What follows belongs to an exercise in optimizing a design on an open flow for small area; a production flow would make more cautious choices.
Where RTL was checked, it was by simulation tests only, not by an equivalence proof against the original.
Not every run is shown, and edits may drop behaviour that the tests do not exercise.
No functional check of the RTL was part of runs 5 to 9.
No activity file was given, so power comes from the tool's default toggle rates.

[design.v]
module carrier_mixer (
  input  logic       if_sign,
  input  logic       if_mag,
  input  logic       carrier_sign,
  input  logic       carrier_mag,
  output logic       mix_sign,
  output logic [2:0] mix_mag
);
  assign mix_mag[0] = ~carrier_mag;
  assign mix_mag[1] =  if_mag | carrier_mag;
  assign mix_mag[2] =  if_mag & carrier_mag;
  assign mix_sign = ~(if_sign ^ carrier_sign);
endmodule
module carrier_nco (
  input  logic        clk,
  input  logic        rstn,
  input  logic        tic_enable,
  input  logic [28:0] f_control,
  output logic [31:0] carrier_val,
  output logic        i_sign,
  output logic        i_mag,    
  output logic        q_sign,
  output logic        q_mag     
);
  logic [29:0] accum_reg;
  logic [21:0] cycle_count_reg;
  logic [3:0]  phase_key;
  logic [30:0] accum_sum;
  logic        accum_carry;
  logic [31:0] combined_carr_value;
  always_ff @(posedge clk) begin
    if (!rstn) accum_reg <= '0;
    else       accum_reg <= accum_sum[29:0];
  end
  assign accum_sum   = {1'b0, accum_reg} + {2'b0, f_control};  
  assign accum_carry = accum_sum[30];
  assign phase_key   = accum_sum[29:26];
  assign combined_carr_value[9:0]   = accum_reg[29:20];
  assign combined_carr_value[31:10] = cycle_count_reg;
  always_ff @(posedge clk) begin
    if (!rstn) begin
      cycle_count_reg <= '0;
      carrier_val     <= '0;
    end
    else if (tic_enable) begin
      carrier_val     <= combined_carr_value;  
      cycle_count_reg <= '0;                   
    end
    else if (accum_carry) begin
      cycle_count_reg <= cycle_count_reg + 22'd1;
    end
  end
  always_comb begin
    i_sign = 1'b0;
    i_mag  = 1'b0;
    q_sign = 1'b0;
    q_mag  = 1'b0;
    case (phase_key)
      4'd15, 4'd0: begin
        i_sign = 1'b1; i_mag = 1'b0;
        q_sign = 1'b1; q_mag = 1'b1;
      end
      4'd1, 4'd2: begin
        i_sign = 1'b1; i_mag = 1'b1;
        q_sign = 1'b1; q_mag = 1'b0;
      end
      4'd3, 4'd4: begin
        i_sign = 1'b1; i_mag = 1'b1;
        q_sign = 1'b0; q_mag = 1'b0;
      end
      4'd5, 4'd6: begin
        i_sign = 1'b1; i_mag = 1'b0;
        q_sign = 1'b0; q_mag = 1'b1;
      end
      4'd7, 4'd8: begin
        i_sign = 1'b0; i_mag = 1'b0;
        q_sign = 1'b0; q_mag = 1'b1;
      end
      4'd9, 4'd10: begin
        i_sign = 1'b0; i_mag = 1'b1;
        q_sign = 1'b0; q_mag = 1'b0;
      end
      4'd11, 4'd12: begin
        i_sign = 1'b0; i_mag = 1'b1;
        q_sign = 1'b1; q_mag = 1'b0;
      end
      4'd13, 4'd14: begin
        i_sign = 1'b0; i_mag = 1'b0;
        q_sign = 1'b1; q_mag = 1'b1;
      end
      default: begin
      end
    endcase
  end
endmodule
module code_nco (
  input  logic        clk,
  input  logic        rstn,
  input  logic        tic_enable,
  input  logic [27:0] f_control,
  output logic        hc_enable,
  output logic [9:0]  code_nco_phase
);
  logic [28:0] accum_reg;
  logic [29:0] accum_sum;
  logic        accum_carry;
  always_ff @(posedge clk) begin
    if (!rstn) begin
      accum_reg <= '0;
    end
    else begin
      accum_reg <= accum_sum[28:0];
    end
  end
  assign accum_sum   = accum_reg + {1'b0, f_control};
  assign accum_carry = accum_sum[29];
  always_ff @(posedge clk) begin
    if (!rstn) begin
      code_nco_phase <= '0;
    end
    else if (tic_enable) begin
      code_nco_phase <= accum_reg[28:19];
    end
  end
  always_ff @(posedge clk) begin
    if (!rstn) begin
      hc_enable <= 1'b0;
    end
    else if (accum_carry) begin
      hc_enable <= 1'b1;
    end
    else begin
      hc_enable <= 1'b0;
    end
  end
endmodule
module code_gen (
  input  logic        clk,
  input  logic        rstn,
  input  logic        tic_enable,         
  input  logic        hc_enable,          
  input  logic        prn_key_enable,     
  input  logic [9:0]  prn_key,            
  input  logic [10:0] code_slew,          
  input  logic        slew_enable,        
  output logic        dump_enable,        
  output logic [10:0] code_phase,         
  output logic        fc_enable,          
  output logic        early,
  output logic        prompt,
  output logic        late
);
  logic [9:0] g1, g2;
  logic       g1_q, g2_q;
  logic       ca_code;
  logic [2:0] srq;
  logic [10:0] hc_count1;
  logic [10:0] hc_count3;
  logic [10:0] slew;
  logic [11:0] hc_count2;
  logic [11:0] max_count2;
  logic        slew_flag;
  logic        slew_trigger;
  logic [2:0]  shft_reg;
  always_ff @(posedge clk) begin
    if (prn_key_enable) begin
      g1_q <= 1'b0;
      g1   <= 10'b1111111111;
    end
    else if (fc_enable) begin
      g1_q <= g1[0];
      g1   <= {(g1[7] ^ g1[0]), g1[9:1]};
    end
  end
  always_ff @(posedge clk) begin
    if (prn_key_enable) begin
      g2_q <= 1'b0;
      g2   <= prn_key;
    end
    else if (fc_enable) begin
      g2_q <= g2[0];
      g2   <= {(g2[8] ^ g2[7] ^ g2[4] ^ g2[2] ^ g2[1] ^ g2[0]), g2[9:1]};
    end
  end
  assign ca_code = g1_q ^ g2_q;
  always_ff @(posedge clk) begin
    if (prn_key_enable) begin
      shft_reg <= 3'b000;
    end
    else if (hc_enable) begin
      shft_reg <= {shft_reg[1:0], ca_code};
    end
  end
  assign srq    = shft_reg;
  assign early  = srq[2];
  assign prompt = srq[1];
  assign late   = srq[0];
  always_ff @(posedge clk) begin
    if (prn_key_enable || dump_enable) begin
      hc_count3 <= 11'd0;
    end
    else if (hc_enable) begin
      hc_count3 <= hc_count3 + 11'd1;
    end
  end
  always_ff @(posedge clk) begin
    if (tic_enable) begin
      code_phase <= hc_count3;
    end
  end
  always_ff @(posedge clk) begin
    if (prn_key_enable) begin
      hc_count1 <= 11'd0;
      fc_enable <= 1'b0;
      slew      <= 11'd0;
    end
    else begin
      fc_enable <= 1'b0;
      if (slew_trigger) begin
        slew <= code_slew;
      end
      if (hc_enable) begin
        if (slew == 11'd0) begin
          if (hc_count1 == 11'd1) begin
            hc_count1 <= 11'd0;
            fc_enable <= 1'b1;    
          end
          else begin
            hc_count1 <= hc_count1 + 11'd1;
          end
        end
        else begin
          slew <= slew - 11'd1;
        end
      end
    end
  end
  always_ff @(posedge clk) begin
    if (prn_key_enable) begin
      dump_enable  <= 1'b0;
      hc_count2    <= 12'd0;
      slew_trigger <= 1'b0;
      max_count2   <= 12'd2045;
    end
    else if (hc_enable) begin
      hc_count2 <= hc_count2 + 12'd1;
      if (hc_count2 == 12'd3) begin
        dump_enable <= 1'b1;
      end
      else begin
        dump_enable <= 1'b0;
      end
      if (hc_count2 == max_count2) begin
        hc_count2 <= 12'd0;
      end
      else if (hc_count2 == 12'd1) begin
        if (slew_flag) begin
          slew_trigger <= 1'b1;
          max_count2   <= 12'd2045 + {1'b0, code_slew};  
        end
        else begin
          max_count2 <= 12'd2045;
        end
      end
      else begin
        slew_trigger <= 1'b0;
      end
    end
    else begin
      dump_enable  <= 1'b0;
      slew_trigger <= 1'b0;
    end
  end
  always_ff @(posedge clk) begin
    if (prn_key_enable) begin
      slew_flag <= 1'b0;
    end
    else if (slew_enable) begin
      slew_flag <= 1'b1;
    end
    else if (dump_enable) begin
      slew_flag <= 1'b0;
    end
  end
endmodule
module epoch_counter (
  input  logic        clk,
  input  logic        rstn,
  input  logic        tic_enable,
  input  logic        dump_enable,
  input  logic        epoch_enable,
  input  logic [10:0] epoch_load,
  output logic [10:0] epoch,
  output logic [10:0] epoch_check
);
  logic [4:0] cycle_count;
  logic [5:0] bit_count;
  logic       cycle_count_overflow;
  always_ff @(posedge clk) begin
    if (!rstn) begin
      cycle_count <= 5'd0;
    end
    else if (epoch_enable) begin
      cycle_count <= epoch_load[4:0];
    end
    else if (dump_enable) begin
      if (cycle_count_overflow)
        cycle_count <= 5'd0;
      else
        cycle_count <= cycle_count + 5'd1;
    end
  end
  assign cycle_count_overflow = (cycle_count == 5'd19);
  always_ff @(posedge clk) begin
    if (!rstn) begin
      bit_count <= 6'd0;
    end
    else if (epoch_enable) begin
      bit_count <= epoch_load[10:5];
    end
    else if (cycle_count_overflow && dump_enable) begin
      if (bit_count == 6'd49)
        bit_count <= 6'd0;
      else
        bit_count <= bit_count + 6'd1;
    end
  end
  always_ff @(posedge clk) begin
    if (tic_enable) begin
      epoch[4:0]  <= cycle_count;
      epoch[10:5] <= bit_count;
    end
  end
  always_ff @(posedge clk) begin
    epoch_check[4:0]  <= cycle_count;
    epoch_check[10:5] <= bit_count;
  end
endmodule
module accumulator (
  input  logic        clk,
  input  logic        rstn,
  input  logic        code,
  input  logic        carrier_mix_sign,
  input  logic [2:0]  carrier_mix_mag,
  input  logic        dump_enable,
  output logic signed [15:0] accumulation
);
  logic signed [15:0] accum_i;
  logic signed [15:0] mag_ext;
  assign mag_ext = $signed({13'b0, carrier_mix_mag});
  always_ff @(posedge clk) begin
    if (!rstn) begin
      accumulation <= '0;
      accum_i      <= '0;
    end
    else if (dump_enable) begin
      accumulation <= accum_i;
      if (code == carrier_mix_sign)
        accum_i <= mag_ext;
      else
        accum_i <= -mag_ext;
    end
    else begin
      if (code == carrier_mix_sign)
        accum_i <= accum_i + mag_ext;
      else
        accum_i <= accum_i - mag_ext;
    end
  end
endmodule
module tracking_channel (
  input  logic        clk,
  input  logic        rstn,
  input  logic        if_sign,
  input  logic        if_mag,
  input  logic        pre_tic_enable,
  input  logic        tic_enable,
  input  logic [28:0] carr_nco_fc,
  input  logic [27:0] code_nco_fc,
  input  logic [9:0]  prn_key,
  input  logic        prn_key_enable,
  input  logic [10:0] code_slew,
  input  logic        slew_enable,
  input  logic        epoch_enable,
  input  logic [10:0] epoch_load,
  output logic        dump,
  output logic signed [15:0] i_early,
  output logic signed [15:0] q_early,
  output logic signed [15:0] i_prompt,
  output logic signed [15:0] q_prompt,
  output logic signed [15:0] i_late,
  output logic signed [15:0] q_late,
  output logic [31:0] carrier_val,
  output logic [20:0] code_val,
  output logic [10:0] epoch,
  output logic [10:0] epoch_check,
  output logic        test_point_01,
  output logic        test_point_02,
  output logic        test_point_03
);
  logic        carrier_i_mag,  carrier_q_mag;
  logic        carrier_i_sign, carrier_q_sign;
  logic        hc_enable, fc_enable;
  logic        dump_enable;
  logic        early_code, prompt_code, late_code;
  logic        mix_i_sign, mix_q_sign;
  logic [2:0]  mix_i_mag,  mix_q_mag;
  assign dump = dump_enable;
  carrier_mixer i_cos (
    .if_sign      (if_sign),
    .if_mag       (if_mag),
    .carrier_sign (carrier_i_sign),
    .carrier_mag  (carrier_i_mag),
    .mix_sign     (mix_i_sign),
    .mix_mag      (mix_i_mag)
  );
  carrier_mixer q_sin (
    .if_sign      (if_sign),
    .if_mag       (if_mag),
    .carrier_sign (carrier_q_sign),
    .carrier_mag  (carrier_q_mag),
    .mix_sign     (mix_q_sign),
    .mix_mag      (mix_q_mag)
  );
  carrier_nco carrnco (
    .clk         (clk),
    .rstn        (rstn),
    .tic_enable  (tic_enable),
    .f_control   (carr_nco_fc),
    .carrier_val (carrier_val),
    .i_sign      (carrier_i_sign),
    .i_mag       (carrier_i_mag),
    .q_sign      (carrier_q_sign),
    .q_mag       (carrier_q_mag)
  );
  code_nco codenco (
    .clk           (clk),
    .rstn          (rstn),
    .tic_enable    (pre_tic_enable),
    .f_control     (code_nco_fc),
    .hc_enable     (hc_enable),
    .code_nco_phase(code_val[9:0])
  );
  code_gen codegen (
    .clk            (clk),
    .rstn           (rstn),
    .tic_enable     (tic_enable),
    .hc_enable      (hc_enable),
    .prn_key_enable (prn_key_enable),
    .prn_key        (prn_key),
    .code_slew      (code_slew),
    .slew_enable    (slew_enable),
    .dump_enable    (dump_enable),
    .code_phase     (code_val[20:10]),
    .fc_enable      (fc_enable),
    .early          (early_code),
    .prompt         (prompt_code),
    .late           (late_code)
  );
  epoch_counter epc (
    .clk          (clk),
    .rstn         (rstn),
    .tic_enable   (tic_enable),
    .dump_enable  (dump_enable),
    .epoch_enable (epoch_enable),
    .epoch_load   (epoch_load),
    .epoch        (epoch),
    .epoch_check  (epoch_check)
  );
  accumulator ie (
    .clk             (clk),
    .rstn            (rstn),
    .code            (early_code),
    .carrier_mix_sign(mix_i_sign),
    .carrier_mix_mag (mix_i_mag),
    .dump_enable     (dump_enable),
    .accumulation    (i_early)
  );
  accumulator ip (
    .clk             (clk),
    .rstn            (rstn),
    .code            (prompt_code),
    .carrier_mix_sign(mix_i_sign),
    .carrier_mix_mag (mix_i_mag),
    .dump_enable     (dump_enable),
    .accumulation    (i_prompt)
  );
  accumulator il (
    .clk             (clk),
    .rstn            (rstn),
    .code            (late_code),
    .carrier_mix_sign(mix_i_sign),
    .carrier_mix_mag (mix_i_mag),
    .dump_enable     (dump_enable),
    .accumulation    (i_late)
  );
  accumulator qe (
    .clk             (clk),
    .rstn            (rstn),
    .code            (early_code),
    .carrier_mix_sign(mix_q_sign),
    .carrier_mix_mag (mix_q_mag),
    .dump_enable     (dump_enable),
    .accumulation    (q_early)
  );
  accumulator qp (
    .clk             (clk),
    .rstn            (rstn),
    .code            (prompt_code),
    .carrier_mix_sign(mix_q_sign),
    .carrier_mix_mag (mix_q_mag),
    .dump_enable     (dump_enable),
    .accumulation    (q_prompt)
  );
  accumulator ql (
    .clk             (clk),
    .rstn            (rstn),
    .code            (late_code),
    .carrier_mix_sign(mix_q_sign),
    .carrier_mix_mag (mix_q_mag),
    .dump_enable     (dump_enable),
    .accumulation    (q_late)
  );
  assign test_point_01 = hc_enable;
  assign test_point_02 = fc_enable;
  assign test_point_03 = prompt_code;
endmodule
[run.sh]
#!/bin/bash
# synth_recipe.tcl (not shown) runs the flow's synth.tcl, then flattens the netlist and writes it again
# the make line also repeats each setting of config.mk as NAME=value (left out here)
make -C /OpenROAD-flow-scripts/flow DESIGN_CONFIG=/design/flow/config.mk WORK_HOME=/design/flow/orfs CLKGATE_MAP_FILE= SYNTH_SCRIPT=/design/flow/synth_recipe.tcl finish
[config.mk]
export PLATFORM = sky130hd
export DESIGN_NAME = tracking_channel
export DESIGN_NICKNAME = tracking_channel
export VERILOG_FILES = /design/flow/design.v
export SDC_FILE = /design/flow/constraint.sdc
export NUM_CORES = 4
export LEC_CHECK = 0
export CAP_MARGIN = 20
export CORE_MARGIN = 2
export CORE_UTILIZATION = 40
export SLEW_MARGIN = 20
[constraint.sdc]
create_clock -name core_clock -period 10.0 [get_ports {clk}]
set_input_delay 2.0000 -clock core_clock [delete_from_list [all_inputs] [get_ports {clk}]]
set_output_delay 2.0000 -clock core_clock [all_outputs]
set_load 0.01 [all_outputs]
==> flow_metrics.tcl, run 1 <==
set metrics [dict create \
    power_density_nw_per_um2 429 \
    cts.hold.buffers_added 0 \
    synthMuxAreaShare 0.0745 \
    wl_per_cell_um 16.5 \
    start_util 0.404 \
    grt_pass1_vias 18500 \
    n_antenna_cell 0 \
    seq_area_frac_synth 0.397 \
    nets 3062 \
    fin_cells 3604 \
    synthCells 2561 \
    leakagePower_nw 11.3 \
    fin_util 0.492 \
    synth_area_sq_um 23300 \
    clk-insertion-delay-late_ns 0.59 \
    place_ws_ns 1.04 \
    cp_slowest_stage_delay_ns 0.78 \
    cts_buffer_depth 3 \
    routabilityCongestion 0.892 \
    holdPathEnd "epc.epoch_check[3]" \
    synth-simple-area-share 0.173 \
    finalWorstSetupSlack_ns 1.59 \
    final.setup.tns_ns 0 \
    hold_depth 0 \
    grt_max_degree 75 \
    seq_share 0.327 \
    r2r_slack_ns 3.17 \
    nonClkBufAreaFrac 0.0986 \
    io_buffers 272 \
    synth_top_cell_area_share 0.356 \
    synth_common_cells "dfxtp_1, nor2_1, a21oi_1" \
    track_usage 0.194 \
    n_all_inverters 72 \
    ios 273 \
    synth_edf_count 32 \
    worst-path-buf-inv 3 \
    required_ns 10.45 \
    row_count 88 \
    place_area_sq_um 26600 \
    core_area_sq_um 57600 \
    n_clock_buffer 73 \
    fin_worst_skew_ns 0.0134 \
    yosys_warnings 5 \
    dpl.hpwl_um 42300 \
    final_layout_size_suffix_gt1_frac 0.0581 \
    remaining_drc_errors 0 \
    dieArea_sq_um 60100 \
    clkSinkCount 446 \
    syn2layout_area_growth_pct 21.7 \
    grt.overflow.total 0 \
    critical_path.max_fanout 17 \
    finalSetupViolCount 0 \
    fillCellCount 5421 \
    start_kind "primary input" \
    rsz0062_at_grt "no" \
    tap_cells 765 \
    ys.flop_type "dfxtp_1" \
    rr_endpoint "qe.accum_i[14]" \
    seq_cells 446 \
    dr.pass1.iters 5 \
    fin_hold_ws_ns 0.397 \
    r2r_cells 25 \
    multi_input_gates 1948 \
    cp.depth 26 \
    drv_slew 0 \
    crit_path_end_kind "register" \
    relSlewSlack 0.389 \
    clk_pin_slew_ns 0.06 \
    num-nonclk-buffers 283 \
    grt_pass1_wl_um 95600 \
    max_slew.worst_pin.slew_ns 0.912 \
    syn_avg_cell_area_sq_um 9.09 \
    min_period_ns 8.41 \
    r2r-start "carrnco.accum_reg[0]" \
    critPathTopFamily "compound AO/OA/AOI/OAI gates" \
    post_cts_buffers 0 \
    synth_top_family_by_area "simple AND/OR/NAND/NOR gates" \
    fp.dieW_um 245 \
    largest_register_ffs 32 \
    area_dominant_class "multi-input gates" \
    synth-compound-area-share 0.153 \
    cts_tree "done" \
    synth_cell_type_count 95 \
    vias 19000 \
    htree_levels 2 \
    drt-initial-drc-count 1154 \
    fin_crit_sh 0.841 \
    syn_nets 2822 \
    hold_viol 0 \
    outcome "complete, no violations" \
    ys_seq_elements 446 \
    clock_cell_area_share 0.0599 \
    synth_xor_xnor_area_share 0.0827 \
    ff_latch_area_sq_um 9250 \
    hold_class "reg -> reg" \
    dp.cells 3514 \
    crit_type "in -> reg" \
    drt_wl_total_um 59300 \
    synthAdderAreaFrac 0.0902 \
    ir_drop_v 0.000273 \
    synth.top_cells.by_area "dfxtp_1, ha_1, mux2i_1, nor2_1, edfxtp_1" \
    yosysMostFrequentCell "dfxtp_1" \
    synth_top_cell_by_area "dfxtp_1" \
    crit_path_start "carr_nco_fc[0]" \
    cp-endpoint "qe.accum_i[14]" \
    cap_violations 0 \
    multi_input_area_share 0.471 \
    cts_root_buffer "clkbuf_16" \
    crit_arrival_ns 8.87 \
    cp_slowest_cell "a2111oi_0" \
    total_power_w 0.0122 \
    cts_buffers 50 \
    drtAntennaViolNets 0 \
    multiInputGateArea_sq_um 13300 \
    fmax_ghz 0.119 \
    antenna_found_initial 2 \
    via_per_inst 5.27 \
    ctsResizeCount 0 \
    design_area_sq_um 28300 \
    fp.dieH_um 245 \
    async_flop_share 0 \
    hold_start "epc.cycle_count[3]" \
]
==> run 1: metal layers <==
metal | up-vias | GRT usage | part of all wire
met1 | 8910 | 0.245 | 0.44
met5 | - | 0 | 0.00039
li1 | 9560 | - | -
met3 | 93 | 0.0450 | 0.062
met2 | 421 | 0.328 | 0.47
met4 | 4 | 0.0534 | 0.023
==> run 1: placed cells by master (no fill, tap or decap), types with 15 or more instances in the layout <==
master and n:
nor2b_1 23, nand2_1 181, o211ai_1 15, or2_2 15, a21o_1 42, mux2i_1 162, o21ai_0 96, dfxtp_1 413
nand3_1 66, xor2_1 76, nand2b_1 24, o21bai_1 33, and2_1 18, o21a_1 25, xnor2_1 105, clkdlybuf4s50_1 269
ha_1 155, edfxtp_1 32, nand4_1 24, nor3_1 51, clkbuf_16 51, inv_1 69, a31oi_1 25, or3_1 24
a211oi_1 20, and3_1 24, a211o_1 16, nor2_1 366, a21oi_1 190
==> run 1: power by group <==
part           switching (W)  internal [W]
clock network       0.000752       0.00114
registers           0.000203       0.00216
logic                0.00436       0.00355
Fig. 1: run 1, sequential cells coloured by netlist name
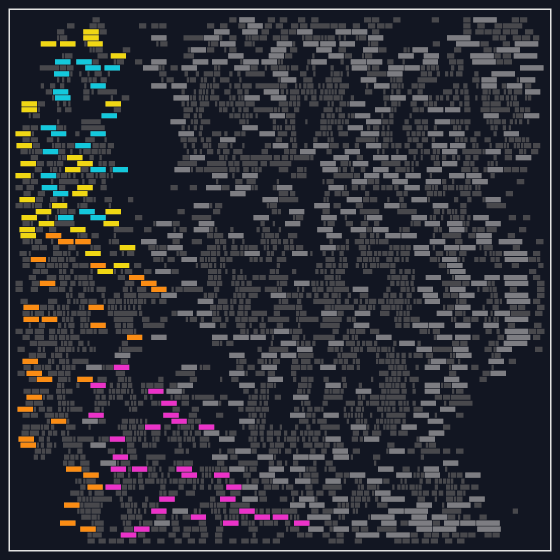
legend:
  codenco.accum_reg:
    colour: magenta
    placed_flops: 29
  carrnco.cycle_count_reg:
    colour: cyan
    placed_flops: 22
    where: upper left
  carrnco.accum_reg:
    colour: orange
    placed_flops: 30
  carrnco.carrier_val:
    colour: yellow
    placed_flops: 32
not coloured: 333

Fig. 2: run 1, cell sizes after repair
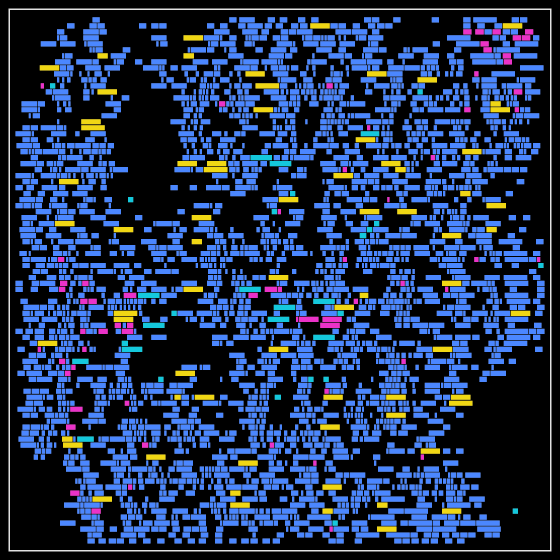
legend:
  _2 cells:
    colour: magenta
    cells: 65
    share: 2.3%
    most_used: or2_2
  _6 and larger:
    colour: yellow
    cells: 69
    share: 2.4%
    most_used: clkbuf_16
  _3 and _4 cells:
    colour: cyan
    cells: 31
    share: 1.1%
    most_used: buf_4
  _0 and _1 cells:
    colour: blue
    cells: 2,674
    share: 94%
    most_used: dfxtp_1

Fig. 3: run 1, routed clock nets over the placement
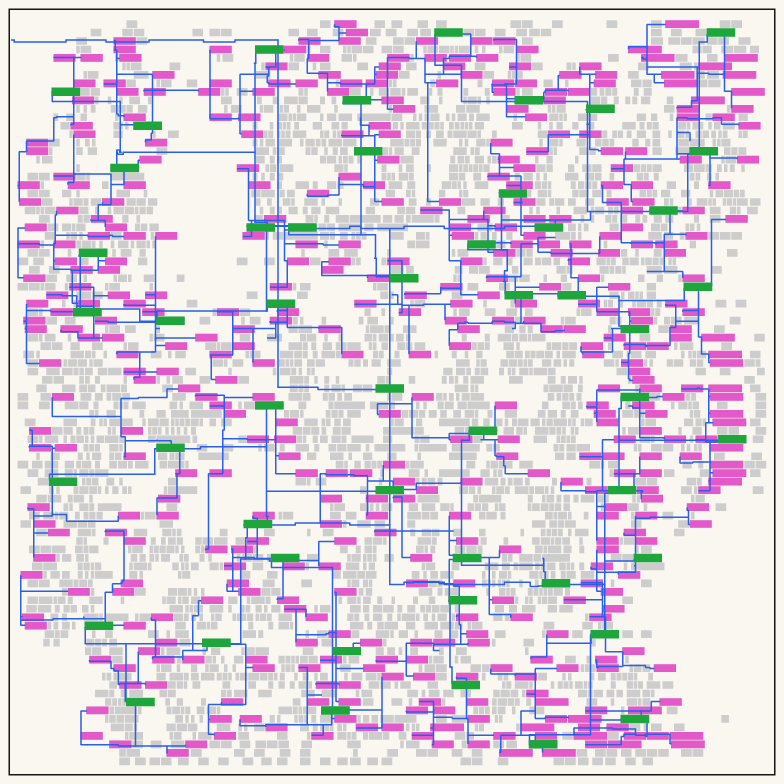
legend:
  flip-flops:
    colour: magenta
    count: 446
  clock wires:
    colour: blue
    length: 6,300 um
  clock drivers:
    colour: green
    count: 50
routed clock nets: 51
flops lie: widely spread

Fig. 4: run 1, clock tree after CTS
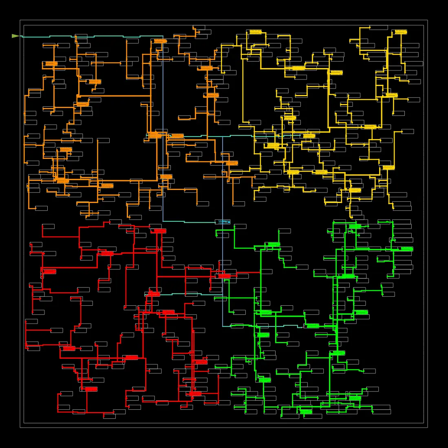

--- run 2 (changed files replaced; the others as in run 1) ---
==> design.v <==
module carrier_mixer (
  input  logic       if_sign,
  input  logic       if_mag,
  input  logic       carrier_sign,
  input  logic       carrier_mag,
  output logic       mix_sign,
  output logic [2:0] mix_mag
);
  assign mix_mag[0] = ~carrier_mag;
  assign mix_mag[1] =  if_mag | carrier_mag;
  assign mix_mag[2] =  if_mag & carrier_mag;
  assign mix_sign = ~(if_sign ^ carrier_sign);
endmodule
module carrier_nco (
  input  logic        clk,
  input  logic        rstn,
  input  logic        tic_enable,
  input  logic [28:0] f_control,
  output logic [31:0] carrier_val,
  output logic [3:0]  phase_reg       
);
  logic [29:0] accum_reg;
  logic [21:0] cycle_count_reg;
  logic [29:0] sum;
  logic [30:0] c;
  logic [22:0] k;
  logic [21:0] cnt_inc;
  assign c[0] = 1'b0;
  for (genvar i = 0; i < 30; i++) begin : g_add
    if (i < 29) begin : g_fa
      assign sum[i]   = accum_reg[i] ^ f_control[i] ^ c[i];
      assign c[i+1]   = (accum_reg[i] & f_control[i]) | (accum_reg[i] & c[i]) | (f_control[i] & c[i]);
    end else begin : g_ha
      assign sum[i]   = accum_reg[i] ^ c[i];
      assign c[i+1]   = accum_reg[i] & c[i];
    end
  end
  always_ff @(posedge clk) begin
    if (!rstn) accum_reg <= '0;
    else       accum_reg <= sum;
  end
  assign phase_reg = accum_reg[29:26];
  assign k[0] = c[30];
  for (genvar i = 0; i < 22; i++) begin : g_cnt
    assign cnt_inc[i] = cycle_count_reg[i] ^ k[i];
    assign k[i+1]     = cycle_count_reg[i] & k[i];
  end
  always_ff @(posedge clk) begin
    if (!rstn || tic_enable) cycle_count_reg <= '0;
    else                     cycle_count_reg <= cnt_inc;
  end
  always_ff @(posedge clk) begin
    if (!rstn)           carrier_val <= '0;
    else if (tic_enable) carrier_val <= {cycle_count_reg, accum_reg[29:20]};
  end
endmodule
module code_nco (
  input  logic        clk,
  input  logic        rstn,
  input  logic        tic_enable,
  input  logic [27:0] f_control,
  output logic        hc_enable,
  output logic [9:0]  code_nco_phase
);
  logic [28:0] accum_reg;
  logic [28:0] sum;
  logic [29:0] c;
  assign c[0] = 1'b0;
  for (genvar i = 0; i < 29; i++) begin : g_add
    if (i < 28) begin : g_fa
      assign sum[i] = accum_reg[i] ^ f_control[i] ^ c[i];
      assign c[i+1] = (accum_reg[i] & f_control[i]) | (accum_reg[i] & c[i]) | (f_control[i] & c[i]);
    end else begin : g_ha
      assign sum[i] = accum_reg[i] ^ c[i];
      assign c[i+1] = accum_reg[i] & c[i];
    end
  end
  always_ff @(posedge clk) begin
    if (!rstn) accum_reg <= '0;
    else       accum_reg <= sum;
  end
  always_ff @(posedge clk) begin
    if (!rstn)           code_nco_phase <= '0;
    else if (tic_enable) code_nco_phase <= accum_reg[28:19];
  end
  always_ff @(posedge clk) begin
    hc_enable <= rstn & c[29];
  end
endmodule
module code_gen (
  input  logic        clk,
  input  logic        rstn,
  input  logic        tic_enable,
  input  logic        hc_enable,
  input  logic        prn_key_enable,
  input  logic [9:0]  prn_key,
  input  logic [10:0] code_slew,
  input  logic        slew_enable,
  output logic        dump_enable,
  output logic [10:0] code_phase,
  output logic        fc_enable,
  output logic        early,
  output logic        prompt,
  output logic        late
);
  logic [9:0]  g1, g2;
  logic        ca_code;
  logic [2:0]  shft_reg;
  logic [10:0] hc_count3;
  logic        hc_half;
  logic [10:0] slew;
  logic        slew_zero;
  logic [2:0]  hc_pos;
  logic [11:0] remain;
  logic        period_end;
  logic        slew_flag;
  logic        slew_trigger;
  always_ff @(posedge clk) begin
    if (prn_key_enable) begin
      g1      <= 10'b1111111111;
      g2      <= prn_key;
      ca_code <= 1'b0;
    end
    else if (fc_enable) begin
      g1      <= {(g1[7] ^ g1[0]), g1[9:1]};
      g2      <= {(g2[8] ^ g2[7] ^ g2[4] ^ g2[2] ^ g2[1] ^ g2[0]), g2[9:1]};
      ca_code <= g1[0] ^ g2[0];
    end
  end
  always_ff @(posedge clk) begin
    if (prn_key_enable)  shft_reg <= 3'b000;
    else if (hc_enable)  shft_reg <= {shft_reg[1:0], ca_code};
  end
  assign early  = shft_reg[2];
  assign prompt = shft_reg[1];
  assign late   = shft_reg[0];
  logic [11:0] h3k;
  logic [10:0] h3inc;
  assign h3k[0] = hc_enable;
  for (genvar i = 0; i < 11; i++) begin : g_h3
    assign h3inc[i] = hc_count3[i] ^ h3k[i];
    assign h3k[i+1] = hc_count3[i] & h3k[i];
  end
  always_ff @(posedge clk) begin
    if (prn_key_enable || dump_enable) hc_count3 <= 11'd0;
    else                               hc_count3 <= h3inc;
  end
  always_ff @(posedge clk) begin
    if (tic_enable) code_phase <= hc_count3;
  end
  assign slew_zero = ~|slew;
  logic [11:0] sb;
  logic [10:0] slew_dec;
  assign sb[0] = hc_enable & ~slew_zero;
  for (genvar i = 0; i < 11; i++) begin : g_sd
    assign slew_dec[i] = slew[i] ^ sb[i];
    assign sb[i+1]     = ~slew[i] & sb[i];
  end
  always_ff @(posedge clk) begin
    if (prn_key_enable) begin
      hc_half   <= 1'b0;
      fc_enable <= 1'b0;
      slew      <= 11'd0;
    end
    else begin
      fc_enable <= hc_enable & slew_zero & hc_half;
      if (hc_enable & slew_zero) hc_half <= ~hc_half;
      if (slew_trigger) slew <= code_slew;
      else              slew <= slew_dec;
    end
  end
  assign period_end = hc_pos[2] & (remain == 12'd2053);
  logic [12:0] rb;
  logic [11:0] remain_dec;
  assign rb[0] = hc_enable;
  for (genvar i = 0; i < 12; i++) begin : g_rd
    assign remain_dec[i] = remain[i] ^ rb[i];
    assign rb[i+1]       = ~remain[i] & rb[i];
  end
  always_ff @(posedge clk) begin
    if (hc_enable && hc_pos == 3'd1)
      remain <= slew_flag ? {1'b0, code_slew} : 12'd0;
    else
      remain <= remain_dec;
  end
  always_ff @(posedge clk) begin
    if (prn_key_enable) begin
      hc_pos       <= 3'd0;
      dump_enable  <= 1'b0;
      slew_trigger <= 1'b0;
    end
    else begin
      dump_enable  <= hc_enable & (hc_pos == 3'd3);
      slew_trigger <= hc_enable & (hc_pos == 3'd1) & slew_flag;
      if (hc_enable) begin
        if (period_end)        hc_pos <= 3'd0;
        else if (!hc_pos[2])   hc_pos <= hc_pos + 3'd1;
      end
    end
  end
  always_ff @(posedge clk) begin
    if (prn_key_enable)   slew_flag <= 1'b0;
    else if (slew_enable) slew_flag <= 1'b1;
    else if (dump_enable) slew_flag <= 1'b0;
  end
endmodule
module epoch_counter (
  input  logic        clk,
  input  logic        rstn,
  input  logic        tic_enable,
  input  logic        dump_enable,
  input  logic        epoch_enable,
  input  logic [10:0] epoch_load,
  output logic [10:0] epoch,
  output logic [10:0] epoch_check
);
  logic [4:0] cycle_count;
  logic [5:0] bit_count;
  logic       cycle_count_overflow;
  assign cycle_count_overflow = (cycle_count == 5'd19);
  always_ff @(posedge clk) begin
    if (!rstn)
      cycle_count <= 5'd0;
    else if (epoch_enable)
      cycle_count <= epoch_load[4:0];
    else if (dump_enable)
      cycle_count <= cycle_count_overflow ? 5'd0 : cycle_count + 5'd1;
  end
  always_ff @(posedge clk) begin
    if (!rstn)
      bit_count <= 6'd0;
    else if (epoch_enable)
      bit_count <= epoch_load[10:5];
    else if (cycle_count_overflow && dump_enable)
      bit_count <= (bit_count == 6'd49) ? 6'd0 : bit_count + 6'd1;
  end
  always_ff @(posedge clk) begin
    if (tic_enable) epoch <= {bit_count, cycle_count};
  end
  always_ff @(posedge clk) begin
    epoch_check <= {bit_count, cycle_count};
  end
endmodule
module accumulator (
  input  logic        clk,
  input  logic        rstn,
  input  logic        dump_enable,
  input  logic        clear_d,
  input  logic        code_d,
  input  logic        mix_sign_d,
  input  logic [2:0]  mix_mag_d,
  output logic signed [15:0] accumulation
);
  logic [15:0] accum_d;
  logic [15:0] a, b, accum_now;
  logic [16:0] c;
  logic        neg;
  assign neg = code_d ^ mix_sign_d;
  assign a   = accum_d & {16{~clear_d}};
  assign b   = {{13{neg}}, mix_mag_d ^ {3{neg}}};
  assign c[0] = neg;
  for (genvar i = 0; i < 16; i++) begin : g_add
    assign accum_now[i] = a[i] ^ b[i] ^ c[i];
    assign c[i+1]       = (a[i] & b[i]) | (a[i] & c[i]) | (b[i] & c[i]);
  end
  always_ff @(posedge clk) begin
    accum_d <= accum_now;
  end
  always_ff @(posedge clk) begin
    if (!rstn)            accumulation <= '0;
    else if (dump_enable) accumulation <= accum_now;
  end
endmodule
module tracking_channel (
  input  logic        clk,
  input  logic        rstn,
  input  logic        if_sign,
  input  logic        if_mag,
  input  logic        pre_tic_enable,
  input  logic        tic_enable,
  input  logic [28:0] carr_nco_fc,
  input  logic [27:0] code_nco_fc,
  input  logic [9:0]  prn_key,
  input  logic        prn_key_enable,
  input  logic [10:0] code_slew,
  input  logic        slew_enable,
  input  logic        epoch_enable,
  input  logic [10:0] epoch_load,
  output logic        dump,
  output logic signed [15:0] i_early,
  output logic signed [15:0] q_early,
  output logic signed [15:0] i_prompt,
  output logic signed [15:0] q_prompt,
  output logic signed [15:0] i_late,
  output logic signed [15:0] q_late,
  output logic [31:0] carrier_val,
  output logic [20:0] code_val,
  output logic [10:0] epoch,
  output logic [10:0] epoch_check,
  output logic        test_point_01,
  output logic        test_point_02,
  output logic        test_point_03
);
  logic        hc_enable, fc_enable;
  logic        dump_enable;
  logic        early_code, prompt_code, late_code;
  logic [3:0]  phase_reg;
  logic        if_sign_d, if_mag_d;
  logic        rstn_d, dump_d;
  logic        early_d, prompt_d, late_d;
  always_ff @(posedge clk) begin
    if_sign_d <= if_sign;
    if_mag_d  <= if_mag;
    rstn_d    <= rstn;
    dump_d    <= dump_enable;
    early_d   <= early_code;
    prompt_d  <= prompt_code;
    late_d    <= late_code;
  end
  assign dump = dump_enable;
  logic carrier_i_sign, carrier_i_mag, carrier_q_sign, carrier_q_mag;
  always_comb begin
    case (phase_reg)
      4'd15, 4'd0:  {carrier_i_sign, carrier_i_mag, carrier_q_sign, carrier_q_mag} = 4'b1011;
      4'd1,  4'd2:  {carrier_i_sign, carrier_i_mag, carrier_q_sign, carrier_q_mag} = 4'b1110;
      4'd3,  4'd4:  {carrier_i_sign, carrier_i_mag, carrier_q_sign, carrier_q_mag} = 4'b1100;
      4'd5,  4'd6:  {carrier_i_sign, carrier_i_mag, carrier_q_sign, carrier_q_mag} = 4'b1001;
      4'd7,  4'd8:  {carrier_i_sign, carrier_i_mag, carrier_q_sign, carrier_q_mag} = 4'b0001;
      4'd9,  4'd10: {carrier_i_sign, carrier_i_mag, carrier_q_sign, carrier_q_mag} = 4'b0100;
      4'd11, 4'd12: {carrier_i_sign, carrier_i_mag, carrier_q_sign, carrier_q_mag} = 4'b0110;
      default:      {carrier_i_sign, carrier_i_mag, carrier_q_sign, carrier_q_mag} = 4'b0011;
    endcase
  end
  logic        mix_i_sign, mix_q_sign;
  logic [2:0]  mix_i_mag,  mix_q_mag;
  carrier_mixer i_cos (
    .if_sign      (if_sign_d),
    .if_mag       (if_mag_d),
    .carrier_sign (carrier_i_sign),
    .carrier_mag  (carrier_i_mag),
    .mix_sign     (mix_i_sign),
    .mix_mag      (mix_i_mag)
  );
  carrier_mixer q_sin (
    .if_sign      (if_sign_d),
    .if_mag       (if_mag_d),
    .carrier_sign (carrier_q_sign),
    .carrier_mag  (carrier_q_mag),
    .mix_sign     (mix_q_sign),
    .mix_mag      (mix_q_mag)
  );
  logic [2:0] mag_i_g, mag_q_g;
  logic       clear_d;
  assign mag_i_g = mix_i_mag & {3{rstn_d}};
  assign mag_q_g = mix_q_mag & {3{rstn_d}};
  assign clear_d = dump_d | ~rstn_d;
  carrier_nco carrnco (
    .clk         (clk),
    .rstn        (rstn),
    .tic_enable  (tic_enable),
    .f_control   (carr_nco_fc),
    .carrier_val (carrier_val),
    .phase_reg   (phase_reg)
  );
  code_nco codenco (
    .clk           (clk),
    .rstn          (rstn),
    .tic_enable    (pre_tic_enable),
    .f_control     (code_nco_fc),
    .hc_enable     (hc_enable),
    .code_nco_phase(code_val[9:0])
  );
  code_gen codegen (
    .clk            (clk),
    .rstn           (rstn),
    .tic_enable     (tic_enable),
    .hc_enable      (hc_enable),
    .prn_key_enable (prn_key_enable),
    .prn_key        (prn_key),
    .code_slew      (code_slew),
    .slew_enable    (slew_enable),
    .dump_enable    (dump_enable),
    .code_phase     (code_val[20:10]),
    .fc_enable      (fc_enable),
    .early          (early_code),
    .prompt         (prompt_code),
    .late           (late_code)
  );
  epoch_counter epc (
    .clk          (clk),
    .rstn         (rstn),
    .tic_enable   (tic_enable),
    .dump_enable  (dump_enable),
    .epoch_enable (epoch_enable),
    .epoch_load   (epoch_load),
    .epoch        (epoch),
    .epoch_check  (epoch_check)
  );
  accumulator ie (.clk(clk), .rstn(rstn), .dump_enable(dump_enable), .clear_d(clear_d),
                  .code_d(early_d),  .mix_sign_d(mix_i_sign), .mix_mag_d(mag_i_g), .accumulation(i_early));
  accumulator ip (.clk(clk), .rstn(rstn), .dump_enable(dump_enable), .clear_d(clear_d),
                  .code_d(prompt_d), .mix_sign_d(mix_i_sign), .mix_mag_d(mag_i_g), .accumulation(i_prompt));
  accumulator il (.clk(clk), .rstn(rstn), .dump_enable(dump_enable), .clear_d(clear_d),
                  .code_d(late_d),   .mix_sign_d(mix_i_sign), .mix_mag_d(mag_i_g), .accumulation(i_late));
  accumulator qe (.clk(clk), .rstn(rstn), .dump_enable(dump_enable), .clear_d(clear_d),
                  .code_d(early_d),  .mix_sign_d(mix_q_sign), .mix_mag_d(mag_q_g), .accumulation(q_early));
  accumulator qp (.clk(clk), .rstn(rstn), .dump_enable(dump_enable), .clear_d(clear_d),
                  .code_d(prompt_d), .mix_sign_d(mix_q_sign), .mix_mag_d(mag_q_g), .accumulation(q_prompt));
  accumulator ql (.clk(clk), .rstn(rstn), .dump_enable(dump_enable), .clear_d(clear_d),
                  .code_d(late_d),   .mix_sign_d(mix_q_sign), .mix_mag_d(mag_q_g), .accumulation(q_late));
  assign test_point_01 = hc_enable;
  assign test_point_02 = fc_enable;
  assign test_point_03 = prompt_code;
endmodule
Fig. 5: run 2, clock tree after CTS
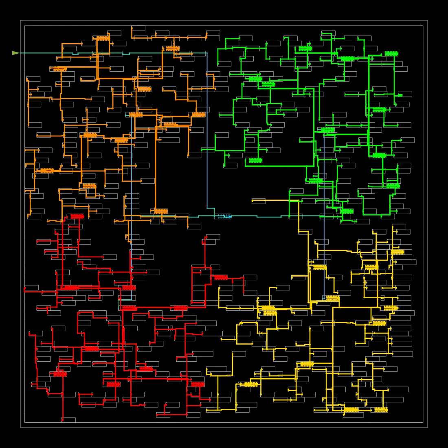
seq_cells: 437
clock buffers created by TritonCTS: 48
clk sink count: 437
H-tree levels: 2

Fig. 6: run 2, cell sizes after repair
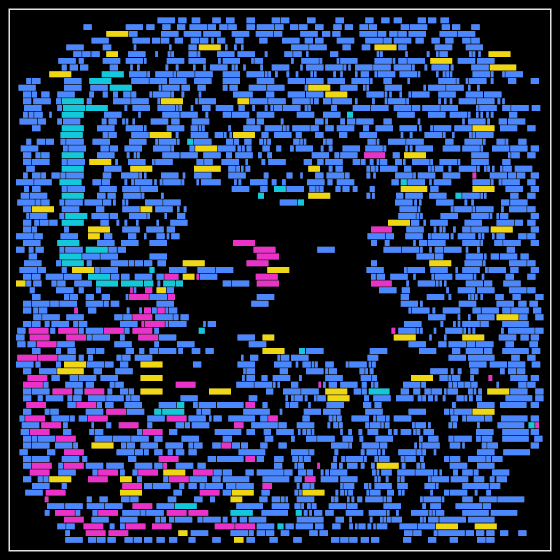
legend:
  _2 cells:
    colour: magenta
    cells: 88
    share: 4.7%
    most_used: fa_2
  _0 and _1 cells:
    colour: blue
    cells: 1,669
    share: 89%
    most_used: dfxtp_1
  _3 and _4 cells:
    colour: cyan
    cells: 44
    share: 2.4%
    most_used: ha_4
  _6 and larger:
    colour: yellow
    cells: 66
    share: 3.5%
    most_used: clkbuf_16

==> flow_metrics.tcl, run 2 <==
set metrics [dict create \
    synth_top_cell_by_area "dfxtp_1" \
    ff_latch_area_sq_um 9070 \
    vias 11400 \
    grt_max_degree 96 \
    place_area_sq_um 21900 \
    n_all_inverters 122 \
    met1_usage 0.219 \
    routabilityCongestion 0.755 \
    power_frac_seq 0.392 \
    syn2layout_area_growth_pct 29.1 \
    ir_drop_v 0.000132 \
    ios 273 \
    ys_seq_elements 437 \
    cts_buffer_depth 3 \
    yosysMostFrequentCell "dfxtp_1" \
    n_clock_buffer 78 \
    synth-compound-area-share 0.0730 \
    cts.hold.buffers_added 0 \
    mostFrequentLayoutCells "dfxtp_1, clkdlybuf4s50_1, nand2_1" \
    min_period_ns 14.82 \
    comb_power_w 0.00187 \
    hold_class "reg -> reg" \
    power_switching_w 0.00182 \
    fin_crit_sh 1.48 \
    drt-initial-drc-count 370 \
    yosys_warnings 6 \
    netSwitchingFraction 0.304 \
    dpl.hpwl_um 26900 \
    synthMuxAreaShare 0.0396 \
    highest_layer "met4" \
    crit_path_end_kind "register" \
    synth.top_cells.by_area "dfxtp_1, fa_1, edfxtp_1, o211a_1, ha_1" \
    violatedChecks "setup timing" \
    remaining_drc_errors 0 \
    wl_per_cell_um 15.5 \
    fp.dieW_um 218 \
    grt_use_met3 0.0519 \
    fin_worst_skew_ns 0.0105 \
    power_density_nw_per_um2 253 \
    largest_register_ffs 32 \
    synthCells 1577 \
    cp_slowest_stage_delay_ns 0.38 \
    clock_cell_area_share 0.0668 \
    fmax_ghz 0.0675 \
    finalSetupViolCount 40 \
    multi_input_gates 936 \
    clk-insertion-delay-late_ns 0.56 \
    sequentialPower_w 0.00234 \
    num-nonclk-buffers 284 \
    route.met3.wl_um 2760 \
    required_ns 10.45 \
    drv_slew 0 \
    crit_arrival_ns 15.28 \
    multiInputGateArea_sq_um 8910 \
    nets 2127 \
    routed-wl-met2_um 17900 \
    start_util 0.404 \
    cp_slowest_cell "fa_2" \
    syn_avg_cell_area_sq_um 11.6 \
    track_usage 0.168 \
    synth_area_sq_um 18300 \
    synth_common_cells "dfxtp_1, nand2_1, fa_1" \
    io_buffers 272 \
    outcome "complete, but fails checks" \
    crit_type "in -> reg" \
    n_antenna_cell 1 \
    final.setup.tns_ns -92.74 \
    ctsResizeCount 14 \
    hold_viol 0 \
    drt_wl_total_um 38200 \
    start_kind "primary input" \
    synth_xor_xnor_area_share 0.0321 \
    core_area_sq_um 45200 \
    finalWorstSetupSlack_ns -4.82 \
    synth-simple-area-share 0.122 \
    wl_met1_um 16900 \
    synth_edf_count 32 \
    cts_root_buffer "clkbuf_16" \
    multi_input_area_share 0.378 \
    busiest_layer "met2" \
    row_count 78 \
    p_clk_w 0.00176 \
    clk_pin_slew_ns 0.06 \
    synth_cell_type_count 56 \
    grt.overflow.total 0 \
    grt_pass1_wl_um 63700 \
    seq_area_frac_synth 0.496 \
    design_area_sq_um 23600 \
    comb_power_share 0.313 \
    post_cts_buffers 0 \
    via_per_inst 4.61 \
    total_power_w 0.00598 \
    final_layout_size_suffix_gt1_frac 0.106 \
    synth_top_cell_area_share 0.444 \
    rsz0062_at_grt "yes" \
]
Fig. 7: run 2, routed clock nets over the placement
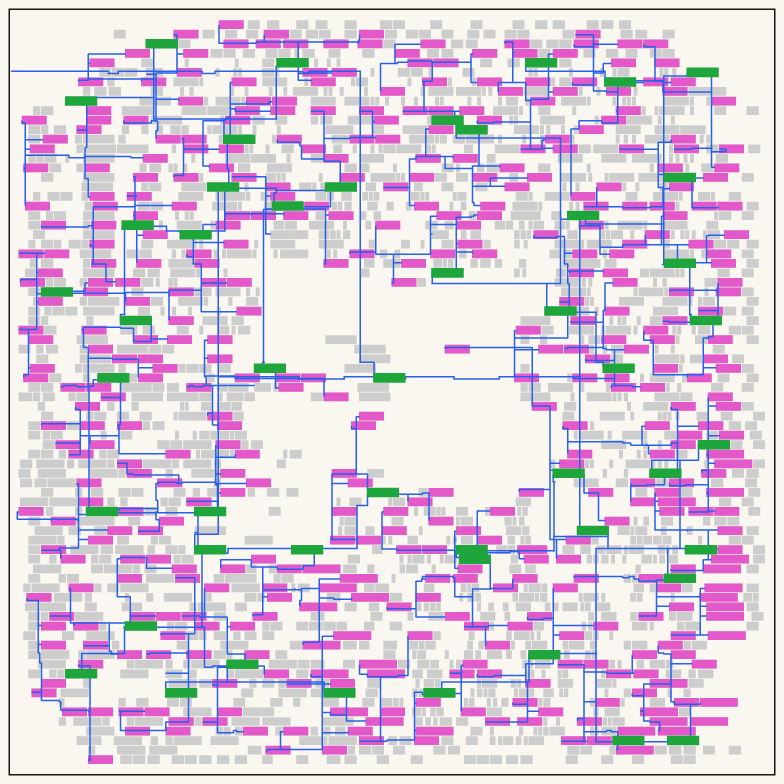
legend:
  clock wires:
    colour: blue
    length: 5,740 um
  clock drivers:
    colour: green
    count: 48
  flip-flops:
    colour: magenta
    count: 437
routed clock nets: 49

==> run 2: cells by family (layout without fill, tap and decap cells) <==
family | count (synthesis) | count (layout)
AND/OR/NAND/NOR | 450 | 450
buffers and inverters | 204 | 494
multiplexers | 71 | 71
adder cells (fa/ha/maj) | 200 | 200
XOR/XNOR | 46 | 46
AO/OA/AOI/OAI | 169 | 169
flip-flops | 437 | 437
other | 0 | 1
==> run 2: final timing paths <==
path,startpoint,to,slack [ns],cells past startpoint
worst max-delay path,carr_nco_fc[0],carrnco.cycle_count_reg[21],-4.82,56
worst min-delay path,codegen.shft_reg[2],early_d,0.37,0
worst max register to register,carrnco.accum_reg[0],carrnco.cycle_count_reg[21],-3.61,55
worst min register to register,codegen.shft_reg[2],early_d,0.37,0
==> run 2: metrics by stage <==
step | cells | hold WS (ns) | utilization | setup WS (ns)
after floorplan | 1577 | 0.330 | - | -5.69
after global placement | 2378 | 0.366 | 0.486 | -6.44
after detailed placement | 2378 | 0.365 | 0.486 | -6.53
after CTS | 2466 | 0.373 | 0.521 | -4.85
after global routing | 2467 | 0.371 | 0.522 | -5.15
final | 2468 | 0.373 | 0.522 | -4.82
Fig. 8: run 2, sequential cells coloured by netlist name
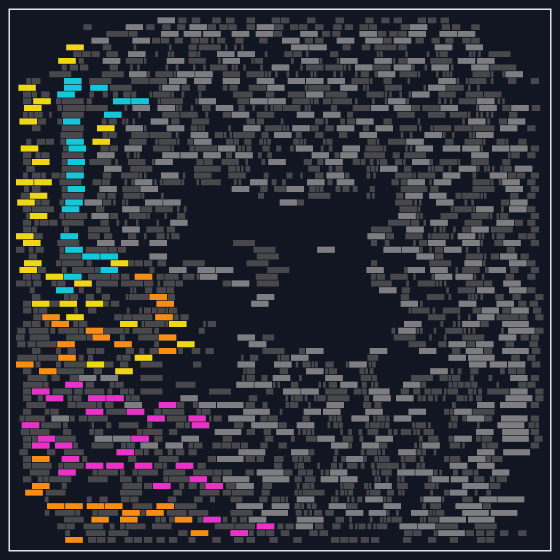

==> run 2 -> run 3 <==
--- a/design.v
+++ b/design.v
@@ -22,25 +22,18 @@
   logic [29:0] accum_reg;
   logic [21:0] cycle_count_reg;
   logic [29:0] sum;
-  logic [30:0] c;
+  logic        carry;
   logic [22:0] k;
   logic [21:0] cnt_inc;
-  assign c[0] = 1'b0;
-  for (genvar i = 0; i < 30; i++) begin : g_add
-    if (i < 29) begin : g_fa
-      assign sum[i]   = accum_reg[i] ^ f_control[i] ^ c[i];
-      assign c[i+1]   = (accum_reg[i] & f_control[i]) | (accum_reg[i] & c[i]) | (f_control[i] & c[i]);
-    end else begin : g_ha
-      assign sum[i]   = accum_reg[i] ^ c[i];
-      assign c[i+1]   = accum_reg[i] & c[i];
-    end
-  end
+  nco_adder #(.W(30), .B1(10), .B2(20)) add (
+    .a(accum_reg), .b({1'b0, f_control}), .s(sum), .co(carry)
+  );
   always_ff @(posedge clk) begin
     if (!rstn) accum_reg <= '0;
     else       accum_reg <= sum;
   end
   assign phase_reg = accum_reg[29:26];
-  assign k[0] = c[30];
+  assign k[0] = carry;
   for (genvar i = 0; i < 22; i++) begin : g_cnt
     assign cnt_inc[i] = cycle_count_reg[i] ^ k[i];
     assign k[i+1]     = cycle_count_reg[i] & k[i];
@@ -64,17 +57,10 @@
 );
   logic [28:0] accum_reg;
   logic [28:0] sum;
-  logic [29:0] c;
-  assign c[0] = 1'b0;
-  for (genvar i = 0; i < 29; i++) begin : g_add
-    if (i < 28) begin : g_fa
-      assign sum[i] = accum_reg[i] ^ f_control[i] ^ c[i];
-      assign c[i+1] = (accum_reg[i] & f_control[i]) | (accum_reg[i] & c[i]) | (f_control[i] & c[i]);
-    end else begin : g_ha
-      assign sum[i] = accum_reg[i] ^ c[i];
-      assign c[i+1] = accum_reg[i] & c[i];
-    end
-  end
+  logic        carry;
+  nco_adder #(.W(29), .B1(10), .B2(20)) add (
+    .a(accum_reg), .b({1'b0, f_control}), .s(sum), .co(carry)
+  );
   always_ff @(posedge clk) begin
     if (!rstn) accum_reg <= '0;
     else       accum_reg <= sum;
@@ -84,8 +70,47 @@
     else if (tic_enable) code_nco_phase <= accum_reg[28:19];
   end
   always_ff @(posedge clk) begin
-    hc_enable <= rstn & c[29];
+    hc_enable <= rstn & carry;
+  end
+endmodule
+module nco_adder #(
+  parameter int W  = 30,
+  parameter int B1 = 10,
+  parameter int B2 = 20
+) (
+  input  logic [W-1:0] a,
+  input  logic [W-1:0] b,
+  output logic [W-1:0] s,
+  output logic         co
+);
+  logic [W:0]   c0;    
+  logic [W-1:0] s0;    
+  logic [W:0]   t1, t2;  
+  logic         cb1, cb2;
+  for (genvar i = 0; i < W; i++) begin : g_rc
+    logic cin;
+    if (i == 0 || i == B1 || i == B2) begin : g_z
+      assign cin = 1'b0;
+    end else begin : g_c
+      assign cin = c0[i];
+    end
+    assign s0[i]   = a[i] ^ b[i] ^ cin;
+    assign c0[i+1] = (a[i] & b[i]) | (a[i] & cin) | (b[i] & cin);
+  end
+  assign s[B1-1:0] = s0[B1-1:0];
+  assign cb1 = c0[B1];
+  assign t1[B1] = cb1;
+  for (genvar i = B1; i < B2; i++) begin : g_i1
+    assign s[i]    = s0[i] ^ t1[i];
+    assign t1[i+1] = s0[i] & t1[i];
+  end
+  assign cb2 = c0[B2] | (cb1 & (&s0[B2-1:B1]));
+  assign t2[B2] = cb2;
+  for (genvar i = B2; i < W; i++) begin : g_i2
+    assign s[i]    = s0[i] ^ t2[i];
+    assign t2[i+1] = s0[i] & t2[i];
   end
+  assign co = c0[W] | (cb2 & (&s0[W-1:B2]));
 endmodule
 module code_gen (
   input  logic        clk,
Fig. 9: run 3, sequential cells coloured by netlist name
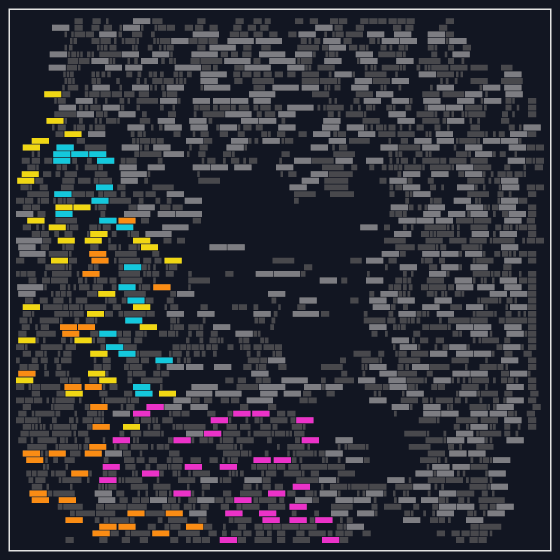
legend:
  codenco.accum_reg:
    colour: magenta
    placed_flops: 29
    where: bottom centre
  carrnco.cycle_count_reg:
    colour: cyan
    placed_flops: 22
  carrnco.accum_reg:
    colour: orange
    placed_flops: 30
  carrnco.carrier_val:
    colour: yellow
    placed_flops: 32

Fig. 10: run 3, routed clock nets over the placement
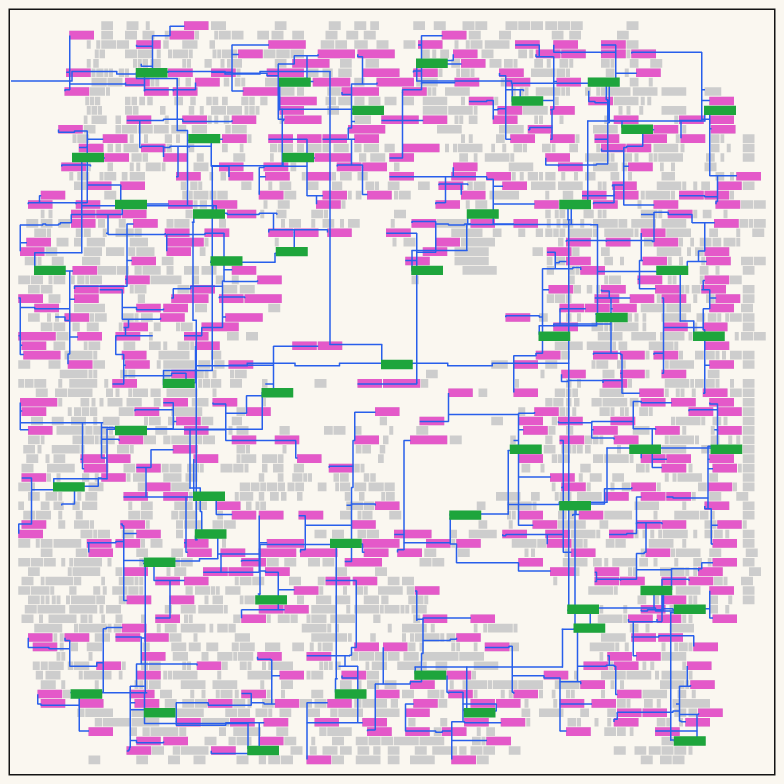
legend:
  flip-flops:
    colour: magenta
    count: 437
  clock wires:
    colour: blue
    length: 5,860 um
  clock drivers:
    colour: green
    count: 49
routed clock nets: 50

Fig. 11: run 3, power grid
Pins as bars on the die edge. Tap cells in grey.
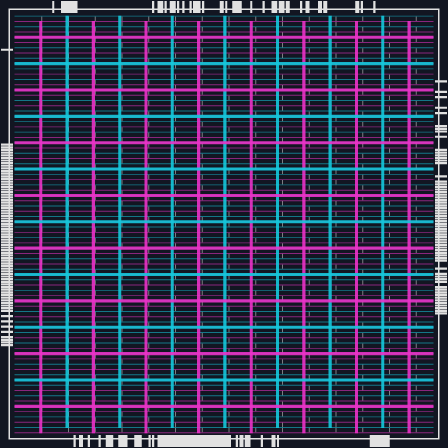
legend:
  VDD:
    colour: cyan
  VSS:
    colour: magenta
signal pins: 273
met5 straps: 15
met1 rails: 80
rows: 79

==> flow_metrics.tcl, run 3 <==
set metrics [dict create \
    outcome "complete, no violations" \
    finalWorstSetupSlack_ns 0.224 \
    p_clk_w 0.00172 \
    post_cts_buffers 0 \
    ys_seq_elements 437 \
    wl_met1_um 17600 \
    clk_pin_slew_ns 0.06 \
    power_leader "registers" \
    met1_usage 0.212 \
    total_power_w 0.00623 \
    synth_edf_count 32 \
    route.met3.wl_um 3050 \
    ir_drop_v 0.000147 \
    cts_buffer_depth 3 \
    met2_usage 0.281 \
    fin_cells 2621 \
    grt_pass1_vias 12500 \
    required_ns 10.42 \
    wl_per_cell_um 15.4 \
    critPathTopFamily "adder cells" \
    grt_use_met3 0.0581 \
    antenna_found_initial 8 \
    leakagePower_nw 9.73 \
    syn_nets 2055 \
    cap_violations 0 \
    dp.cells 2529 \
    core_area_sq_um 46500 \
    hold_start "codegen.shft_reg[2]" \
    syn_avg_cell_area_sq_um 10.9 \
    nets 2306 \
    hold_viol 0 \
    dpl.hpwl_um 28500 \
    fin_worst_skew_ns 0.0151 \
    min_period_ns 9.78 \
    synthCells 1722 \
    fin_crit_sh 0.978 \
    hold_depth 0 \
    dieArea_sq_um 48700 \
    drv_slew 0 \
    finalSetupViolCount 0 \
    synth.top_cells.by_area "dfxtp_1, fa_1, ha_1, edfxtp_1, inv_1" \
    fin_hold_ws_ns 0.355 \
    cts_buffers 49 \
    grt.overflow.total 0 \
    highest_layer "met5" \
    place_area_sq_um 22100 \
    track_usage 0.171 \
    power_density_nw_per_um2 262 \
    yosys_warnings 6 \
    clk-insertion-delay-late_ns 0.57 \
    r2r_cells 38 \
    via_per_inst 4.64 \
    comb_power_share 0.352 \
    clkSinkCount 437 \
    r2r-start "carrnco.accum_reg[10]" \
    ios 273 \
    final_layout_size_suffix_gt1_frac 0.0801 \
    cp.depth 39 \
    sequentialPower_w 0.00232 \
    critical_path.max_fanout 2 \
    row_count 79 \
    cp_slowest_stage_delay_ns 0.53 \
    drtAntennaViolNets 0 \
    crit_path_start "carr_nco_fc[10]" \
    design_area_sq_um 23800 \
    synth_cell_type_count 52 \
    drt_wl_total_um 40300 \
    synth_common_cells "dfxtp_1, inv_1, nor2_1" \
    final.setup.tns_ns 0 \
    power_switching_w 0.00203 \
    fp.dieH_um 221 \
    netSwitchingFraction 0.325 \
    async_flop_share 0 \
    routabilityCongestion 0.797 \
    ys.flop_type "dfxtp_1" \
    dr.pass1.iters 4 \
    ctsResizeCount 30 \
    synth_area_sq_um 18800 \
    synth_top_cell_by_area "dfxtp_1" \
    remaining_drc_errors 0 \
    worst-path-buf-inv 2 \
    routed-wl-met2_um 18800 \
    yosysMostFrequentCell "dfxtp_1" \
    mostFrequentLayoutCells "dfxtp_1, clkdlybuf4s50_1, inv_1" \
    start_kind "primary input" \
    layout_commonest_cell "dfxtp_1" \
    crit_type "in -> reg" \
    cp-endpoint "carrnco.cycle_count_reg[21]" \
    rr_endpoint "carrnco.cycle_count_reg[21]" \
    holdPathEnd "early_d" \
    comb_power_w 0.00219 \
    cellInternalPower_w 0.00420 \
    fmax_ghz 0.102 \
    worst_path_most_repeated_cell "ha_2" \
    relSlewSlack 0.307 \
    vias 12200 \
    htree_levels 2 \
    start_util 0.405 \
    syn2layout_area_growth_pct 26.4 \
    grt_max_degree 112 \
    crit_arrival_ns 10.19 \
    synth_top_cell_area_share 0.431 \
    seq_area_frac_synth 0.482 \
    cts_root_buffer "clkbuf_16" \
    max_slew.worst_pin.slew_ns 1.04 \
    busiest_layer "met2" \
    rsz0062_at_grt "no" \
    power.share.clock 0.276 \
    io_buffers 272 \
    fin_util 0.511 \
    fillCellCount 4263 \
    crit_path_end_kind "register" \
    place_ws_ns -0.890 \
    hold_class "reg -> reg" \
    cts_tree "done" \
    r2r_slack_ns 1.79 \
    drt-initial-drc-count 386 \
    largest_register_ffs 32 \
    cp_slowest_cell "fa_1" \
    fp.dieW_um 221 \
    cts.hold.buffers_added 0 \
    power_frac_seq 0.372 \
    grt_pass1_wl_um 65500 \
]
## run 3: cell types whose count changed in the layout (fill, tap and decap cells not counted), moves of 8 or more
cell	before	now
nor2_1	40	187
inv_1	116	211
nand2_1	201	110
a211oi_1	1	87
o211a_1	85	0
nor2b_1	57	11
ha_1	36	78
fa_2	55	24
fa_1	84	111
ha_4	25	7
ha_2	0	15
a21oi_1	42	54
a21boi_1	8	0
clkbuf_1	20	12
## run 3: area by class of cell
cell class | instances | area (sq um) | share of cell area
Tap cell | 607 | 759 | 0.0320
Sequential cell | 437 | 9070 | 0.382
Timing Repair Buffer | 282 | 2790 | 0.117
Clock buffer | 68 | 1370 | 0.0576
Antenna cell | 3 | 7.51 | 0.000316
Multi-Input combinational cell | 988 | 8790 | 0.370
Clock inverter | 21 | 163 | 0.00685
Inverter | 215 | 810 | 0.0341
## run 3: cells by family (layout without fill, tap and decap cells)
group,after synthesis,count (layout),synth area share
buffers and inverters,297,586,0.0608
multiplexers,71,71,0.0385
AND/OR/NAND/NOR,459,459,0.113
adder cells (fa/ha/maj),235,235,0.210
other,0,3,0
AO/OA/AOI/OAI,172,172,0.0606
flip-flops,437,437,0.482
XOR/XNOR,51,51,0.0340
Fig. 12: run 3, clock tree after CTS
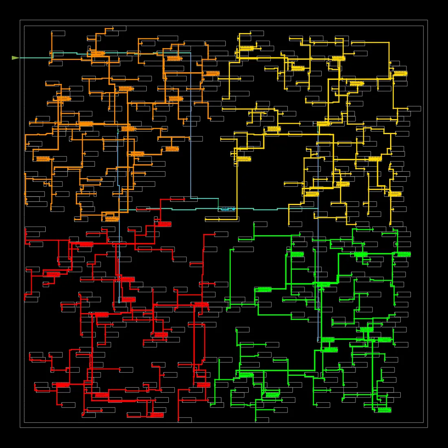

==> run 3 -> run 4 <==
--- a/design.v
+++ b/design.v
@@ -25,7 +25,7 @@
   logic        carry;
   logic [22:0] k;
   logic [21:0] cnt_inc;
-  nco_adder #(.W(30), .B1(10), .B2(20)) add (
+  nco_adder #(.W(30), .B1(10), .B2(20), .BT(29)) add (
     .a(accum_reg), .b({1'b0, f_control}), .s(sum), .co(carry)
   );
   always_ff @(posedge clk) begin
@@ -35,8 +35,7 @@
   assign phase_reg = accum_reg[29:26];
   assign k[0] = carry;
   for (genvar i = 0; i < 22; i++) begin : g_cnt
-    assign cnt_inc[i] = cycle_count_reg[i] ^ k[i];
-    assign k[i+1]     = cycle_count_reg[i] & k[i];
+    ha_cell u_ha (.a(cycle_count_reg[i]), .b(k[i]), .s(cnt_inc[i]), .co(k[i+1]));
   end
   always_ff @(posedge clk) begin
     if (!rstn || tic_enable) cycle_count_reg <= '0;
@@ -58,7 +57,7 @@
   logic [28:0] accum_reg;
   logic [28:0] sum;
   logic        carry;
-  nco_adder #(.W(29), .B1(10), .B2(20)) add (
+  nco_adder #(.W(29), .B1(10), .B2(20), .BT(28)) add (
     .a(accum_reg), .b({1'b0, f_control}), .s(sum), .co(carry)
   );
   always_ff @(posedge clk) begin
@@ -76,10 +75,11 @@
 module nco_adder #(
   parameter int W  = 30,
   parameter int B1 = 10,
-  parameter int B2 = 20
+  parameter int B2 = 20,
+  parameter int BT = 29
 ) (
   input  logic [W-1:0] a,
-  input  logic [W-1:0] b,
+  input  logic [W-1:0] b,      
   output logic [W-1:0] s,
   output logic         co
 );
@@ -88,27 +88,24 @@
   logic [W:0]   t1, t2;  
   logic         cb1, cb2;
   for (genvar i = 0; i < W; i++) begin : g_rc
-    logic cin;
     if (i == 0 || i == B1 || i == B2) begin : g_z
-      assign cin = 1'b0;
+      ha_cell u_ha (.a(a[i]), .b(b[i]), .s(s0[i]), .co(c0[i+1]));
+    end else if (i >= BT) begin : g_t
+      ha_cell u_ha (.a(a[i]), .b(c0[i]), .s(s0[i]), .co(c0[i+1]));
     end else begin : g_c
-      assign cin = c0[i];
+      fa_cell u_fa (.a(a[i]), .b(b[i]), .ci(c0[i]), .s(s0[i]), .co(c0[i+1]));
     end
-    assign s0[i]   = a[i] ^ b[i] ^ cin;
-    assign c0[i+1] = (a[i] & b[i]) | (a[i] & cin) | (b[i] & cin);
   end
   assign s[B1-1:0] = s0[B1-1:0];
   assign cb1 = c0[B1];
   assign t1[B1] = cb1;
   for (genvar i = B1; i < B2; i++) begin : g_i1
-    assign s[i]    = s0[i] ^ t1[i];
-    assign t1[i+1] = s0[i] & t1[i];
+    ha_cell u_ha (.a(s0[i]), .b(t1[i]), .s(s[i]), .co(t1[i+1]));
   end
   assign cb2 = c0[B2] | (cb1 & (&s0[B2-1:B1]));
   assign t2[B2] = cb2;
   for (genvar i = B2; i < W; i++) begin : g_i2
-    assign s[i]    = s0[i] ^ t2[i];
-    assign t2[i+1] = s0[i] & t2[i];
+    ha_cell u_ha (.a(s0[i]), .b(t2[i]), .s(s[i]), .co(t2[i+1]));
   end
   assign co = c0[W] | (cb2 & (&s0[W-1:B2]));
 endmodule
@@ -163,8 +160,7 @@
   logic [10:0] h3inc;
   assign h3k[0] = hc_enable;
   for (genvar i = 0; i < 11; i++) begin : g_h3
-    assign h3inc[i] = hc_count3[i] ^ h3k[i];
-    assign h3k[i+1] = hc_count3[i] & h3k[i];
+    ha_cell u_ha (.a(hc_count3[i]), .b(h3k[i]), .s(h3inc[i]), .co(h3k[i+1]));
   end
   always_ff @(posedge clk) begin
     if (prn_key_enable || dump_enable) hc_count3 <= 11'd0;
@@ -285,8 +281,7 @@
   assign b   = {{13{neg}}, mix_mag_d ^ {3{neg}}};
   assign c[0] = neg;
   for (genvar i = 0; i < 16; i++) begin : g_add
-    assign accum_now[i] = a[i] ^ b[i] ^ c[i];
-    assign c[i+1]       = (a[i] & b[i]) | (a[i] & c[i]) | (b[i] & c[i]);
+    fa_cell u_fa (.a(a[i]), .b(b[i]), .ci(c[i]), .s(accum_now[i]), .co(c[i+1]));
   end
   always_ff @(posedge clk) begin
     accum_d <= accum_now;
@@ -296,6 +291,25 @@
     else if (dump_enable) accumulation <= accum_now;
   end
 endmodule
+module fa_cell (
+  input  logic a,
+  input  logic b,
+  input  logic ci,
+  output logic s,
+  output logic co
+);
+  assign s  = a ^ b ^ ci;
+  assign co = (a & b) | (a & ci) | (b & ci);
+endmodule
+module ha_cell (
+  input  logic a,
+  input  logic b,
+  output logic s,
+  output logic co
+);
+  assign s  = a ^ b;
+  assign co = a & b;
+endmodule
 module tracking_channel (
   input  logic        clk,
   input  logic        rstn,
--- a/config.mk
+++ b/config.mk
@@ -9,3 +9,4 @@
 export CORE_MARGIN = 2
 export CORE_UTILIZATION = 40
 export SLEW_MARGIN = 20
+export SYNTH_HIERARCHICAL = 1
Fig. 13: run 4, clock tree after CTS
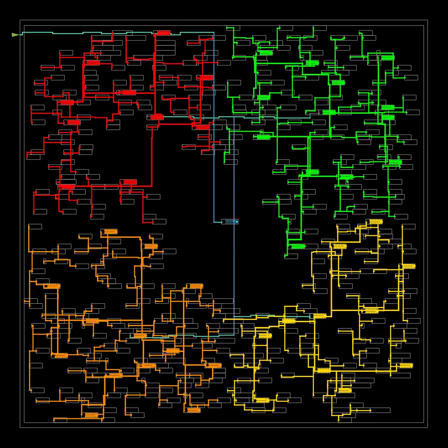
clk sink count: 433
seq_cells: 433
clk root buf: clkbuf_16

Fig. 14: run 4, power grid
Pins as bars on the die edge. Tap cells in grey.
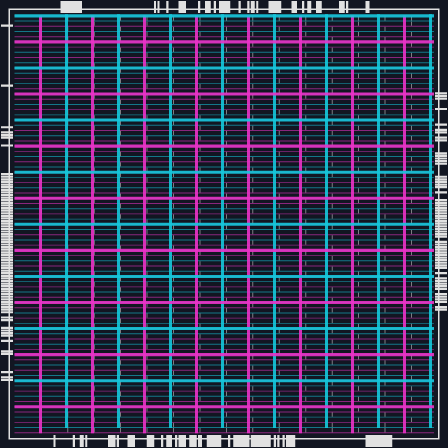
legend:
  VSS:
    colour: magenta
  VDD:
    colour: cyan
rows: 80
met1 rails: 81

==> flow_metrics.tcl, run 4 <==
set metrics [dict create \
    dieArea_sq_um 49900 \
    comb_power_w 0.00266 \
    power_density_nw_per_um2 282 \
    netSwitchingFraction 0.334 \
    critical_path.max_fanout 2 \
    routabilityCongestion 0.757 \
    synth_area_sq_um 19200 \
    synthCells 1528 \
    leakagePower_nw 9.30 \
    worst_path_most_repeated_cell "ha_2" \
    dr.pass1.iters 4 \
    holdPathEnd "early_d" \
    crit_arrival_ns 10.21 \
    drtAntennaViolNets 0 \
    syn_nets 1879 \
    rsz0062_at_grt "no" \
    htree_levels 2 \
    outcome "complete, no violations" \
    cellInternalPower_w 0.00448 \
    r2r_cells 23 \
    antenna_found_initial 3 \
    hold_start "codegen.shft_reg[2]" \
    place_ws_ns -0.946 \
    largest_register_ffs 32 \
    cp-endpoint "carrnco.cycle_count_reg[21]" \
    syn_avg_cell_area_sq_um 12.6 \
    vias 11200 \
    sequentialPower_w 0.00235 \
    dp.cells 2346 \
    fin_cells 2437 \
    mostFrequentLayoutCells "dfxtp_1, clkdlybuf4s50_1, nor2b_1" \
    grt_pass1_vias 11700 \
    fin_crit_sh 0.975 \
    finalWorstSetupSlack_ns 0.253 \
    fp.dieH_um 223 \
    start_kind "primary input" \
    grt_max_degree 93 \
    start_util 0.404 \
    crit_path_start "carr_nco_fc[0]" \
    drt-initial-drc-count 438 \
    row_count 80 \
    cap_violations 0 \
    total_power_w 0.00672 \
    power_frac_seq 0.350 \
    comb_power_share 0.395 \
    p_clk_w 0.00172 \
    power_switching_w 0.00224 \
    yosys_warnings 12 \
    final.setup.tns_ns 0 \
    required_ns 10.46 \
    layout_commonest_cell "dfxtp_1" \
    power_leader "combinational logic" \
    fmax_ghz 0.103 \
    crit_path_end_kind "register" \
    rr_endpoint "qp.accumulation[15]" \
    clk_pin_slew_ns 0.06 \
    ir_drop_v 0.000134 \
    nets 2133 \
    fin_util 0.501 \
    power.share.clock 0.255 \
    dpl.hpwl_um 26800 \
    place_area_sq_um 22200 \
    cts.hold.buffers_added 0 \
    fin_worst_skew_ns 0.0198 \
    final_layout_size_suffix_gt1_frac 0.0917 \
    grt_pass1_wl_um 62200 \
    drv_slew 0 \
    design_area_sq_um 23900 \
    crit_type "in -> reg" \
    drt_wl_total_um 38000 \
    clk-insertion-delay-late_ns 0.58 \
    core_area_sq_um 47600 \
    r2r-start "carrnco.accum_reg[26]" \
    cp_slowest_stage_delay_ns 0.42 \
    via_per_inst 4.59 \
    relSlewSlack 0.386 \
    cp_slowest_cell "clkdlybuf4s50_1" \
    grt.overflow.total 0 \
    cts_buffers 48 \
    max_slew.worst_pin.slew_ns 0.921 \
    io_buffers 272 \
    hold_depth 0 \
    syn2layout_area_growth_pct 23.9 \
    fin_hold_ws_ns 0.349 \
    remaining_drc_errors 0 \
    hold_class "reg -> reg" \
    hold_viol 0 \
    track_usage 0.156 \
    wl_per_cell_um 15.6 \
    cts_tree "done" \
    ios 273 \
    fp.dieW_um 223 \
    r2r_slack_ns 1.02 \
    cts_buffer_depth 3 \
    min_period_ns 9.75 \
    finalSetupViolCount 0 \
]
Fig. 15: run 4, sequential cells coloured by netlist name
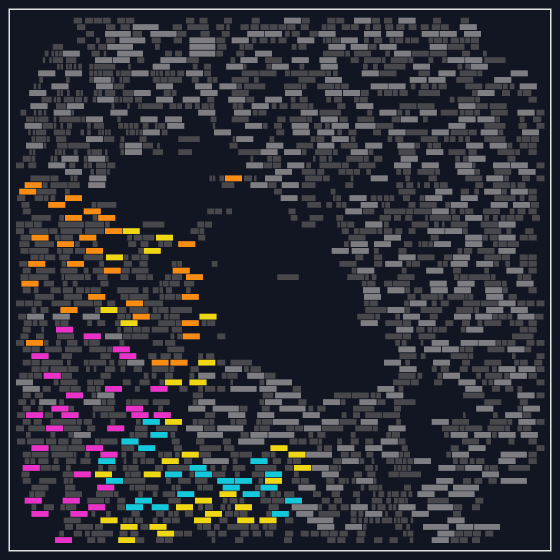
legend:
  carrnco.cycle_count_reg:
    colour: cyan
    placed_flops: 22
  codenco.accum_reg:
    colour: magenta
    placed_flops: 29
    where: lower left
  carrnco.accum_reg:
    colour: orange
    placed_flops: 30
    where: middle left
  carrnco.carrier_val:
    colour: yellow
    placed_flops: 32
not coloured: 320

==> run 4: cell count changes in the layout (fill, tap and decap cells not counted), moves of 11 or more <==
cell	before	now
fa_1	111	128
a21oi_1	54	43
nor2b_1	11	243
a211o_1	0	11
inv_1	211	38
nand2_1	110	10
mux2i_1	60	142
a211oi_1	87	1
ha_1	78	90
nor2_1	187	33
==> run 4: layout make-up <==
type / instances / area, sq um
antenna: 1 / 2.50
clock buffer: 67 / 1360
clock inverter: 22 / 181
fill: 4252 / 23800
inverter: 39 / 146
multi-input combinational: 972 / 9560
sequential: 433 / 8990
tap: 615 / 769
timing repair buffer: 288 / 2840
==> run 4: layer usage <==
metal  GRT usage  up-vias  part of all wire
met3      0.0475       64             0.060
met5           0        -           0.00068
li1            -     5520                 -
met1       0.205     5375              0.45
met4      0.0445        4             0.023
met2       0.250      219              0.46
==> run 4: what timing repair did <==
action                     4_1_cts  5_1_grt
setup buffers                    0        1
resized for setup               15       21
pin swaps                        3       13
setup endpoints to repair        2        2
==> run 4: critical path, delay by kind of cell <==
family	cells	cell delay [ns]
simple gates	2	0.23
buf+inv	1	0.42
fa+ha+maj	32	7.28
compound gates	2	0.27
Fig. 16: run 4, cell sizes after repair
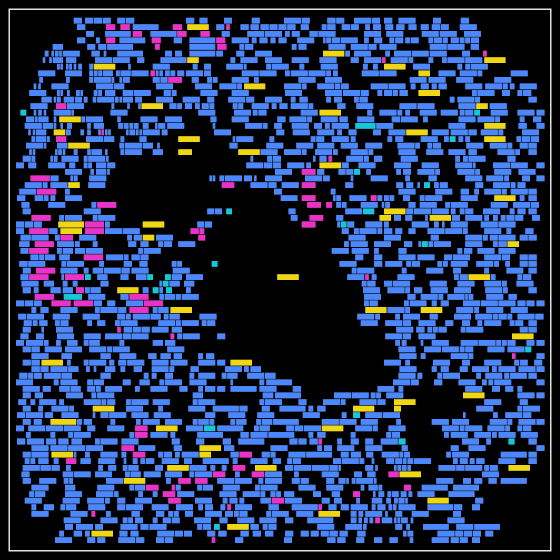

==> run 4 -> run 5 <==
--- a/design.v
+++ b/design.v
@@ -41,9 +41,21 @@
     if (!rstn || tic_enable) cycle_count_reg <= '0;
     else                     cycle_count_reg <= cnt_inc;
   end
+  logic        lat_load, lat_hold;
+  logic [31:0] cv_next;
+  assign lat_load = tic_enable & rstn;
+  assign lat_hold = ~tic_enable & rstn;
+  for (genvar i = 0; i < 32; i++) begin : g_cv
+    logic nv;
+    if (i < 10) begin : g_ph
+      assign nv = accum_reg[20+i];
+    end else begin : g_cc
+      assign nv = cycle_count_reg[i-10];
+    end
+    sel_cell u_sel (.s1(lat_load), .x(nv), .s0(lat_hold), .y(carrier_val[i]), .z(cv_next[i]));
+  end
   always_ff @(posedge clk) begin
-    if (!rstn)           carrier_val <= '0;
-    else if (tic_enable) carrier_val <= {cycle_count_reg, accum_reg[29:20]};
+    carrier_val <= cv_next;
   end
 endmodule
 module code_nco (
@@ -64,9 +76,15 @@
     if (!rstn) accum_reg <= '0;
     else       accum_reg <= sum;
   end
+  logic       lat_load, lat_hold;
+  logic [9:0] ph_next;
+  assign lat_load = tic_enable & rstn;
+  assign lat_hold = ~tic_enable & rstn;
+  for (genvar i = 0; i < 10; i++) begin : g_ph
+    sel_cell u_sel (.s1(lat_load), .x(accum_reg[19+i]), .s0(lat_hold), .y(code_nco_phase[i]), .z(ph_next[i]));
+  end
   always_ff @(posedge clk) begin
-    if (!rstn)           code_nco_phase <= '0;
-    else if (tic_enable) code_nco_phase <= accum_reg[28:19];
+    code_nco_phase <= ph_next;
   end
   always_ff @(posedge clk) begin
     hc_enable <= rstn & carry;
@@ -264,8 +282,8 @@
 endmodule
 module accumulator (
   input  logic        clk,
-  input  logic        rstn,
-  input  logic        dump_enable,
+  input  logic        load,           
+  input  logic        hold,           
   input  logic        clear_d,
   input  logic        code_d,
   input  logic        mix_sign_d,
@@ -286,9 +304,12 @@
   always_ff @(posedge clk) begin
     accum_d <= accum_now;
   end
+  logic [15:0] acc_next;
+  for (genvar i = 0; i < 16; i++) begin : g_out
+    sel_cell u_sel (.s1(load), .x(accum_now[i]), .s0(hold), .y(accumulation[i]), .z(acc_next[i]));
+  end
   always_ff @(posedge clk) begin
-    if (!rstn)            accumulation <= '0;
-    else if (dump_enable) accumulation <= accum_now;
+    accumulation <= acc_next;
   end
 endmodule
 module fa_cell (
@@ -310,6 +331,15 @@
   assign s  = a ^ b;
   assign co = a & b;
 endmodule
+module sel_cell (
+  input  logic s1,
+  input  logic x,
+  input  logic s0,
+  input  logic y,
+  output logic z
+);
+  assign z = (s1 & x) | (s0 & y);
+endmodule
 module tracking_channel (
   input  logic        clk,
   input  logic        rstn,
@@ -393,6 +423,9 @@
   assign mag_i_g = mix_i_mag & {3{rstn_d}};
   assign mag_q_g = mix_q_mag & {3{rstn_d}};
   assign clear_d = dump_d | ~rstn_d;
+  logic acc_load, acc_hold;
+  assign acc_load = dump_enable & rstn;
+  assign acc_hold = ~dump_enable & rstn;
   carrier_nco carrnco (
     .clk         (clk),
     .rstn        (rstn),
@@ -435,17 +468,17 @@
     .epoch        (epoch),
     .epoch_check  (epoch_check)
   );
-  accumulator ie (.clk(clk), .rstn(rstn), .dump_enable(dump_enable), .clear_d(clear_d),
+  accumulator ie (.clk(clk), .load(acc_load), .hold(acc_hold), .clear_d(clear_d),
                   .code_d(early_d),  .mix_sign_d(mix_i_sign), .mix_mag_d(mag_i_g), .accumulation(i_early));
-  accumulator ip (.clk(clk), .rstn(rstn), .dump_enable(dump_enable), .clear_d(clear_d),
+  accumulator ip (.clk(clk), .load(acc_load), .hold(acc_hold), .clear_d(clear_d),
                   .code_d(prompt_d), .mix_sign_d(mix_i_sign), .mix_mag_d(mag_i_g), .accumulation(i_prompt));
-  accumulator il (.clk(clk), .rstn(rstn), .dump_enable(dump_enable), .clear_d(clear_d),
+  accumulator il (.clk(clk), .load(acc_load), .hold(acc_hold), .clear_d(clear_d),
                   .code_d(late_d),   .mix_sign_d(mix_i_sign), .mix_mag_d(mag_i_g), .accumulation(i_late));
-  accumulator qe (.clk(clk), .rstn(rstn), .dump_enable(dump_enable), .clear_d(clear_d),
+  accumulator qe (.clk(clk), .load(acc_load), .hold(acc_hold), .clear_d(clear_d),
                   .code_d(early_d),  .mix_sign_d(mix_q_sign), .mix_mag_d(mag_q_g), .accumulation(q_early));
-  accumulator qp (.clk(clk), .rstn(rstn), .dump_enable(dump_enable), .clear_d(clear_d),
+  accumulator qp (.clk(clk), .load(acc_load), .hold(acc_hold), .clear_d(clear_d),
                   .code_d(prompt_d), .mix_sign_d(mix_q_sign), .mix_mag_d(mag_q_g), .accumulation(q_prompt));
-  accumulator ql (.clk(clk), .rstn(rstn), .dump_enable(dump_enable), .clear_d(clear_d),
+  accumulator ql (.clk(clk), .load(acc_load), .hold(acc_hold), .clear_d(clear_d),
                   .code_d(late_d),   .mix_sign_d(mix_q_sign), .mix_mag_d(mag_q_g), .accumulation(q_late));
   assign test_point_01 = hc_enable;
   assign test_point_02 = fc_enable;
Fig. 17: run 5, cell sizes after repair
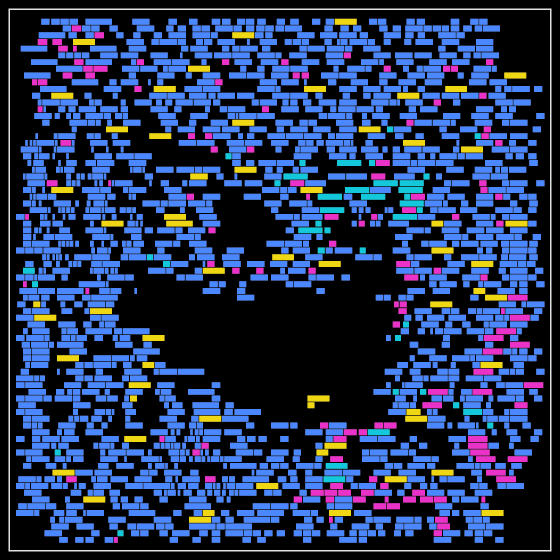
legend:
  _2 cells:
    colour: magenta
    cells: 127
    share: 7.5%
    most_used: and2b_2
  _3 and _4 cells:
    colour: cyan
    cells: 41
    share: 2.4%
    most_used: buf_4
  _0 and _1 cells:
    colour: blue
    cells: 1,459
    share: 87%
    most_used: dfxtp_1
  _6 and larger:
    colour: yellow
    cells: 59
    share: 3.5%
    most_used: clkbuf_16

Fig. 18: run 5, sequential cells coloured by netlist name
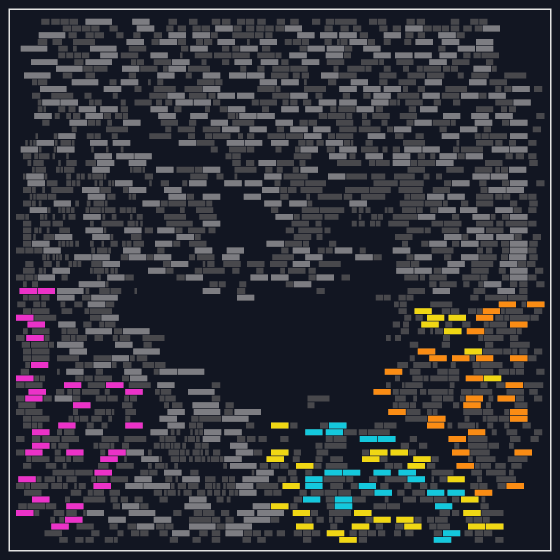
legend:
  carrnco.carrier_val:
    colour: yellow
    placed_flops: 32
  codenco.accum_reg:
    colour: magenta
    placed_flops: 29
    where: lower left
  carrnco.cycle_count_reg:
    colour: cyan
    placed_flops: 22
  carrnco.accum_reg:
    colour: orange
    placed_flops: 30
not coloured: 320

==> flow_metrics.tcl, run 5 <==
set metrics [dict create \
    fillCellCount 3921 \
    grt_max_degree 101 \
    clk-insertion-delay-late_ns 0.58 \
    clkSinkCount 433 \
    post_cts_buffers 0 \
    start_kind "primary input" \
    grt_pass1_wl_um 63400 \
    nonClkBufAreaFrac 0.124 \
    layout_commonest_cell "dfxtp_1" \
    fin_util 0.514 \
    synthCells 1363 \
    p_clk_w 0.00165 \
    sequentialPower_w 0.00235 \
    dieArea_sq_um 47600 \
    min_period_ns 9.66 \
    core_area_sq_um 45400 \
    cellInternalPower_w 0.00454 \
    fin_worst_skew_ns 0.0222 \
    cp-endpoint "carrnco.cycle_count_reg[21]" \
    route.met3.wl_um 2600 \
    drtAntennaViolNets 0 \
    cts_root_buffer "clkbuf_16" \
    crit_path_end_kind "register" \
    mostFrequentLayoutCells "dfxtp_1, clkdlybuf4s50_1, a22o_1" \
    syn_avg_cell_area_sq_um 13.5 \
    final.setup.tns_ns 0 \
    fp.dieW_um 218 \
    n_all_inverters 33 \
    cts_buffer_depth 3 \
    track_usage 0.168 \
    synth_area_sq_um 18400 \
    power_density_nw_per_um2 289 \
    crit_arrival_ns 10.12 \
    wl_met1_um 17000 \
    relSlewSlack 0.407 \
    hold_viol 0 \
    fin_crit_sh 0.966 \
    drt-initial-drc-count 383 \
    multiInputGateArea_sq_um 9130 \
    place_area_sq_um 21700 \
    r2r_slack_ns 1.14 \
    fin_cells 2286 \
    drv_slew 0 \
    vias 11000 \
    syn_nets 1714 \
    max_slew.worst_pin.slew_ns 0.884 \
    rsz0062_at_grt "no" \
    seq_share 0.385 \
    dr.pass1.iters 4 \
    start_util 0.405 \
    num-nonclk-buffers 294 \
    fp.dieH_um 218 \
    grt.overflow.total 0 \
    finalWorstSetupSlack_ns 0.336 \
    crit_type "in -> reg" \
    crit_path_start "carr_nco_fc[10]" \
    leakagePower_nw 9.73 \
    cts_buffers 48 \
    n_antenna_cell 0 \
    power_switching_w 0.00221 \
    r2r_cells 21 \
    finalSetupViolCount 0 \
    wl_per_cell_um 16.8 \
    power.share.clock 0.245 \
    outcome "complete, no violations" \
    hold_depth 0 \
    multi_input_area_share 0.391 \
    required_ns 10.46 \
    ir_drop_v 0.000162 \
    largest_register_ffs 32 \
    drt_wl_total_um 38400 \
    clk_pin_slew_ns 0.06 \
    nets 2000 \
    dp.cells 2198 \
    comb_power_w 0.00274 \
    cp_slowest_cell "fa_1" \
    area_dominant_class "multi-input gates" \
    rr_endpoint "il.accumulation[15]" \
    syn2layout_area_growth_pct 27.1 \
    final_layout_size_suffix_gt1_frac 0.135 \
    seq_cells 433 \
    fin_hold_ws_ns 0.378 \
    routabilityCongestion 0.758 \
    yosys_warnings 12 \
    ff_latch_area_sq_um 8990 \
    io_buffers 272 \
    place_ws_ns -0.842 \
    comb_power_share 0.406 \
    dpl.hpwl_um 27000 \
    remaining_drc_errors 0 \
    highest_layer "met4" \
    fmax_ghz 0.103 \
    total_power_w 0.00674 \
    clock_cell_area_share 0.0629 \
    via_per_inst 4.80 \
    power_frac_seq 0.349 \
    hold_class "reg -> reg" \
    cts_tree "done" \
    grt_pass1_vias 11700 \
    r2r-start "carrnco.accum_reg[28]" \
    ios 273 \
    power_leader "combinational logic" \
    routed-wl-met2_um 18000 \
    netSwitchingFraction 0.327 \
    row_count 78 \
    htree_levels 2 \
    cp_slowest_stage_delay_ns 0.47 \
    n_clock_buffer 69 \
    antenna_found_initial 0 \
    cap_violations 0 \
    multi_input_gates 839 \
    critical_path.max_fanout 2 \
    design_area_sq_um 23300 \
    worst_path_most_repeated_cell "ha_2" \
    tap_cells 600 \
]
Fig. 19: run 5, power grid
Pins as bars on the die edge. Tap cells in grey.
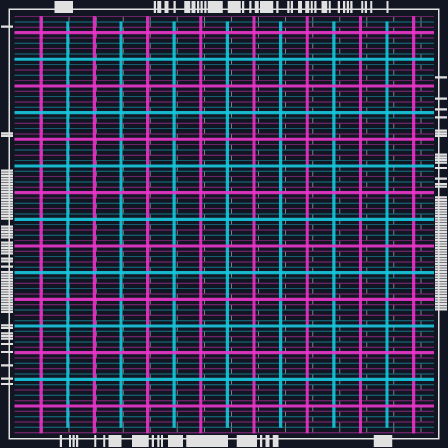
legend:
  VDD:
    colour: cyan
  VSS:
    colour: magenta
met4 straps: 15
met1 rails: 79
rows: 78

## run 5: changes by cell type in the layout (fill, tap and decap cells not counted), sizes merged, moves of 4 or more
cell,change
buf,+6
and2,-19
and2b,+72
xnor2,-24
clkinv,-5
nor2b,-208
inv,-4
a22o,+138
and3b,+22
mux2i,-138
xor3,+18
xor2,+6
## run 5: critical path, delay by kind of cell
family          cells  cell delay [ns]
buf+inv             1             0.40
compound gates      2             0.26
simple gates        2             0.34
fa+ha+maj          32             7.11
## run 5: how the worst min path moves through the flow
stage | start | end | slack [ns]
final | codegen.shft_reg[2] | early_d | 0.38
after detailed placement | codegen.shft_reg[2] | early_d | 0.38
after global placement | codegen.shft_reg[2] | early_d | 0.37
after global routing | codegen.shft_reg[2] | early_d | 0.40
after floorplan | codegen.shft_reg[2] | early_d | 0.33
after CTS | codegen.shft_reg[2] | early_d | 0.39
## run 5: per-layer routing
metal,up-vias,track usage
li1,5289,-
met1,5392,0.221
met2,221,0.268
met3,61,0.0521
met4,0,0.0440
met5,-,0
## run 5: timing repair
item | 4_1_cts | 5_1_grt
resized for setup | 36 | 1
hold buffers | 0 | 0
setup endpoints to repair | 2 | 2
pin swaps | 13 | 9
Fig. 20: run 5, clock tree after CTS
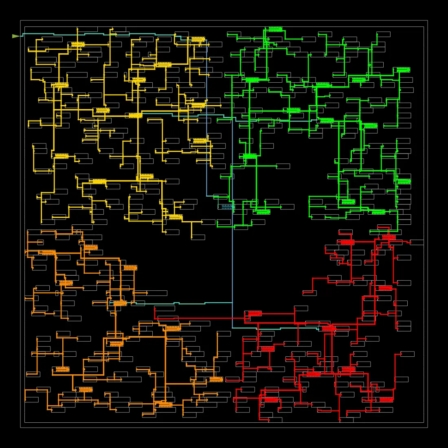

==> run 5 -> run 6 <==
==> flow/run.sh (new file) <==
#!/bin/bash
# Layout flow: the standard ORFS flow (standard.sh, unchanged synthesis),
# with two settings changed:
#  - every input and output port still gets its own buffer, but a small
#    buf_1 instead of the default delay buffer (repair may resize it);
#  - clock tree: no dummy loads, smaller clock buffers.
# Each tool's full output is kept in orfs/logs; make's output in standard.log.
set -euo pipefail
export BUFFER_PORTS_ARGS="-buffer_cell sky130_fd_sc_hd__buf_1"
export CTS_ARGS="-sink_clustering_enable -repair_clock_nets -dont_use_dummy_load -buf_list {sky130_fd_sc_hd__clkbuf_4 sky130_fd_sc_hd__clkbuf_8}"
bash standard.sh > standard.log 2>&1
==> standard.sh (new file) <==
#!/bin/bash
# synth_recipe.tcl (not shown) runs the flow's synth.tcl, then flattens the netlist and writes it again
# the make line also repeats each setting of config.mk as NAME=value (left out here)
make -C /OpenROAD-flow-scripts/flow DESIGN_CONFIG=/design/flow/config.mk WORK_HOME=/design/flow/orfs CLKGATE_MAP_FILE= SYNTH_SCRIPT=/design/flow/synth_recipe.tcl "${@:-finish}"
removed: run.sh
Fig. 21: run 6, clock tree after CTS
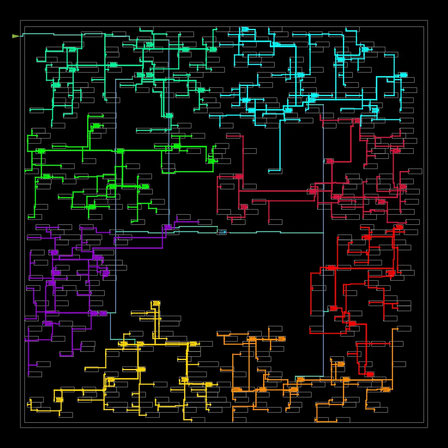
clock buffers created by TritonCTS: 76
clk root buf: clkbuf_8
H-tree levels: 3

Fig. 22: run 6, cell sizes after repair
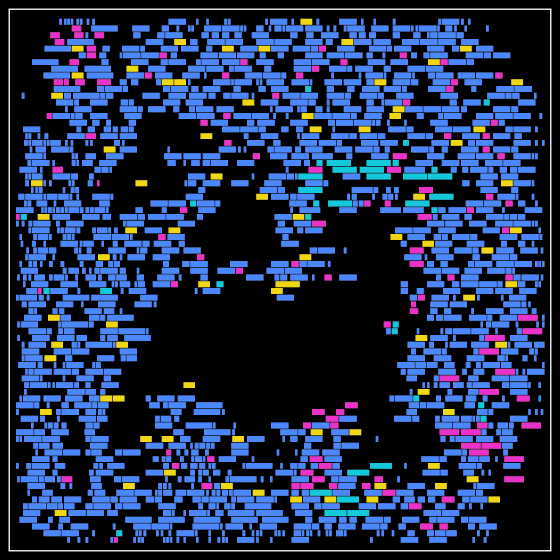
legend:
  _2 cells:
    colour: magenta
    cells: 112
    share: 6.7%
    most_used: and2b_2
  _0 and _1 cells:
    colour: blue
    cells: 1,445
    share: 86%
    most_used: dfxtp_1
  _6 and larger:
    colour: yellow
    cells: 77
    share: 4.6%
    most_used: clkbuf_8
  _3 and _4 cells:
    colour: cyan
    cells: 38
    share: 2.3%
    most_used: buf_4

Fig. 23: run 6, routed clock nets over the placement
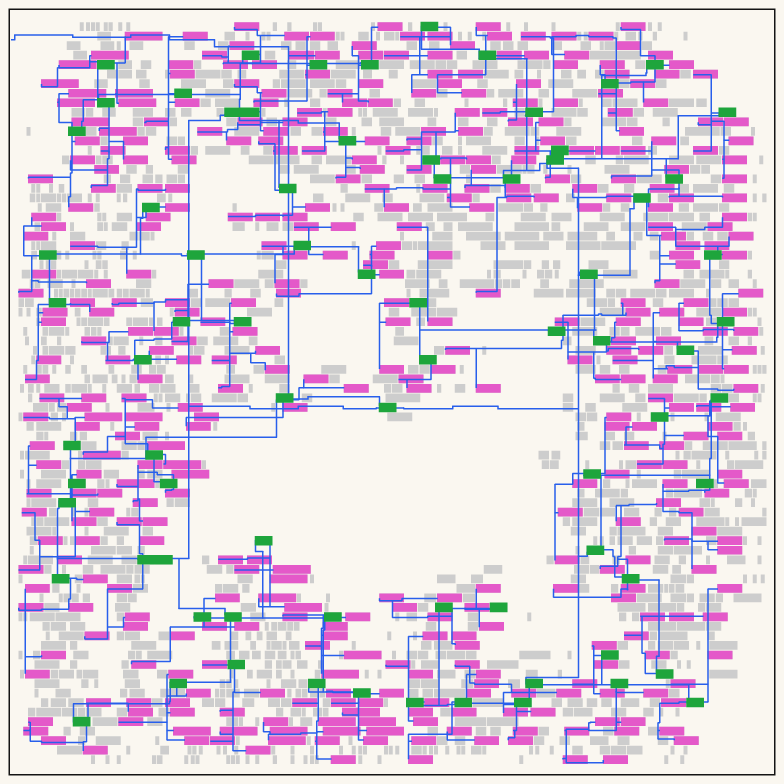
legend:
  flip-flops:
    colour: magenta
    count: 433
  clock wires:
    colour: blue
    length: 5,860 um
  clock drivers:
    colour: green
    count: 76
routed clock nets: 77
flops lie: widely spread

==> flow_metrics.tcl, run 6 <==
set metrics [dict create \
    outcome "complete, no violations" \
    syn2layout_area_growth_pct 15.6 \
    met2_usage 0.256 \
    cellInternalPower_w 0.00421 \
    final.setup.tns_ns 0 \
    grt_use_met3 0.0512 \
    wl_per_cell_um 16.6 \
    hold_class "reg -> reg" \
    rr_endpoint "ie.accumulation[15]" \
    cts_tree "done" \
    io_buffers 272 \
    cap_violations 0 \
    leakagePower_nw 8.90 \
    busiest_layer "met2" \
    grt_pass1_wl_um 61300 \
    met1_usage 0.211 \
    multiInputGateArea_sq_um 9130 \
    routed-wl-met2_um 17800 \
    finalSetupViolCount 0 \
    routabilityCongestion 0.777 \
    worst-path-buf-inv 1 \
    row_count 78 \
    hold_viol 0 \
    nets 2025 \
    hold_start "codegen.shft_reg[2]" \
    cp_slowest_stage_delay_ns 0.51 \
    final_layout_size_suffix_gt1_frac 0.136 \
    drt_wl_total_um 37800 \
    required_ns 10.49 \
    critical_path.max_fanout 2 \
    critPathTopFamily "adder cells" \
    start_util 0.405 \
    dpl.hpwl_um 26200 \
    r2r_cells 23 \
    antenna_found_initial 0 \
    dr.pass1.iters 4 \
    drtAntennaViolNets 0 \
    ff_latch_area_sq_um 8990 \
    power.share.clock 0.204 \
    fillCellCount 4176 \
    fin_hold_ws_ns 0.372 \
    grt_max_degree 101 \
    vias 11000 \
    max_slew.worst_pin.slew_ns 1.02 \
    grt_pass1_vias 11500 \
    route.met3.wl_um 2480 \
    largest_register_ffs 32 \
    synthCells 1363 \
    drt-initial-drc-count 491 \
    crit_type "in -> reg" \
    comb_power_share 0.426 \
    fp.dieW_um 218 \
    cts_buffer_depth 3 \
    layout_commonest_cell "dfxtp_1" \
    clkSinkCount 433 \
    worst_path_most_repeated_cell "ha_2" \
    fin_crit_sh 0.980 \
    start_kind "primary input" \
    ios 273 \
    power_switching_w 0.00214 \
    cp.depth 37 \
    crit_arrival_ns 10.29 \
    ir_drop_v 0.000160 \
    syn_avg_cell_area_sq_um 13.5 \
    drv_slew 0 \
    fp.dieH_um 218 \
    clk_pin_slew_ns 0.05 \
    grt.overflow.total 0 \
    yosys_warnings 12 \
    clk-insertion-delay-late_ns 0.64 \
    syn_nets 1714 \
    highest_layer "met4" \
    r2r-start "carrnco.accum_reg[28]" \
    track_usage 0.163 \
    holdPathEnd "early_d" \
    min_period_ns 9.80 \
    synth_area_sq_um 18400 \
    netSwitchingFraction 0.337 \
    r2r_slack_ns 1.05 \
    dieArea_sq_um 47600 \
    remaining_drc_errors 0 \
    relSlewSlack 0.313 \
    hold_depth 0 \
    fmax_ghz 0.102 \
    power_density_nw_per_um2 299 \
    cp-endpoint "carrnco.cycle_count_reg[21]" \
    power_frac_seq 0.370 \
    wl_met1_um 16900 \
    crit_path_start "carr_nco_fc[10]" \
    via_per_inst 4.84 \
    cp_slowest_cell "fa_1" \
    mostFrequentLayoutCells "dfxtp_1, buf_1, a22o_1" \
    crit_path_end_kind "register" \
    core_area_sq_um 45400 \
    fin_worst_skew_ns 0.0643 \
]
## run 6: timing repair
item                       4_1_cts  5_1_grt
setup endpoints to repair        0        1
hold buffers                     0        0
resized for setup                0       33
setup buffers                    0        1
## run 6: power by group through the flow
stage	combinational [W]	clock, W	sequential, W
6_report	0.00271	0.00129	0.00235
3_3_place_gp	0.00262	0	0.00238
2_1_floorplan	0.00206	0	0.00235
4_1_cts	0.00275	0.00136	0.00236
5_1_grt	0.00315	0.00143	0.00239
3_5_place_dp	0.00271	0	0.00239
## run 6: per-stage QoR
step                      worst slack, ns  utilization  std cells  power [W]  area, sq um
after floorplan                    0.0158            -       1363    0.00441        18400
after global placement             -0.342        0.441       2194    0.00500        20000
after detailed placement           -0.522        0.441       2194    0.00510        20000
after CTS                           0.150        0.464       2270    0.00647        21100
after global routing              -0.0215        0.468       2272    0.00697        21200
final                               0.195        0.468       2273    0.00635        21200
## run 6: final cells by class
class	count	area share
Tap cell	600	0.0354
Inverter	33	0.00583
Sequential cell	433	0.423
Multi-Input combinational cell	839	0.430
Clock buffer	76	0.0493
Antenna cell	1	0.000118
Timing Repair Buffer	291	0.0559
Fig. 24: run 6, sequential cells coloured by netlist name
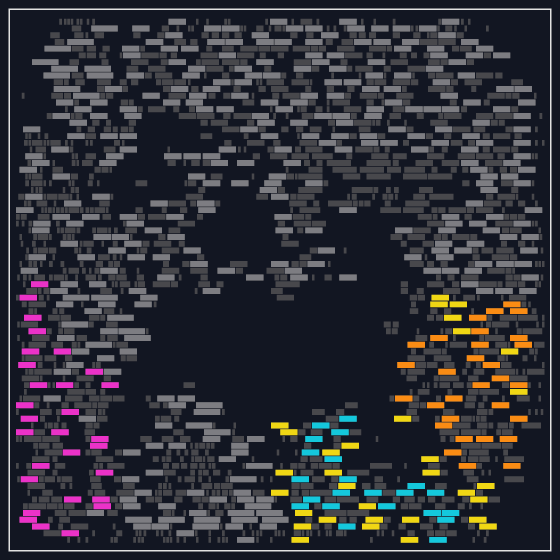

==> run 6 -> run 7 <==
--- a/flow/run.sh
+++ b/flow/run.sh
@@ -7,5 +7,5 @@
 # Each tool's full output is kept in orfs/logs; make's output in standard.log.
 set -euo pipefail
 export BUFFER_PORTS_ARGS="-buffer_cell sky130_fd_sc_hd__buf_1"
-export CTS_ARGS="-sink_clustering_enable -repair_clock_nets -dont_use_dummy_load -buf_list {sky130_fd_sc_hd__clkbuf_4 sky130_fd_sc_hd__clkbuf_8}"
+export CTS_ARGS="-sink_clustering_enable -repair_clock_nets -dont_use_dummy_load -buf_list sky130_fd_sc_hd__clkbuf_8 -sink_clustering_size 20 -sink_clustering_max_diameter 80"
 bash standard.sh > standard.log 2>&1
Fig. 25: run 7, sequential cells coloured by netlist name
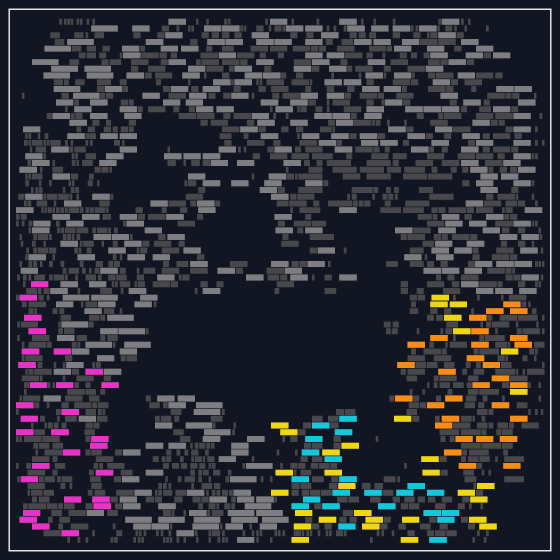
legend:
  codenco.accum_reg:
    colour: magenta
    placed_flops: 29
    where: lower left
  carrnco.carrier_val:
    colour: yellow
    placed_flops: 32
  carrnco.accum_reg:
    colour: orange
    placed_flops: 30
  carrnco.cycle_count_reg:
    colour: cyan
    placed_flops: 22
not coloured: 320

Fig. 26: run 7, clock tree after CTS
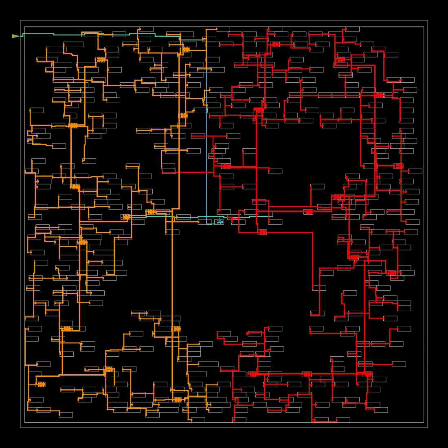
clock buffers created by TritonCTS: 28
H-tree levels: 1

Fig. 27: run 7, routed clock nets over the placement
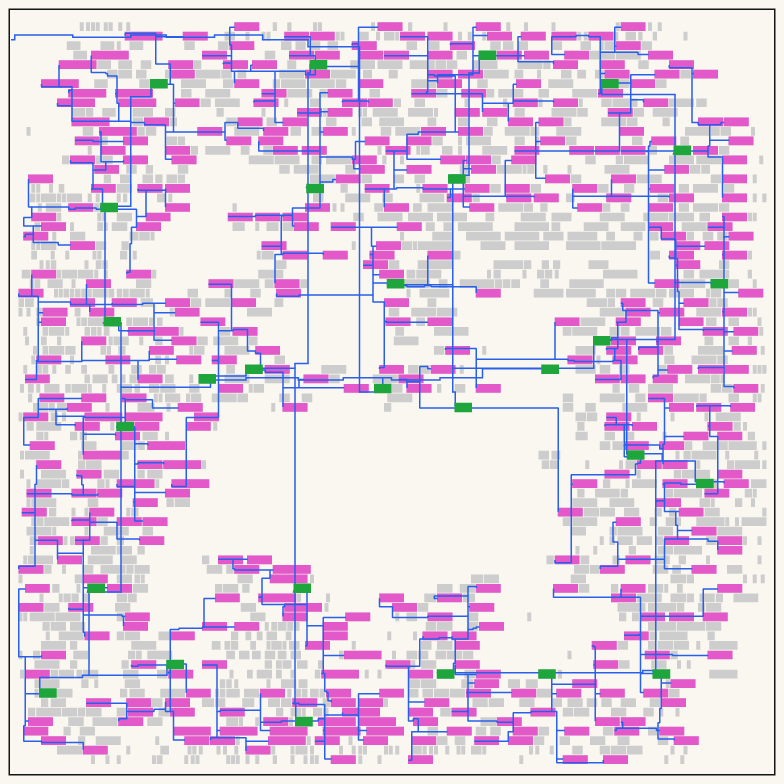
legend:
  flip-flops:
    colour: magenta
    count: 433
  clock wires:
    colour: blue
    length: 5,130 um
  clock drivers:
    colour: green
    count: 28
routed clock nets: 29

==> flow_metrics.tcl, run 7 <==
set metrics [dict create \
    final.setup.tns_ns 0 \
    cts_tree "done" \
    dpl.hpwl_um 26200 \
    cp_slowest_stage_delay_ns 0.40 \
    final_layout_size_suffix_gt1_frac 0.0961 \
    fp.dieH_um 218 \
    fp.dieW_um 218 \
    post_cts_buffers 0 \
    fin_worst_skew_ns 0.0592 \
    fin_cells 2224 \
    synth_area_sq_um 18400 \
    min_period_ns 9.72 \
    syn2layout_area_growth_pct 11.4 \
    via_per_inst 4.82 \
    dieArea_sq_um 47600 \
    power_density_nw_per_um2 284 \
    synthCells 1363 \
    relSlewSlack 0.320 \
    r2r-start "carrnco.accum_reg[27]" \
    r2r_slack_ns 1.08 \
    worst_path_most_repeated_cell "ha_1" \
    remaining_drc_errors 0 \
    clk_pin_slew_ns 0.11 \
    dp.cells 2194 \
    cp_slowest_cell "fa_1" \
    core_area_sq_um 45400 \
    cts_root_buffer "clkbuf_8" \
    r2r_cells 21 \
    track_usage 0.156 \
    grt_pass1_vias 11100 \
    start_util 0.405 \
    wl_per_cell_um 16.6 \
    syn_nets 1714 \
    drt_wl_total_um 36800 \
    ios 273 \
    fin_crit_sh 0.972 \
    hold_depth 0 \
    vias 10700 \
    finalSetupViolCount 0 \
    design_area_sq_um 20400 \
    layout_commonest_cell "dfxtp_1" \
    start_kind "primary input" \
    fillCellCount 4225 \
    fin_util 0.451 \
    crit_type "in -> reg" \
    grt_pass1_wl_um 60000 \
    required_ns 10.53 \
    ir_drop_v 0.000159 \
    yosys_warnings 12 \
    grt_max_degree 101 \
    cts.hold.buffers_added 0 \
    dr.pass1.iters 4 \
    rsz0062_at_grt "no" \
    max_slew.worst_pin.slew_ns 1.01 \
    clk-insertion-delay-late_ns 0.64 \
    cts_buffer_depth 3 \
    rr_endpoint "qe.accumulation[15]" \
    hold_start "codegen.shft_reg[2]" \
    crit_path_end_kind "register" \
    antenna_found_initial 0 \
    place_area_sq_um 20000 \
    place_ws_ns -0.522 \
    drt-initial-drc-count 491 \
    row_count 78 \
    outcome "complete, no violations" \
    drv_slew 0 \
    largest_register_ffs 32 \
    mostFrequentLayoutCells "dfxtp_1, buf_1, a22o_1" \
    crit_path_start "carr_nco_fc[0]" \
    fmax_ghz 0.103 \
    crit_arrival_ns 10.25 \
    hold_viol 0 \
    total_power_w 0.00581 \
    io_buffers 272 \
    routabilityCongestion 0.777 \
    drtAntennaViolNets 0 \
    finalWorstSetupSlack_ns 0.280 \
    syn_avg_cell_area_sq_um 13.5 \
    holdPathEnd "early_d" \
    nets 1976 \
    hold_class "reg -> reg" \
    ctsResizeCount 0 \
    critical_path.max_fanout 2 \
    clkSinkCount 433 \
    fin_hold_ws_ns 0.376 \
    cap_violations 0 \
    grt.overflow.total 0 \
    cp-endpoint "carrnco.cycle_count_reg[21]" \
    leakagePower_nw 8.61 \
]
[run 7: final cells by class]
cell class,instances,area (sq um),area share
Antenna cell,1,2.50,0.000122
Clock buffer,28,385,0.0188
Inverter,33,124,0.00606
Multi-Input combinational cell,839,9020,0.441
Sequential cell,433,8990,0.440
Tap cell,600,751,0.0367
Timing Repair Buffer,290,1180,0.0577
[run 7: routing by layer]
layer	vias to the layer above	routed length, um	GRT usage
met5	-	0	0
met4	0	792	0.0349
met3	39	2000	0.0387
met2	171	17200	0.252
met1	5309	16800	0.212
li1	5205	-	-
[run 7: report_power, final]
| part | internal (W) | leakage, nW | switching [W] |
|---|---|---|---|
| clock network | 0.000251 | 0.201 | 0.000529 |
| logic | 0.00134 | 4.79 | 0.00135 |
| registers | 0.00219 | 3.62 | 0.000157 |
[run 7: worst max-delay path, delay by kind of cell]
| kind | cells | cell delay [ns] |
|---|---|---|
| fa+ha+maj | 32 | 7.62 |
| buf+inv | 1 | 0.08 |
| simple gates | 2 | 0.30 |
| compound gates | 2 | 0.27 |
Fig. 28: run 7, cell sizes after repair
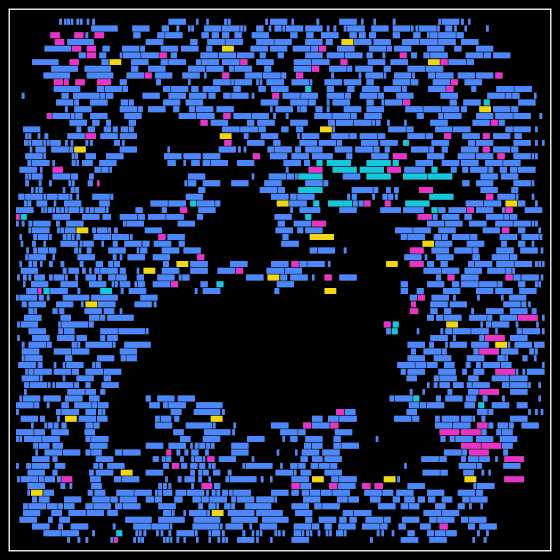

==> run 7 -> run 8 <==
--- a/flow/run.sh
+++ b/flow/run.sh
@@ -7,5 +7,5 @@
 # Each tool's full output is kept in orfs/logs; make's output in standard.log.
 set -euo pipefail
 export BUFFER_PORTS_ARGS="-buffer_cell sky130_fd_sc_hd__buf_1"
-export CTS_ARGS="-sink_clustering_enable -repair_clock_nets -dont_use_dummy_load -buf_list sky130_fd_sc_hd__clkbuf_8 -sink_clustering_size 20 -sink_clustering_max_diameter 80"
+export CTS_ARGS="-sink_clustering_enable -repair_clock_nets -dont_use_dummy_load -buf_list sky130_fd_sc_hd__clkbuf_8 -sink_clustering_size 20 -sink_clustering_max_diameter 50"
 bash standard.sh > standard.log 2>&1
Fig. 29: run 8, cell sizes after repair
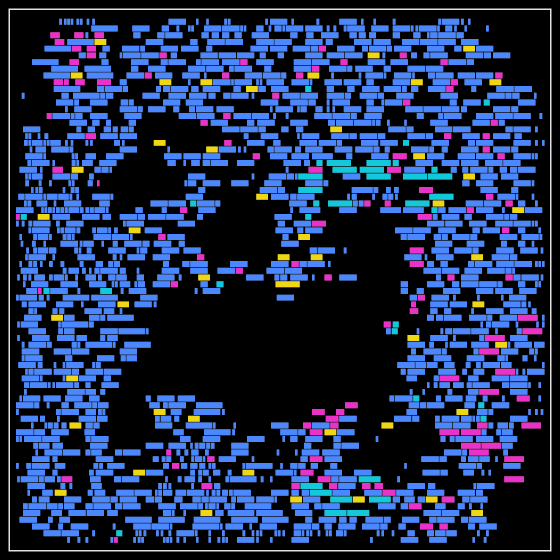
legend:
  _2 cells:
    colour: magenta
    cells: 111
    share: 6.8%
    most_used: and2b_2
  _6 and larger:
    colour: yellow
    cells: 47
    share: 2.9%
    most_used: clkbuf_8
  _0 and _1 cells:
    colour: blue
    cells: 1,445
    share: 88%
    most_used: dfxtp_1
  _3 and _4 cells:
    colour: cyan
    cells: 39
    share: 2.4%
    most_used: buf_4

Fig. 30: run 8, clock tree after CTS
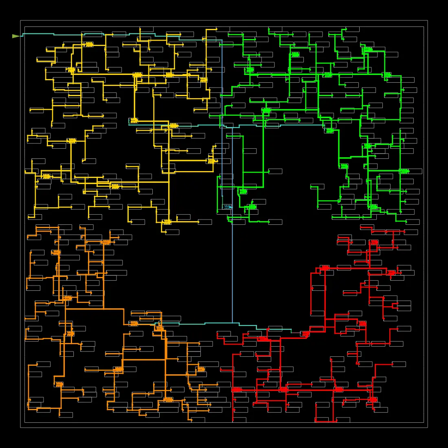
H-tree levels: 2
clock buffers created by TritonCTS: 46

==> flow_metrics.tcl, run 8 <==
set metrics [dict create \
    synthCells 1363 \
    drtAntennaViolNets 0 \
    critical_path.max_fanout 2 \
    fin_hold_ws_ns 0.371 \
    finalSetupViolCount 0 \
    place_area_sq_um 20000 \
    final_layout_size_suffix_gt1_frac 0.120 \
    start_kind "primary input" \
    syn_avg_cell_area_sq_um 13.5 \
    drv_slew 0 \
    cts_buffer_depth 3 \
    power_frac_seq 0.390 \
    dr.pass1.iters 4 \
    syn2layout_area_growth_pct 13.4 \
    relSlewSlack 0.320 \
    drt_wl_total_um 37200 \
    power_switching_w 0.00207 \
    core_area_sq_um 45400 \
    cp_slowest_cell "fa_1" \
    grt_pass1_wl_um 60400 \
    outcome "complete, no violations" \
    finalWorstSetupSlack_ns 0.206 \
    fp.dieH_um 218 \
    cts_root_buffer "clkbuf_8" \
    vias 10900 \
    start_util 0.405 \
    fin_crit_sh 0.979 \
    clk-insertion-delay-late_ns 0.63 \
    final.setup.tns_ns 0 \
    grt_pass1_vias 11300 \
    dp.cells 2194 \
    fp.dieW_um 218 \
    power_leader "combinational logic" \
    yosys_warnings 12 \
    total_power_w 0.00602 \
    antenna_found_initial 0 \
    row_count 78 \
    mostFrequentLayoutCells "dfxtp_1, buf_1, a22o_1" \
    hold_viol 0 \
    p_clk_w 0.000974 \
    hold_class "reg -> reg" \
    power.share.clock 0.162 \
    drt-initial-drc-count 527 \
    crit_path_end_kind "register" \
    nets 1995 \
    clk_pin_slew_ns 0.08 \
    cap_violations 0 \
    place_ws_ns -0.522 \
    fillCellCount 4197 \
    power_density_nw_per_um2 289 \
    track_usage 0.159 \
    crit_type "in -> reg" \
    ff_latch_area_sq_um 8990 \
    design_area_sq_um 20800 \
    ios 273 \
    wl_per_cell_um 16.6 \
    dpl.hpwl_um 26200 \
    worst_path_most_repeated_cell "ha_2" \
    layout_commonest_cell "dfxtp_1" \
    largest_register_ffs 32 \
    required_ns 10.47 \
    grt_max_degree 101 \
    crit_arrival_ns 10.26 \
    comb_power_share 0.449 \
    cts.hold.buffers_added 0 \
    multiInputGateArea_sq_um 9140 \
    cp_slowest_stage_delay_ns 0.51 \
    synth_area_sq_um 18400 \
    cellInternalPower_w 0.00394 \
    remaining_drc_errors 0 \
    sequentialPower_w 0.00234 \
    clkSinkCount 433 \
    routabilityCongestion 0.777 \
    fin_cells 2243 \
    io_buffers 272 \
    grt.overflow.total 0 \
    min_period_ns 9.79 \
    fin_util 0.459 \
    fmax_ghz 0.102 \
    syn_nets 1714 \
    netSwitchingFraction 0.345 \
    via_per_inst 4.84 \
    cts_tree "done" \
    leakagePower_nw 8.69 \
    fin_worst_skew_ns 0.0768 \
    comb_power_w 0.00270 \
    dieArea_sq_um 47600 \
    ir_drop_v 0.000183 \
    max_slew.worst_pin.slew_ns 1.02 \
]
Fig. 31: run 8, routed clock nets over the placement
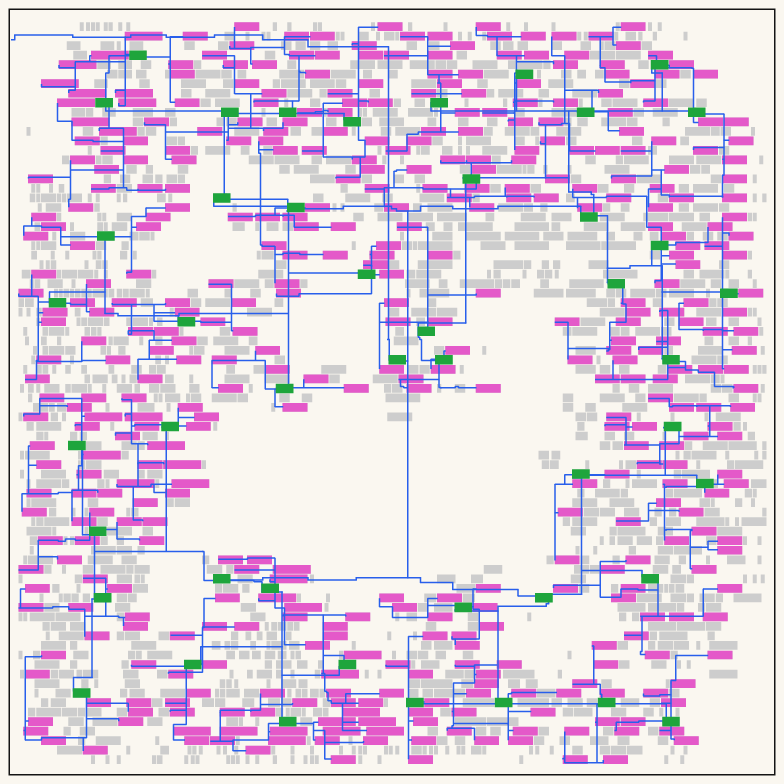
legend:
  clock drivers:
    colour: green
    count: 46
  flip-flops:
    colour: magenta
    count: 433
  clock wires:
    colour: blue
    length: 5,370 um
flops lie: widely spread

[run 8: cell type report]
class,instances,area share
antenna,1,0.000120
clock buffer,46,0.0304
inverter,33,0.00595
multi-input combinational,839,0.439
sequential,433,0.432
tap,600,0.0360
timing repair buffer,291,0.0570
[run 8: path summary, 6_finish.rpt]
check / start / to / slack [ns] / cells after the start
min reg2reg: codegen.shft_reg[2] / early_d / 0.37 / 0
max: carr_nco_fc[10] / carrnco.cycle_count_reg[21] / 0.21 / 37
min: codegen.shft_reg[2] / early_d / 0.37 / 0
max reg2reg: carrnco.accum_reg[28] / ie.accumulation[15] / 1.08 / 23
[run 8: metal layers]
layer	up-vias	track usage	wire (um)
met2	191	0.251	17400
met1	5376	0.212	16700
met3	50	0.0491	2380
li1	5240	-	-
met5	-	0	0
met4	0	0.0415	691
[run 8: worst max-delay path: cells and delay by family]
kind	cells	cell delay, ns
and+or+nand+nor	2	0.30
buffers and inverters	1	0.08
adders and majority gates	32	7.53
AOI/OAI and AO/OA	2	0.28
[run 8: repair_timing]
| action | CTS | global route |
|---|---|---|
| resized for setup | 0 | 34 |
| setup endpoints to repair | 0 | 1 |
| setup buffers | 0 | 1 |
Fig. 32: run 8, sequential cells coloured by netlist name
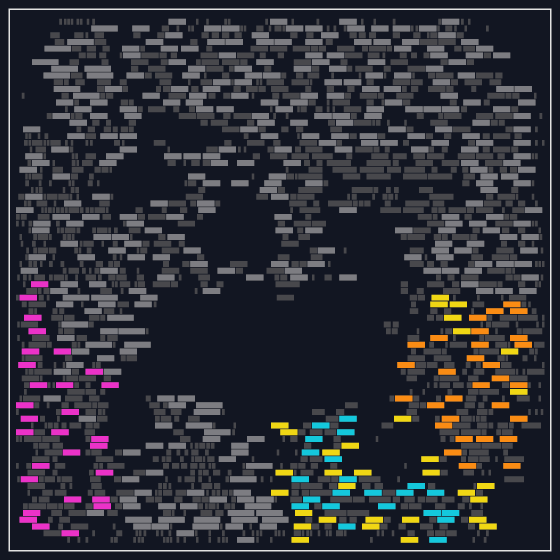

==> run 8 -> run 9 <==
--- a/flow/run.sh
+++ b/flow/run.sh
@@ -7,5 +7,5 @@
 # Each tool's full output is kept in orfs/logs; make's output in standard.log.
 set -euo pipefail
 export BUFFER_PORTS_ARGS="-buffer_cell sky130_fd_sc_hd__buf_1"
-export CTS_ARGS="-sink_clustering_enable -repair_clock_nets -dont_use_dummy_load -buf_list sky130_fd_sc_hd__clkbuf_8 -sink_clustering_size 20 -sink_clustering_max_diameter 50"
+export CTS_ARGS="-sink_clustering_enable -repair_clock_nets -dont_use_dummy_load -buf_list sky130_fd_sc_hd__clkbuf_16 -sink_clustering_size 40 -sink_clustering_max_diameter 80"
 bash standard.sh > standard.log 2>&1
Fig. 33: run 9, sequential cells coloured by netlist name
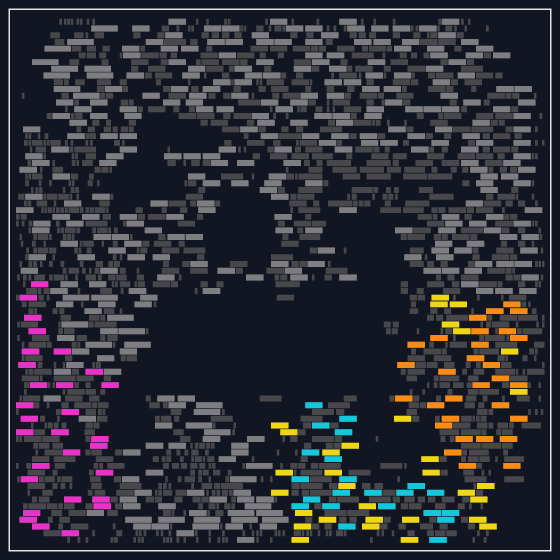
legend:
  carrnco.cycle_count_reg:
    colour: cyan
    placed_flops: 22
  codenco.accum_reg:
    colour: magenta
    placed_flops: 29
    where: lower left
  carrnco.carrier_val:
    colour: yellow
    placed_flops: 32
  carrnco.accum_reg:
    colour: orange
    placed_flops: 30
not coloured: 320

Fig. 34: run 9, cell sizes after repair
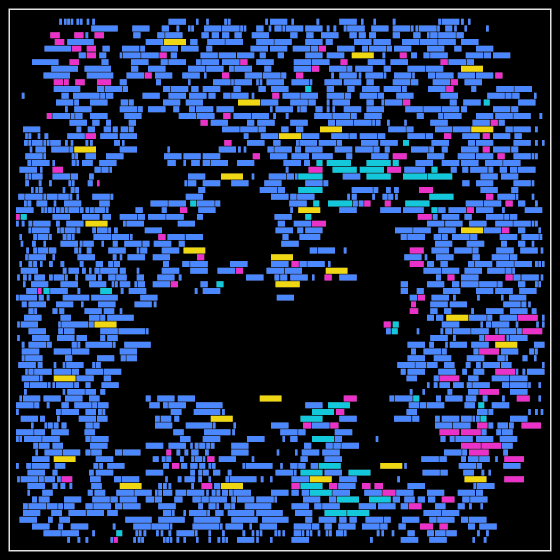
legend:
  _6 and larger:
    colour: yellow
    cells: 28
    share: 1.7%
    most_used: clkbuf_16
  _3 and _4 cells:
    colour: cyan
    cells: 45
    share: 2.8%
    most_used: buf_4
  _2 cells:
    colour: magenta
    cells: 105
    share: 6.5%
    most_used: and2b_2
  _0 and _1 cells:
    colour: blue
    cells: 1,445
    share: 89%
    most_used: dfxtp_1

==> flow_metrics.tcl, run 9 <==
set metrics [dict create \
    critPathTopFamily "adder cells" \
    syn_nets 1714 \
    netSwitchingFraction 0.340 \
    largest_register_ffs 32 \
    fmax_ghz 0.102 \
    clk_pin_slew_ns 0.07 \
    worst_path_most_repeated_cell "ha_4" \
    rsz0062_at_grt "no" \
    routed-wl-met2_um 17500 \
    grt_max_degree 101 \
    cellInternalPower_w 0.00401 \
    syn_avg_cell_area_sq_um 13.5 \
    max_slew.worst_pin.slew_ns 1.01 \
    outcome "complete, no violations" \
    cp_slowest_stage_delay_ns 0.51 \
    dpl.hpwl_um 26200 \
    met1_usage 0.212 \
    drt-initial-drc-count 446 \
    highest_layer "met4" \
    start_kind "primary input" \
    power_leader "combinational logic" \
    grt_pass1_wl_um 59900 \
    dieArea_sq_um 47600 \
    route.met3.wl_um 2130 \
    hold_viol 0 \
    fp.dieW_um 218 \
    via_per_inst 4.84 \
    mostFrequentLayoutCells "dfxtp_1, buf_1, a22o_1" \
    power_switching_w 0.00206 \
    grt_use_met3 0.0363 \
    hold_class "reg -> reg" \
    finalSetupViolCount 0 \
    power_density_nw_per_um2 290 \
    dr.pass1.iters 4 \
    power.share.clock 0.170 \
    layout_commonest_cell "dfxtp_1" \
    fin_crit_sh 0.977 \
    design_area_sq_um 20900 \
    synthCells 1363 \
    drtAntennaViolNets 0 \
    io_buffers 272 \
    relSlewSlack 0.321 \
    remaining_drc_errors 0 \
    synth_area_sq_um 18400 \
    final_layout_size_suffix_gt1_frac 0.110 \
    worst-path-buf-inv 1 \
    power_frac_seq 0.386 \
    grt.overflow.total 0 \
    crit_path_end_kind "register" \
    hold_depth 0 \
    drv_slew 0 \
    cts_root_buffer "clkbuf_16" \
    fin_cells 2224 \
    required_ns 10.44 \
    clk-insertion-delay-late_ns 0.60 \
    p_clk_w 0.00103 \
    routabilityCongestion 0.777 \
    dp.cells 2194 \
    fillCellCount 4176 \
    r2r_cells 23 \
    vias 10800 \
]
Fig. 35: run 9, clock tree after CTS
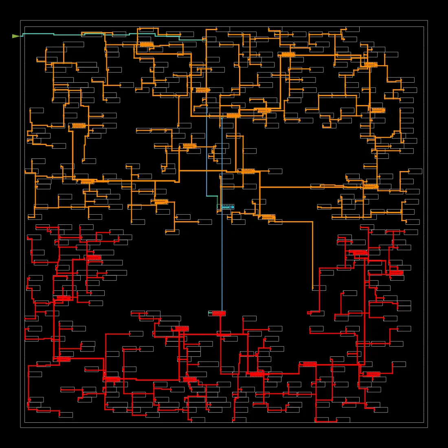
H-tree levels: 1
clock buffers created by TritonCTS: 27

[run 9: area by class of cell]
class | count | area, sq um | share of cell area
repair buffers | 291 | 1190 | 0.0567
multi-input cells | 839 | 9200 | 0.440
well taps | 600 | 751 | 0.0359
clock buffers | 27 | 676 | 0.0323
inverters | 33 | 124 | 0.00592
flip-flops and latches | 433 | 8990 | 0.429
diodes | 1 | 2.50 | 0.000120
[run 9: worst max-delay path by stage]
stage / start / end / slack (ns) / cells after the start
after floorplan: carr_nco_fc[0] / carrnco.cycle_count_reg[21] / 0.02 / 36
after global placement: carr_nco_fc[0] / carrnco.cycle_count_reg[21] / -0.34 / 37
after detailed placement: carr_nco_fc[0] / carrnco.cycle_count_reg[21] / -0.52 / 37
after CTS: carr_nco_fc[0] / carrnco.cycle_count_reg[21] / 0.1 / 37
after global routing: carr_nco_fc[10] / carrnco.cycle_count_reg[21] / 0.003 / 37
final: carr_nco_fc[10] / carrnco.cycle_count_reg[21] / 0.23 / 37
[run 9: timing repair]
action,4_1_cts,5_1_grt
endpoints found under the hold margin,0,0
gates resized for setup,0,40
buffers inserted,0,1
setup endpoints to repair,0,2

==> gallery <==
Routed clock nets over the placement.
picture 1
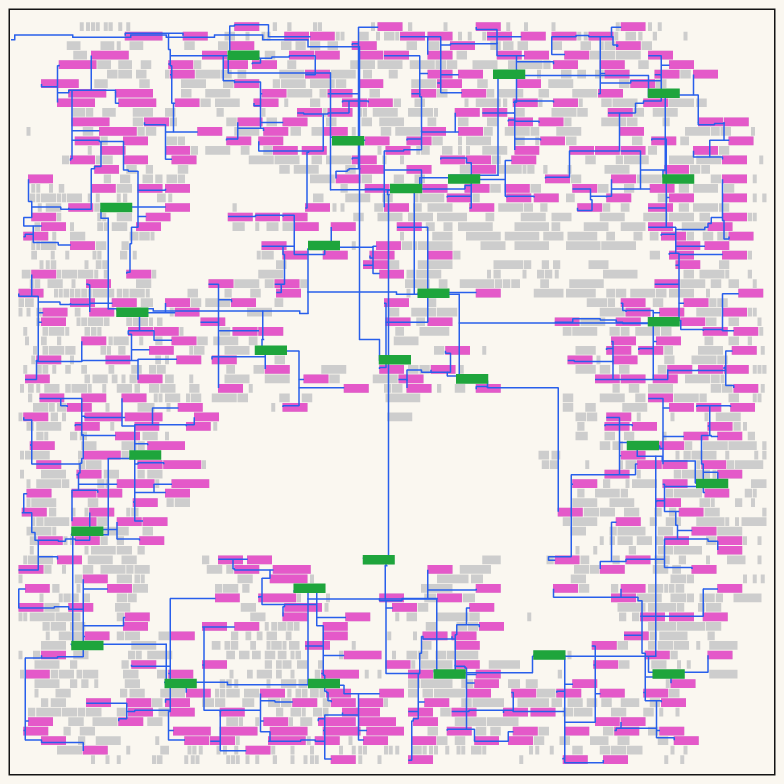
picture 2
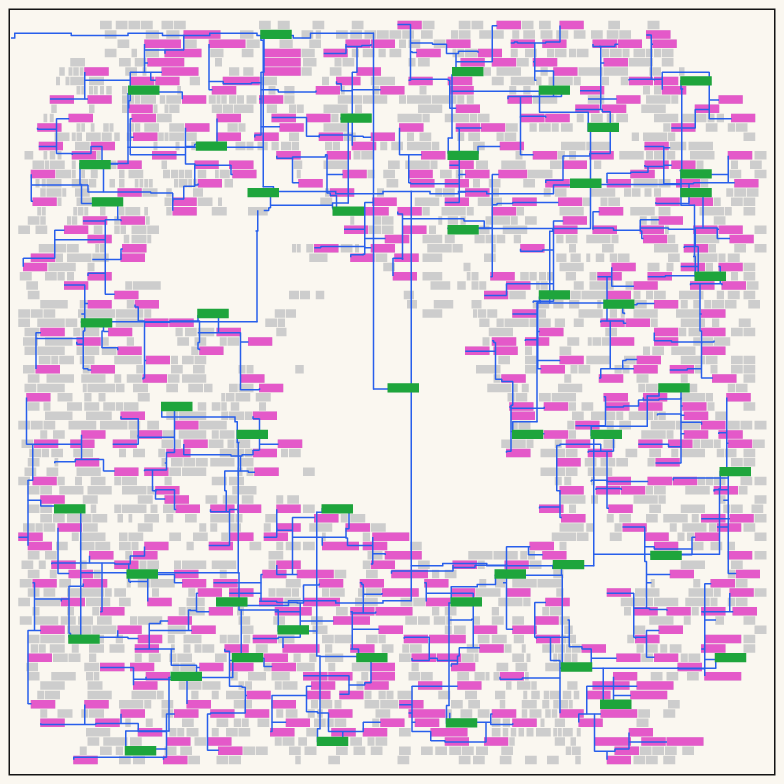
| picture | from |
|---|---|
| picture 1 | run 9 |
| picture 2 | run 4 |

Key to picture 1:
legend:
  flip-flops:
    colour: magenta
    count: 433
  clock wires:
    colour: blue
    length: 4,990 um
  clock drivers:
    colour: green
    count: 27
routed clock nets: 28

==> afterwards: timing with drivers on the ports <==
No port has a modelled driver above. Below, the same layouts with a new extraction and two added sets of constraints. Step 1, drivers: a clkbuf_16 drives clk and a buf_2 each remaining input, both assumed. Step 2 adds t to the input delays and takes it off the output delays; t is the mean of the earliest and latest rising clock arrival at the registers after step 1. Input paths then give back, and output paths get back, about the clock's delay inside the block. a / b / c = ideal ports / drivers / drivers and shift; a / b = the first two.
| run | t, ns | setup slack, ns | worst data-port slew with drivers (ns) |
|---|---|---|---|
| run 1 | 0.643 | 1.586 / 1.623 / 0.979 | 0.08 |
| run 2 | 0.613 | -4.823 / -4.801 / -5.414 | 0.08 |
| run 3 | 0.617 | 0.224 / 0.252 / -0.365 | 0.10 |
| run 4 | 0.622 | 0.253 / 0.257 / -0.365 | 0.07 |
| run 5 | 0.625 | 0.336 / 0.358 / -0.267 | 0.09 |
| run 6 | 0.658 | 0.195 / 0.221 / -0.437 | 0.09 |
| run 7 | 0.665 | 0.280 / 0.314 / -0.352 | 0.09 |
| run 8 | 0.642 | 0.206 / 0.232 / -0.410 | 0.09 |
| run 9 | 0.617 | 0.233 / 0.264 / -0.353 | 0.10 |
Met with ideal ports but missed after step 2: setup timing in 7 of these runs.
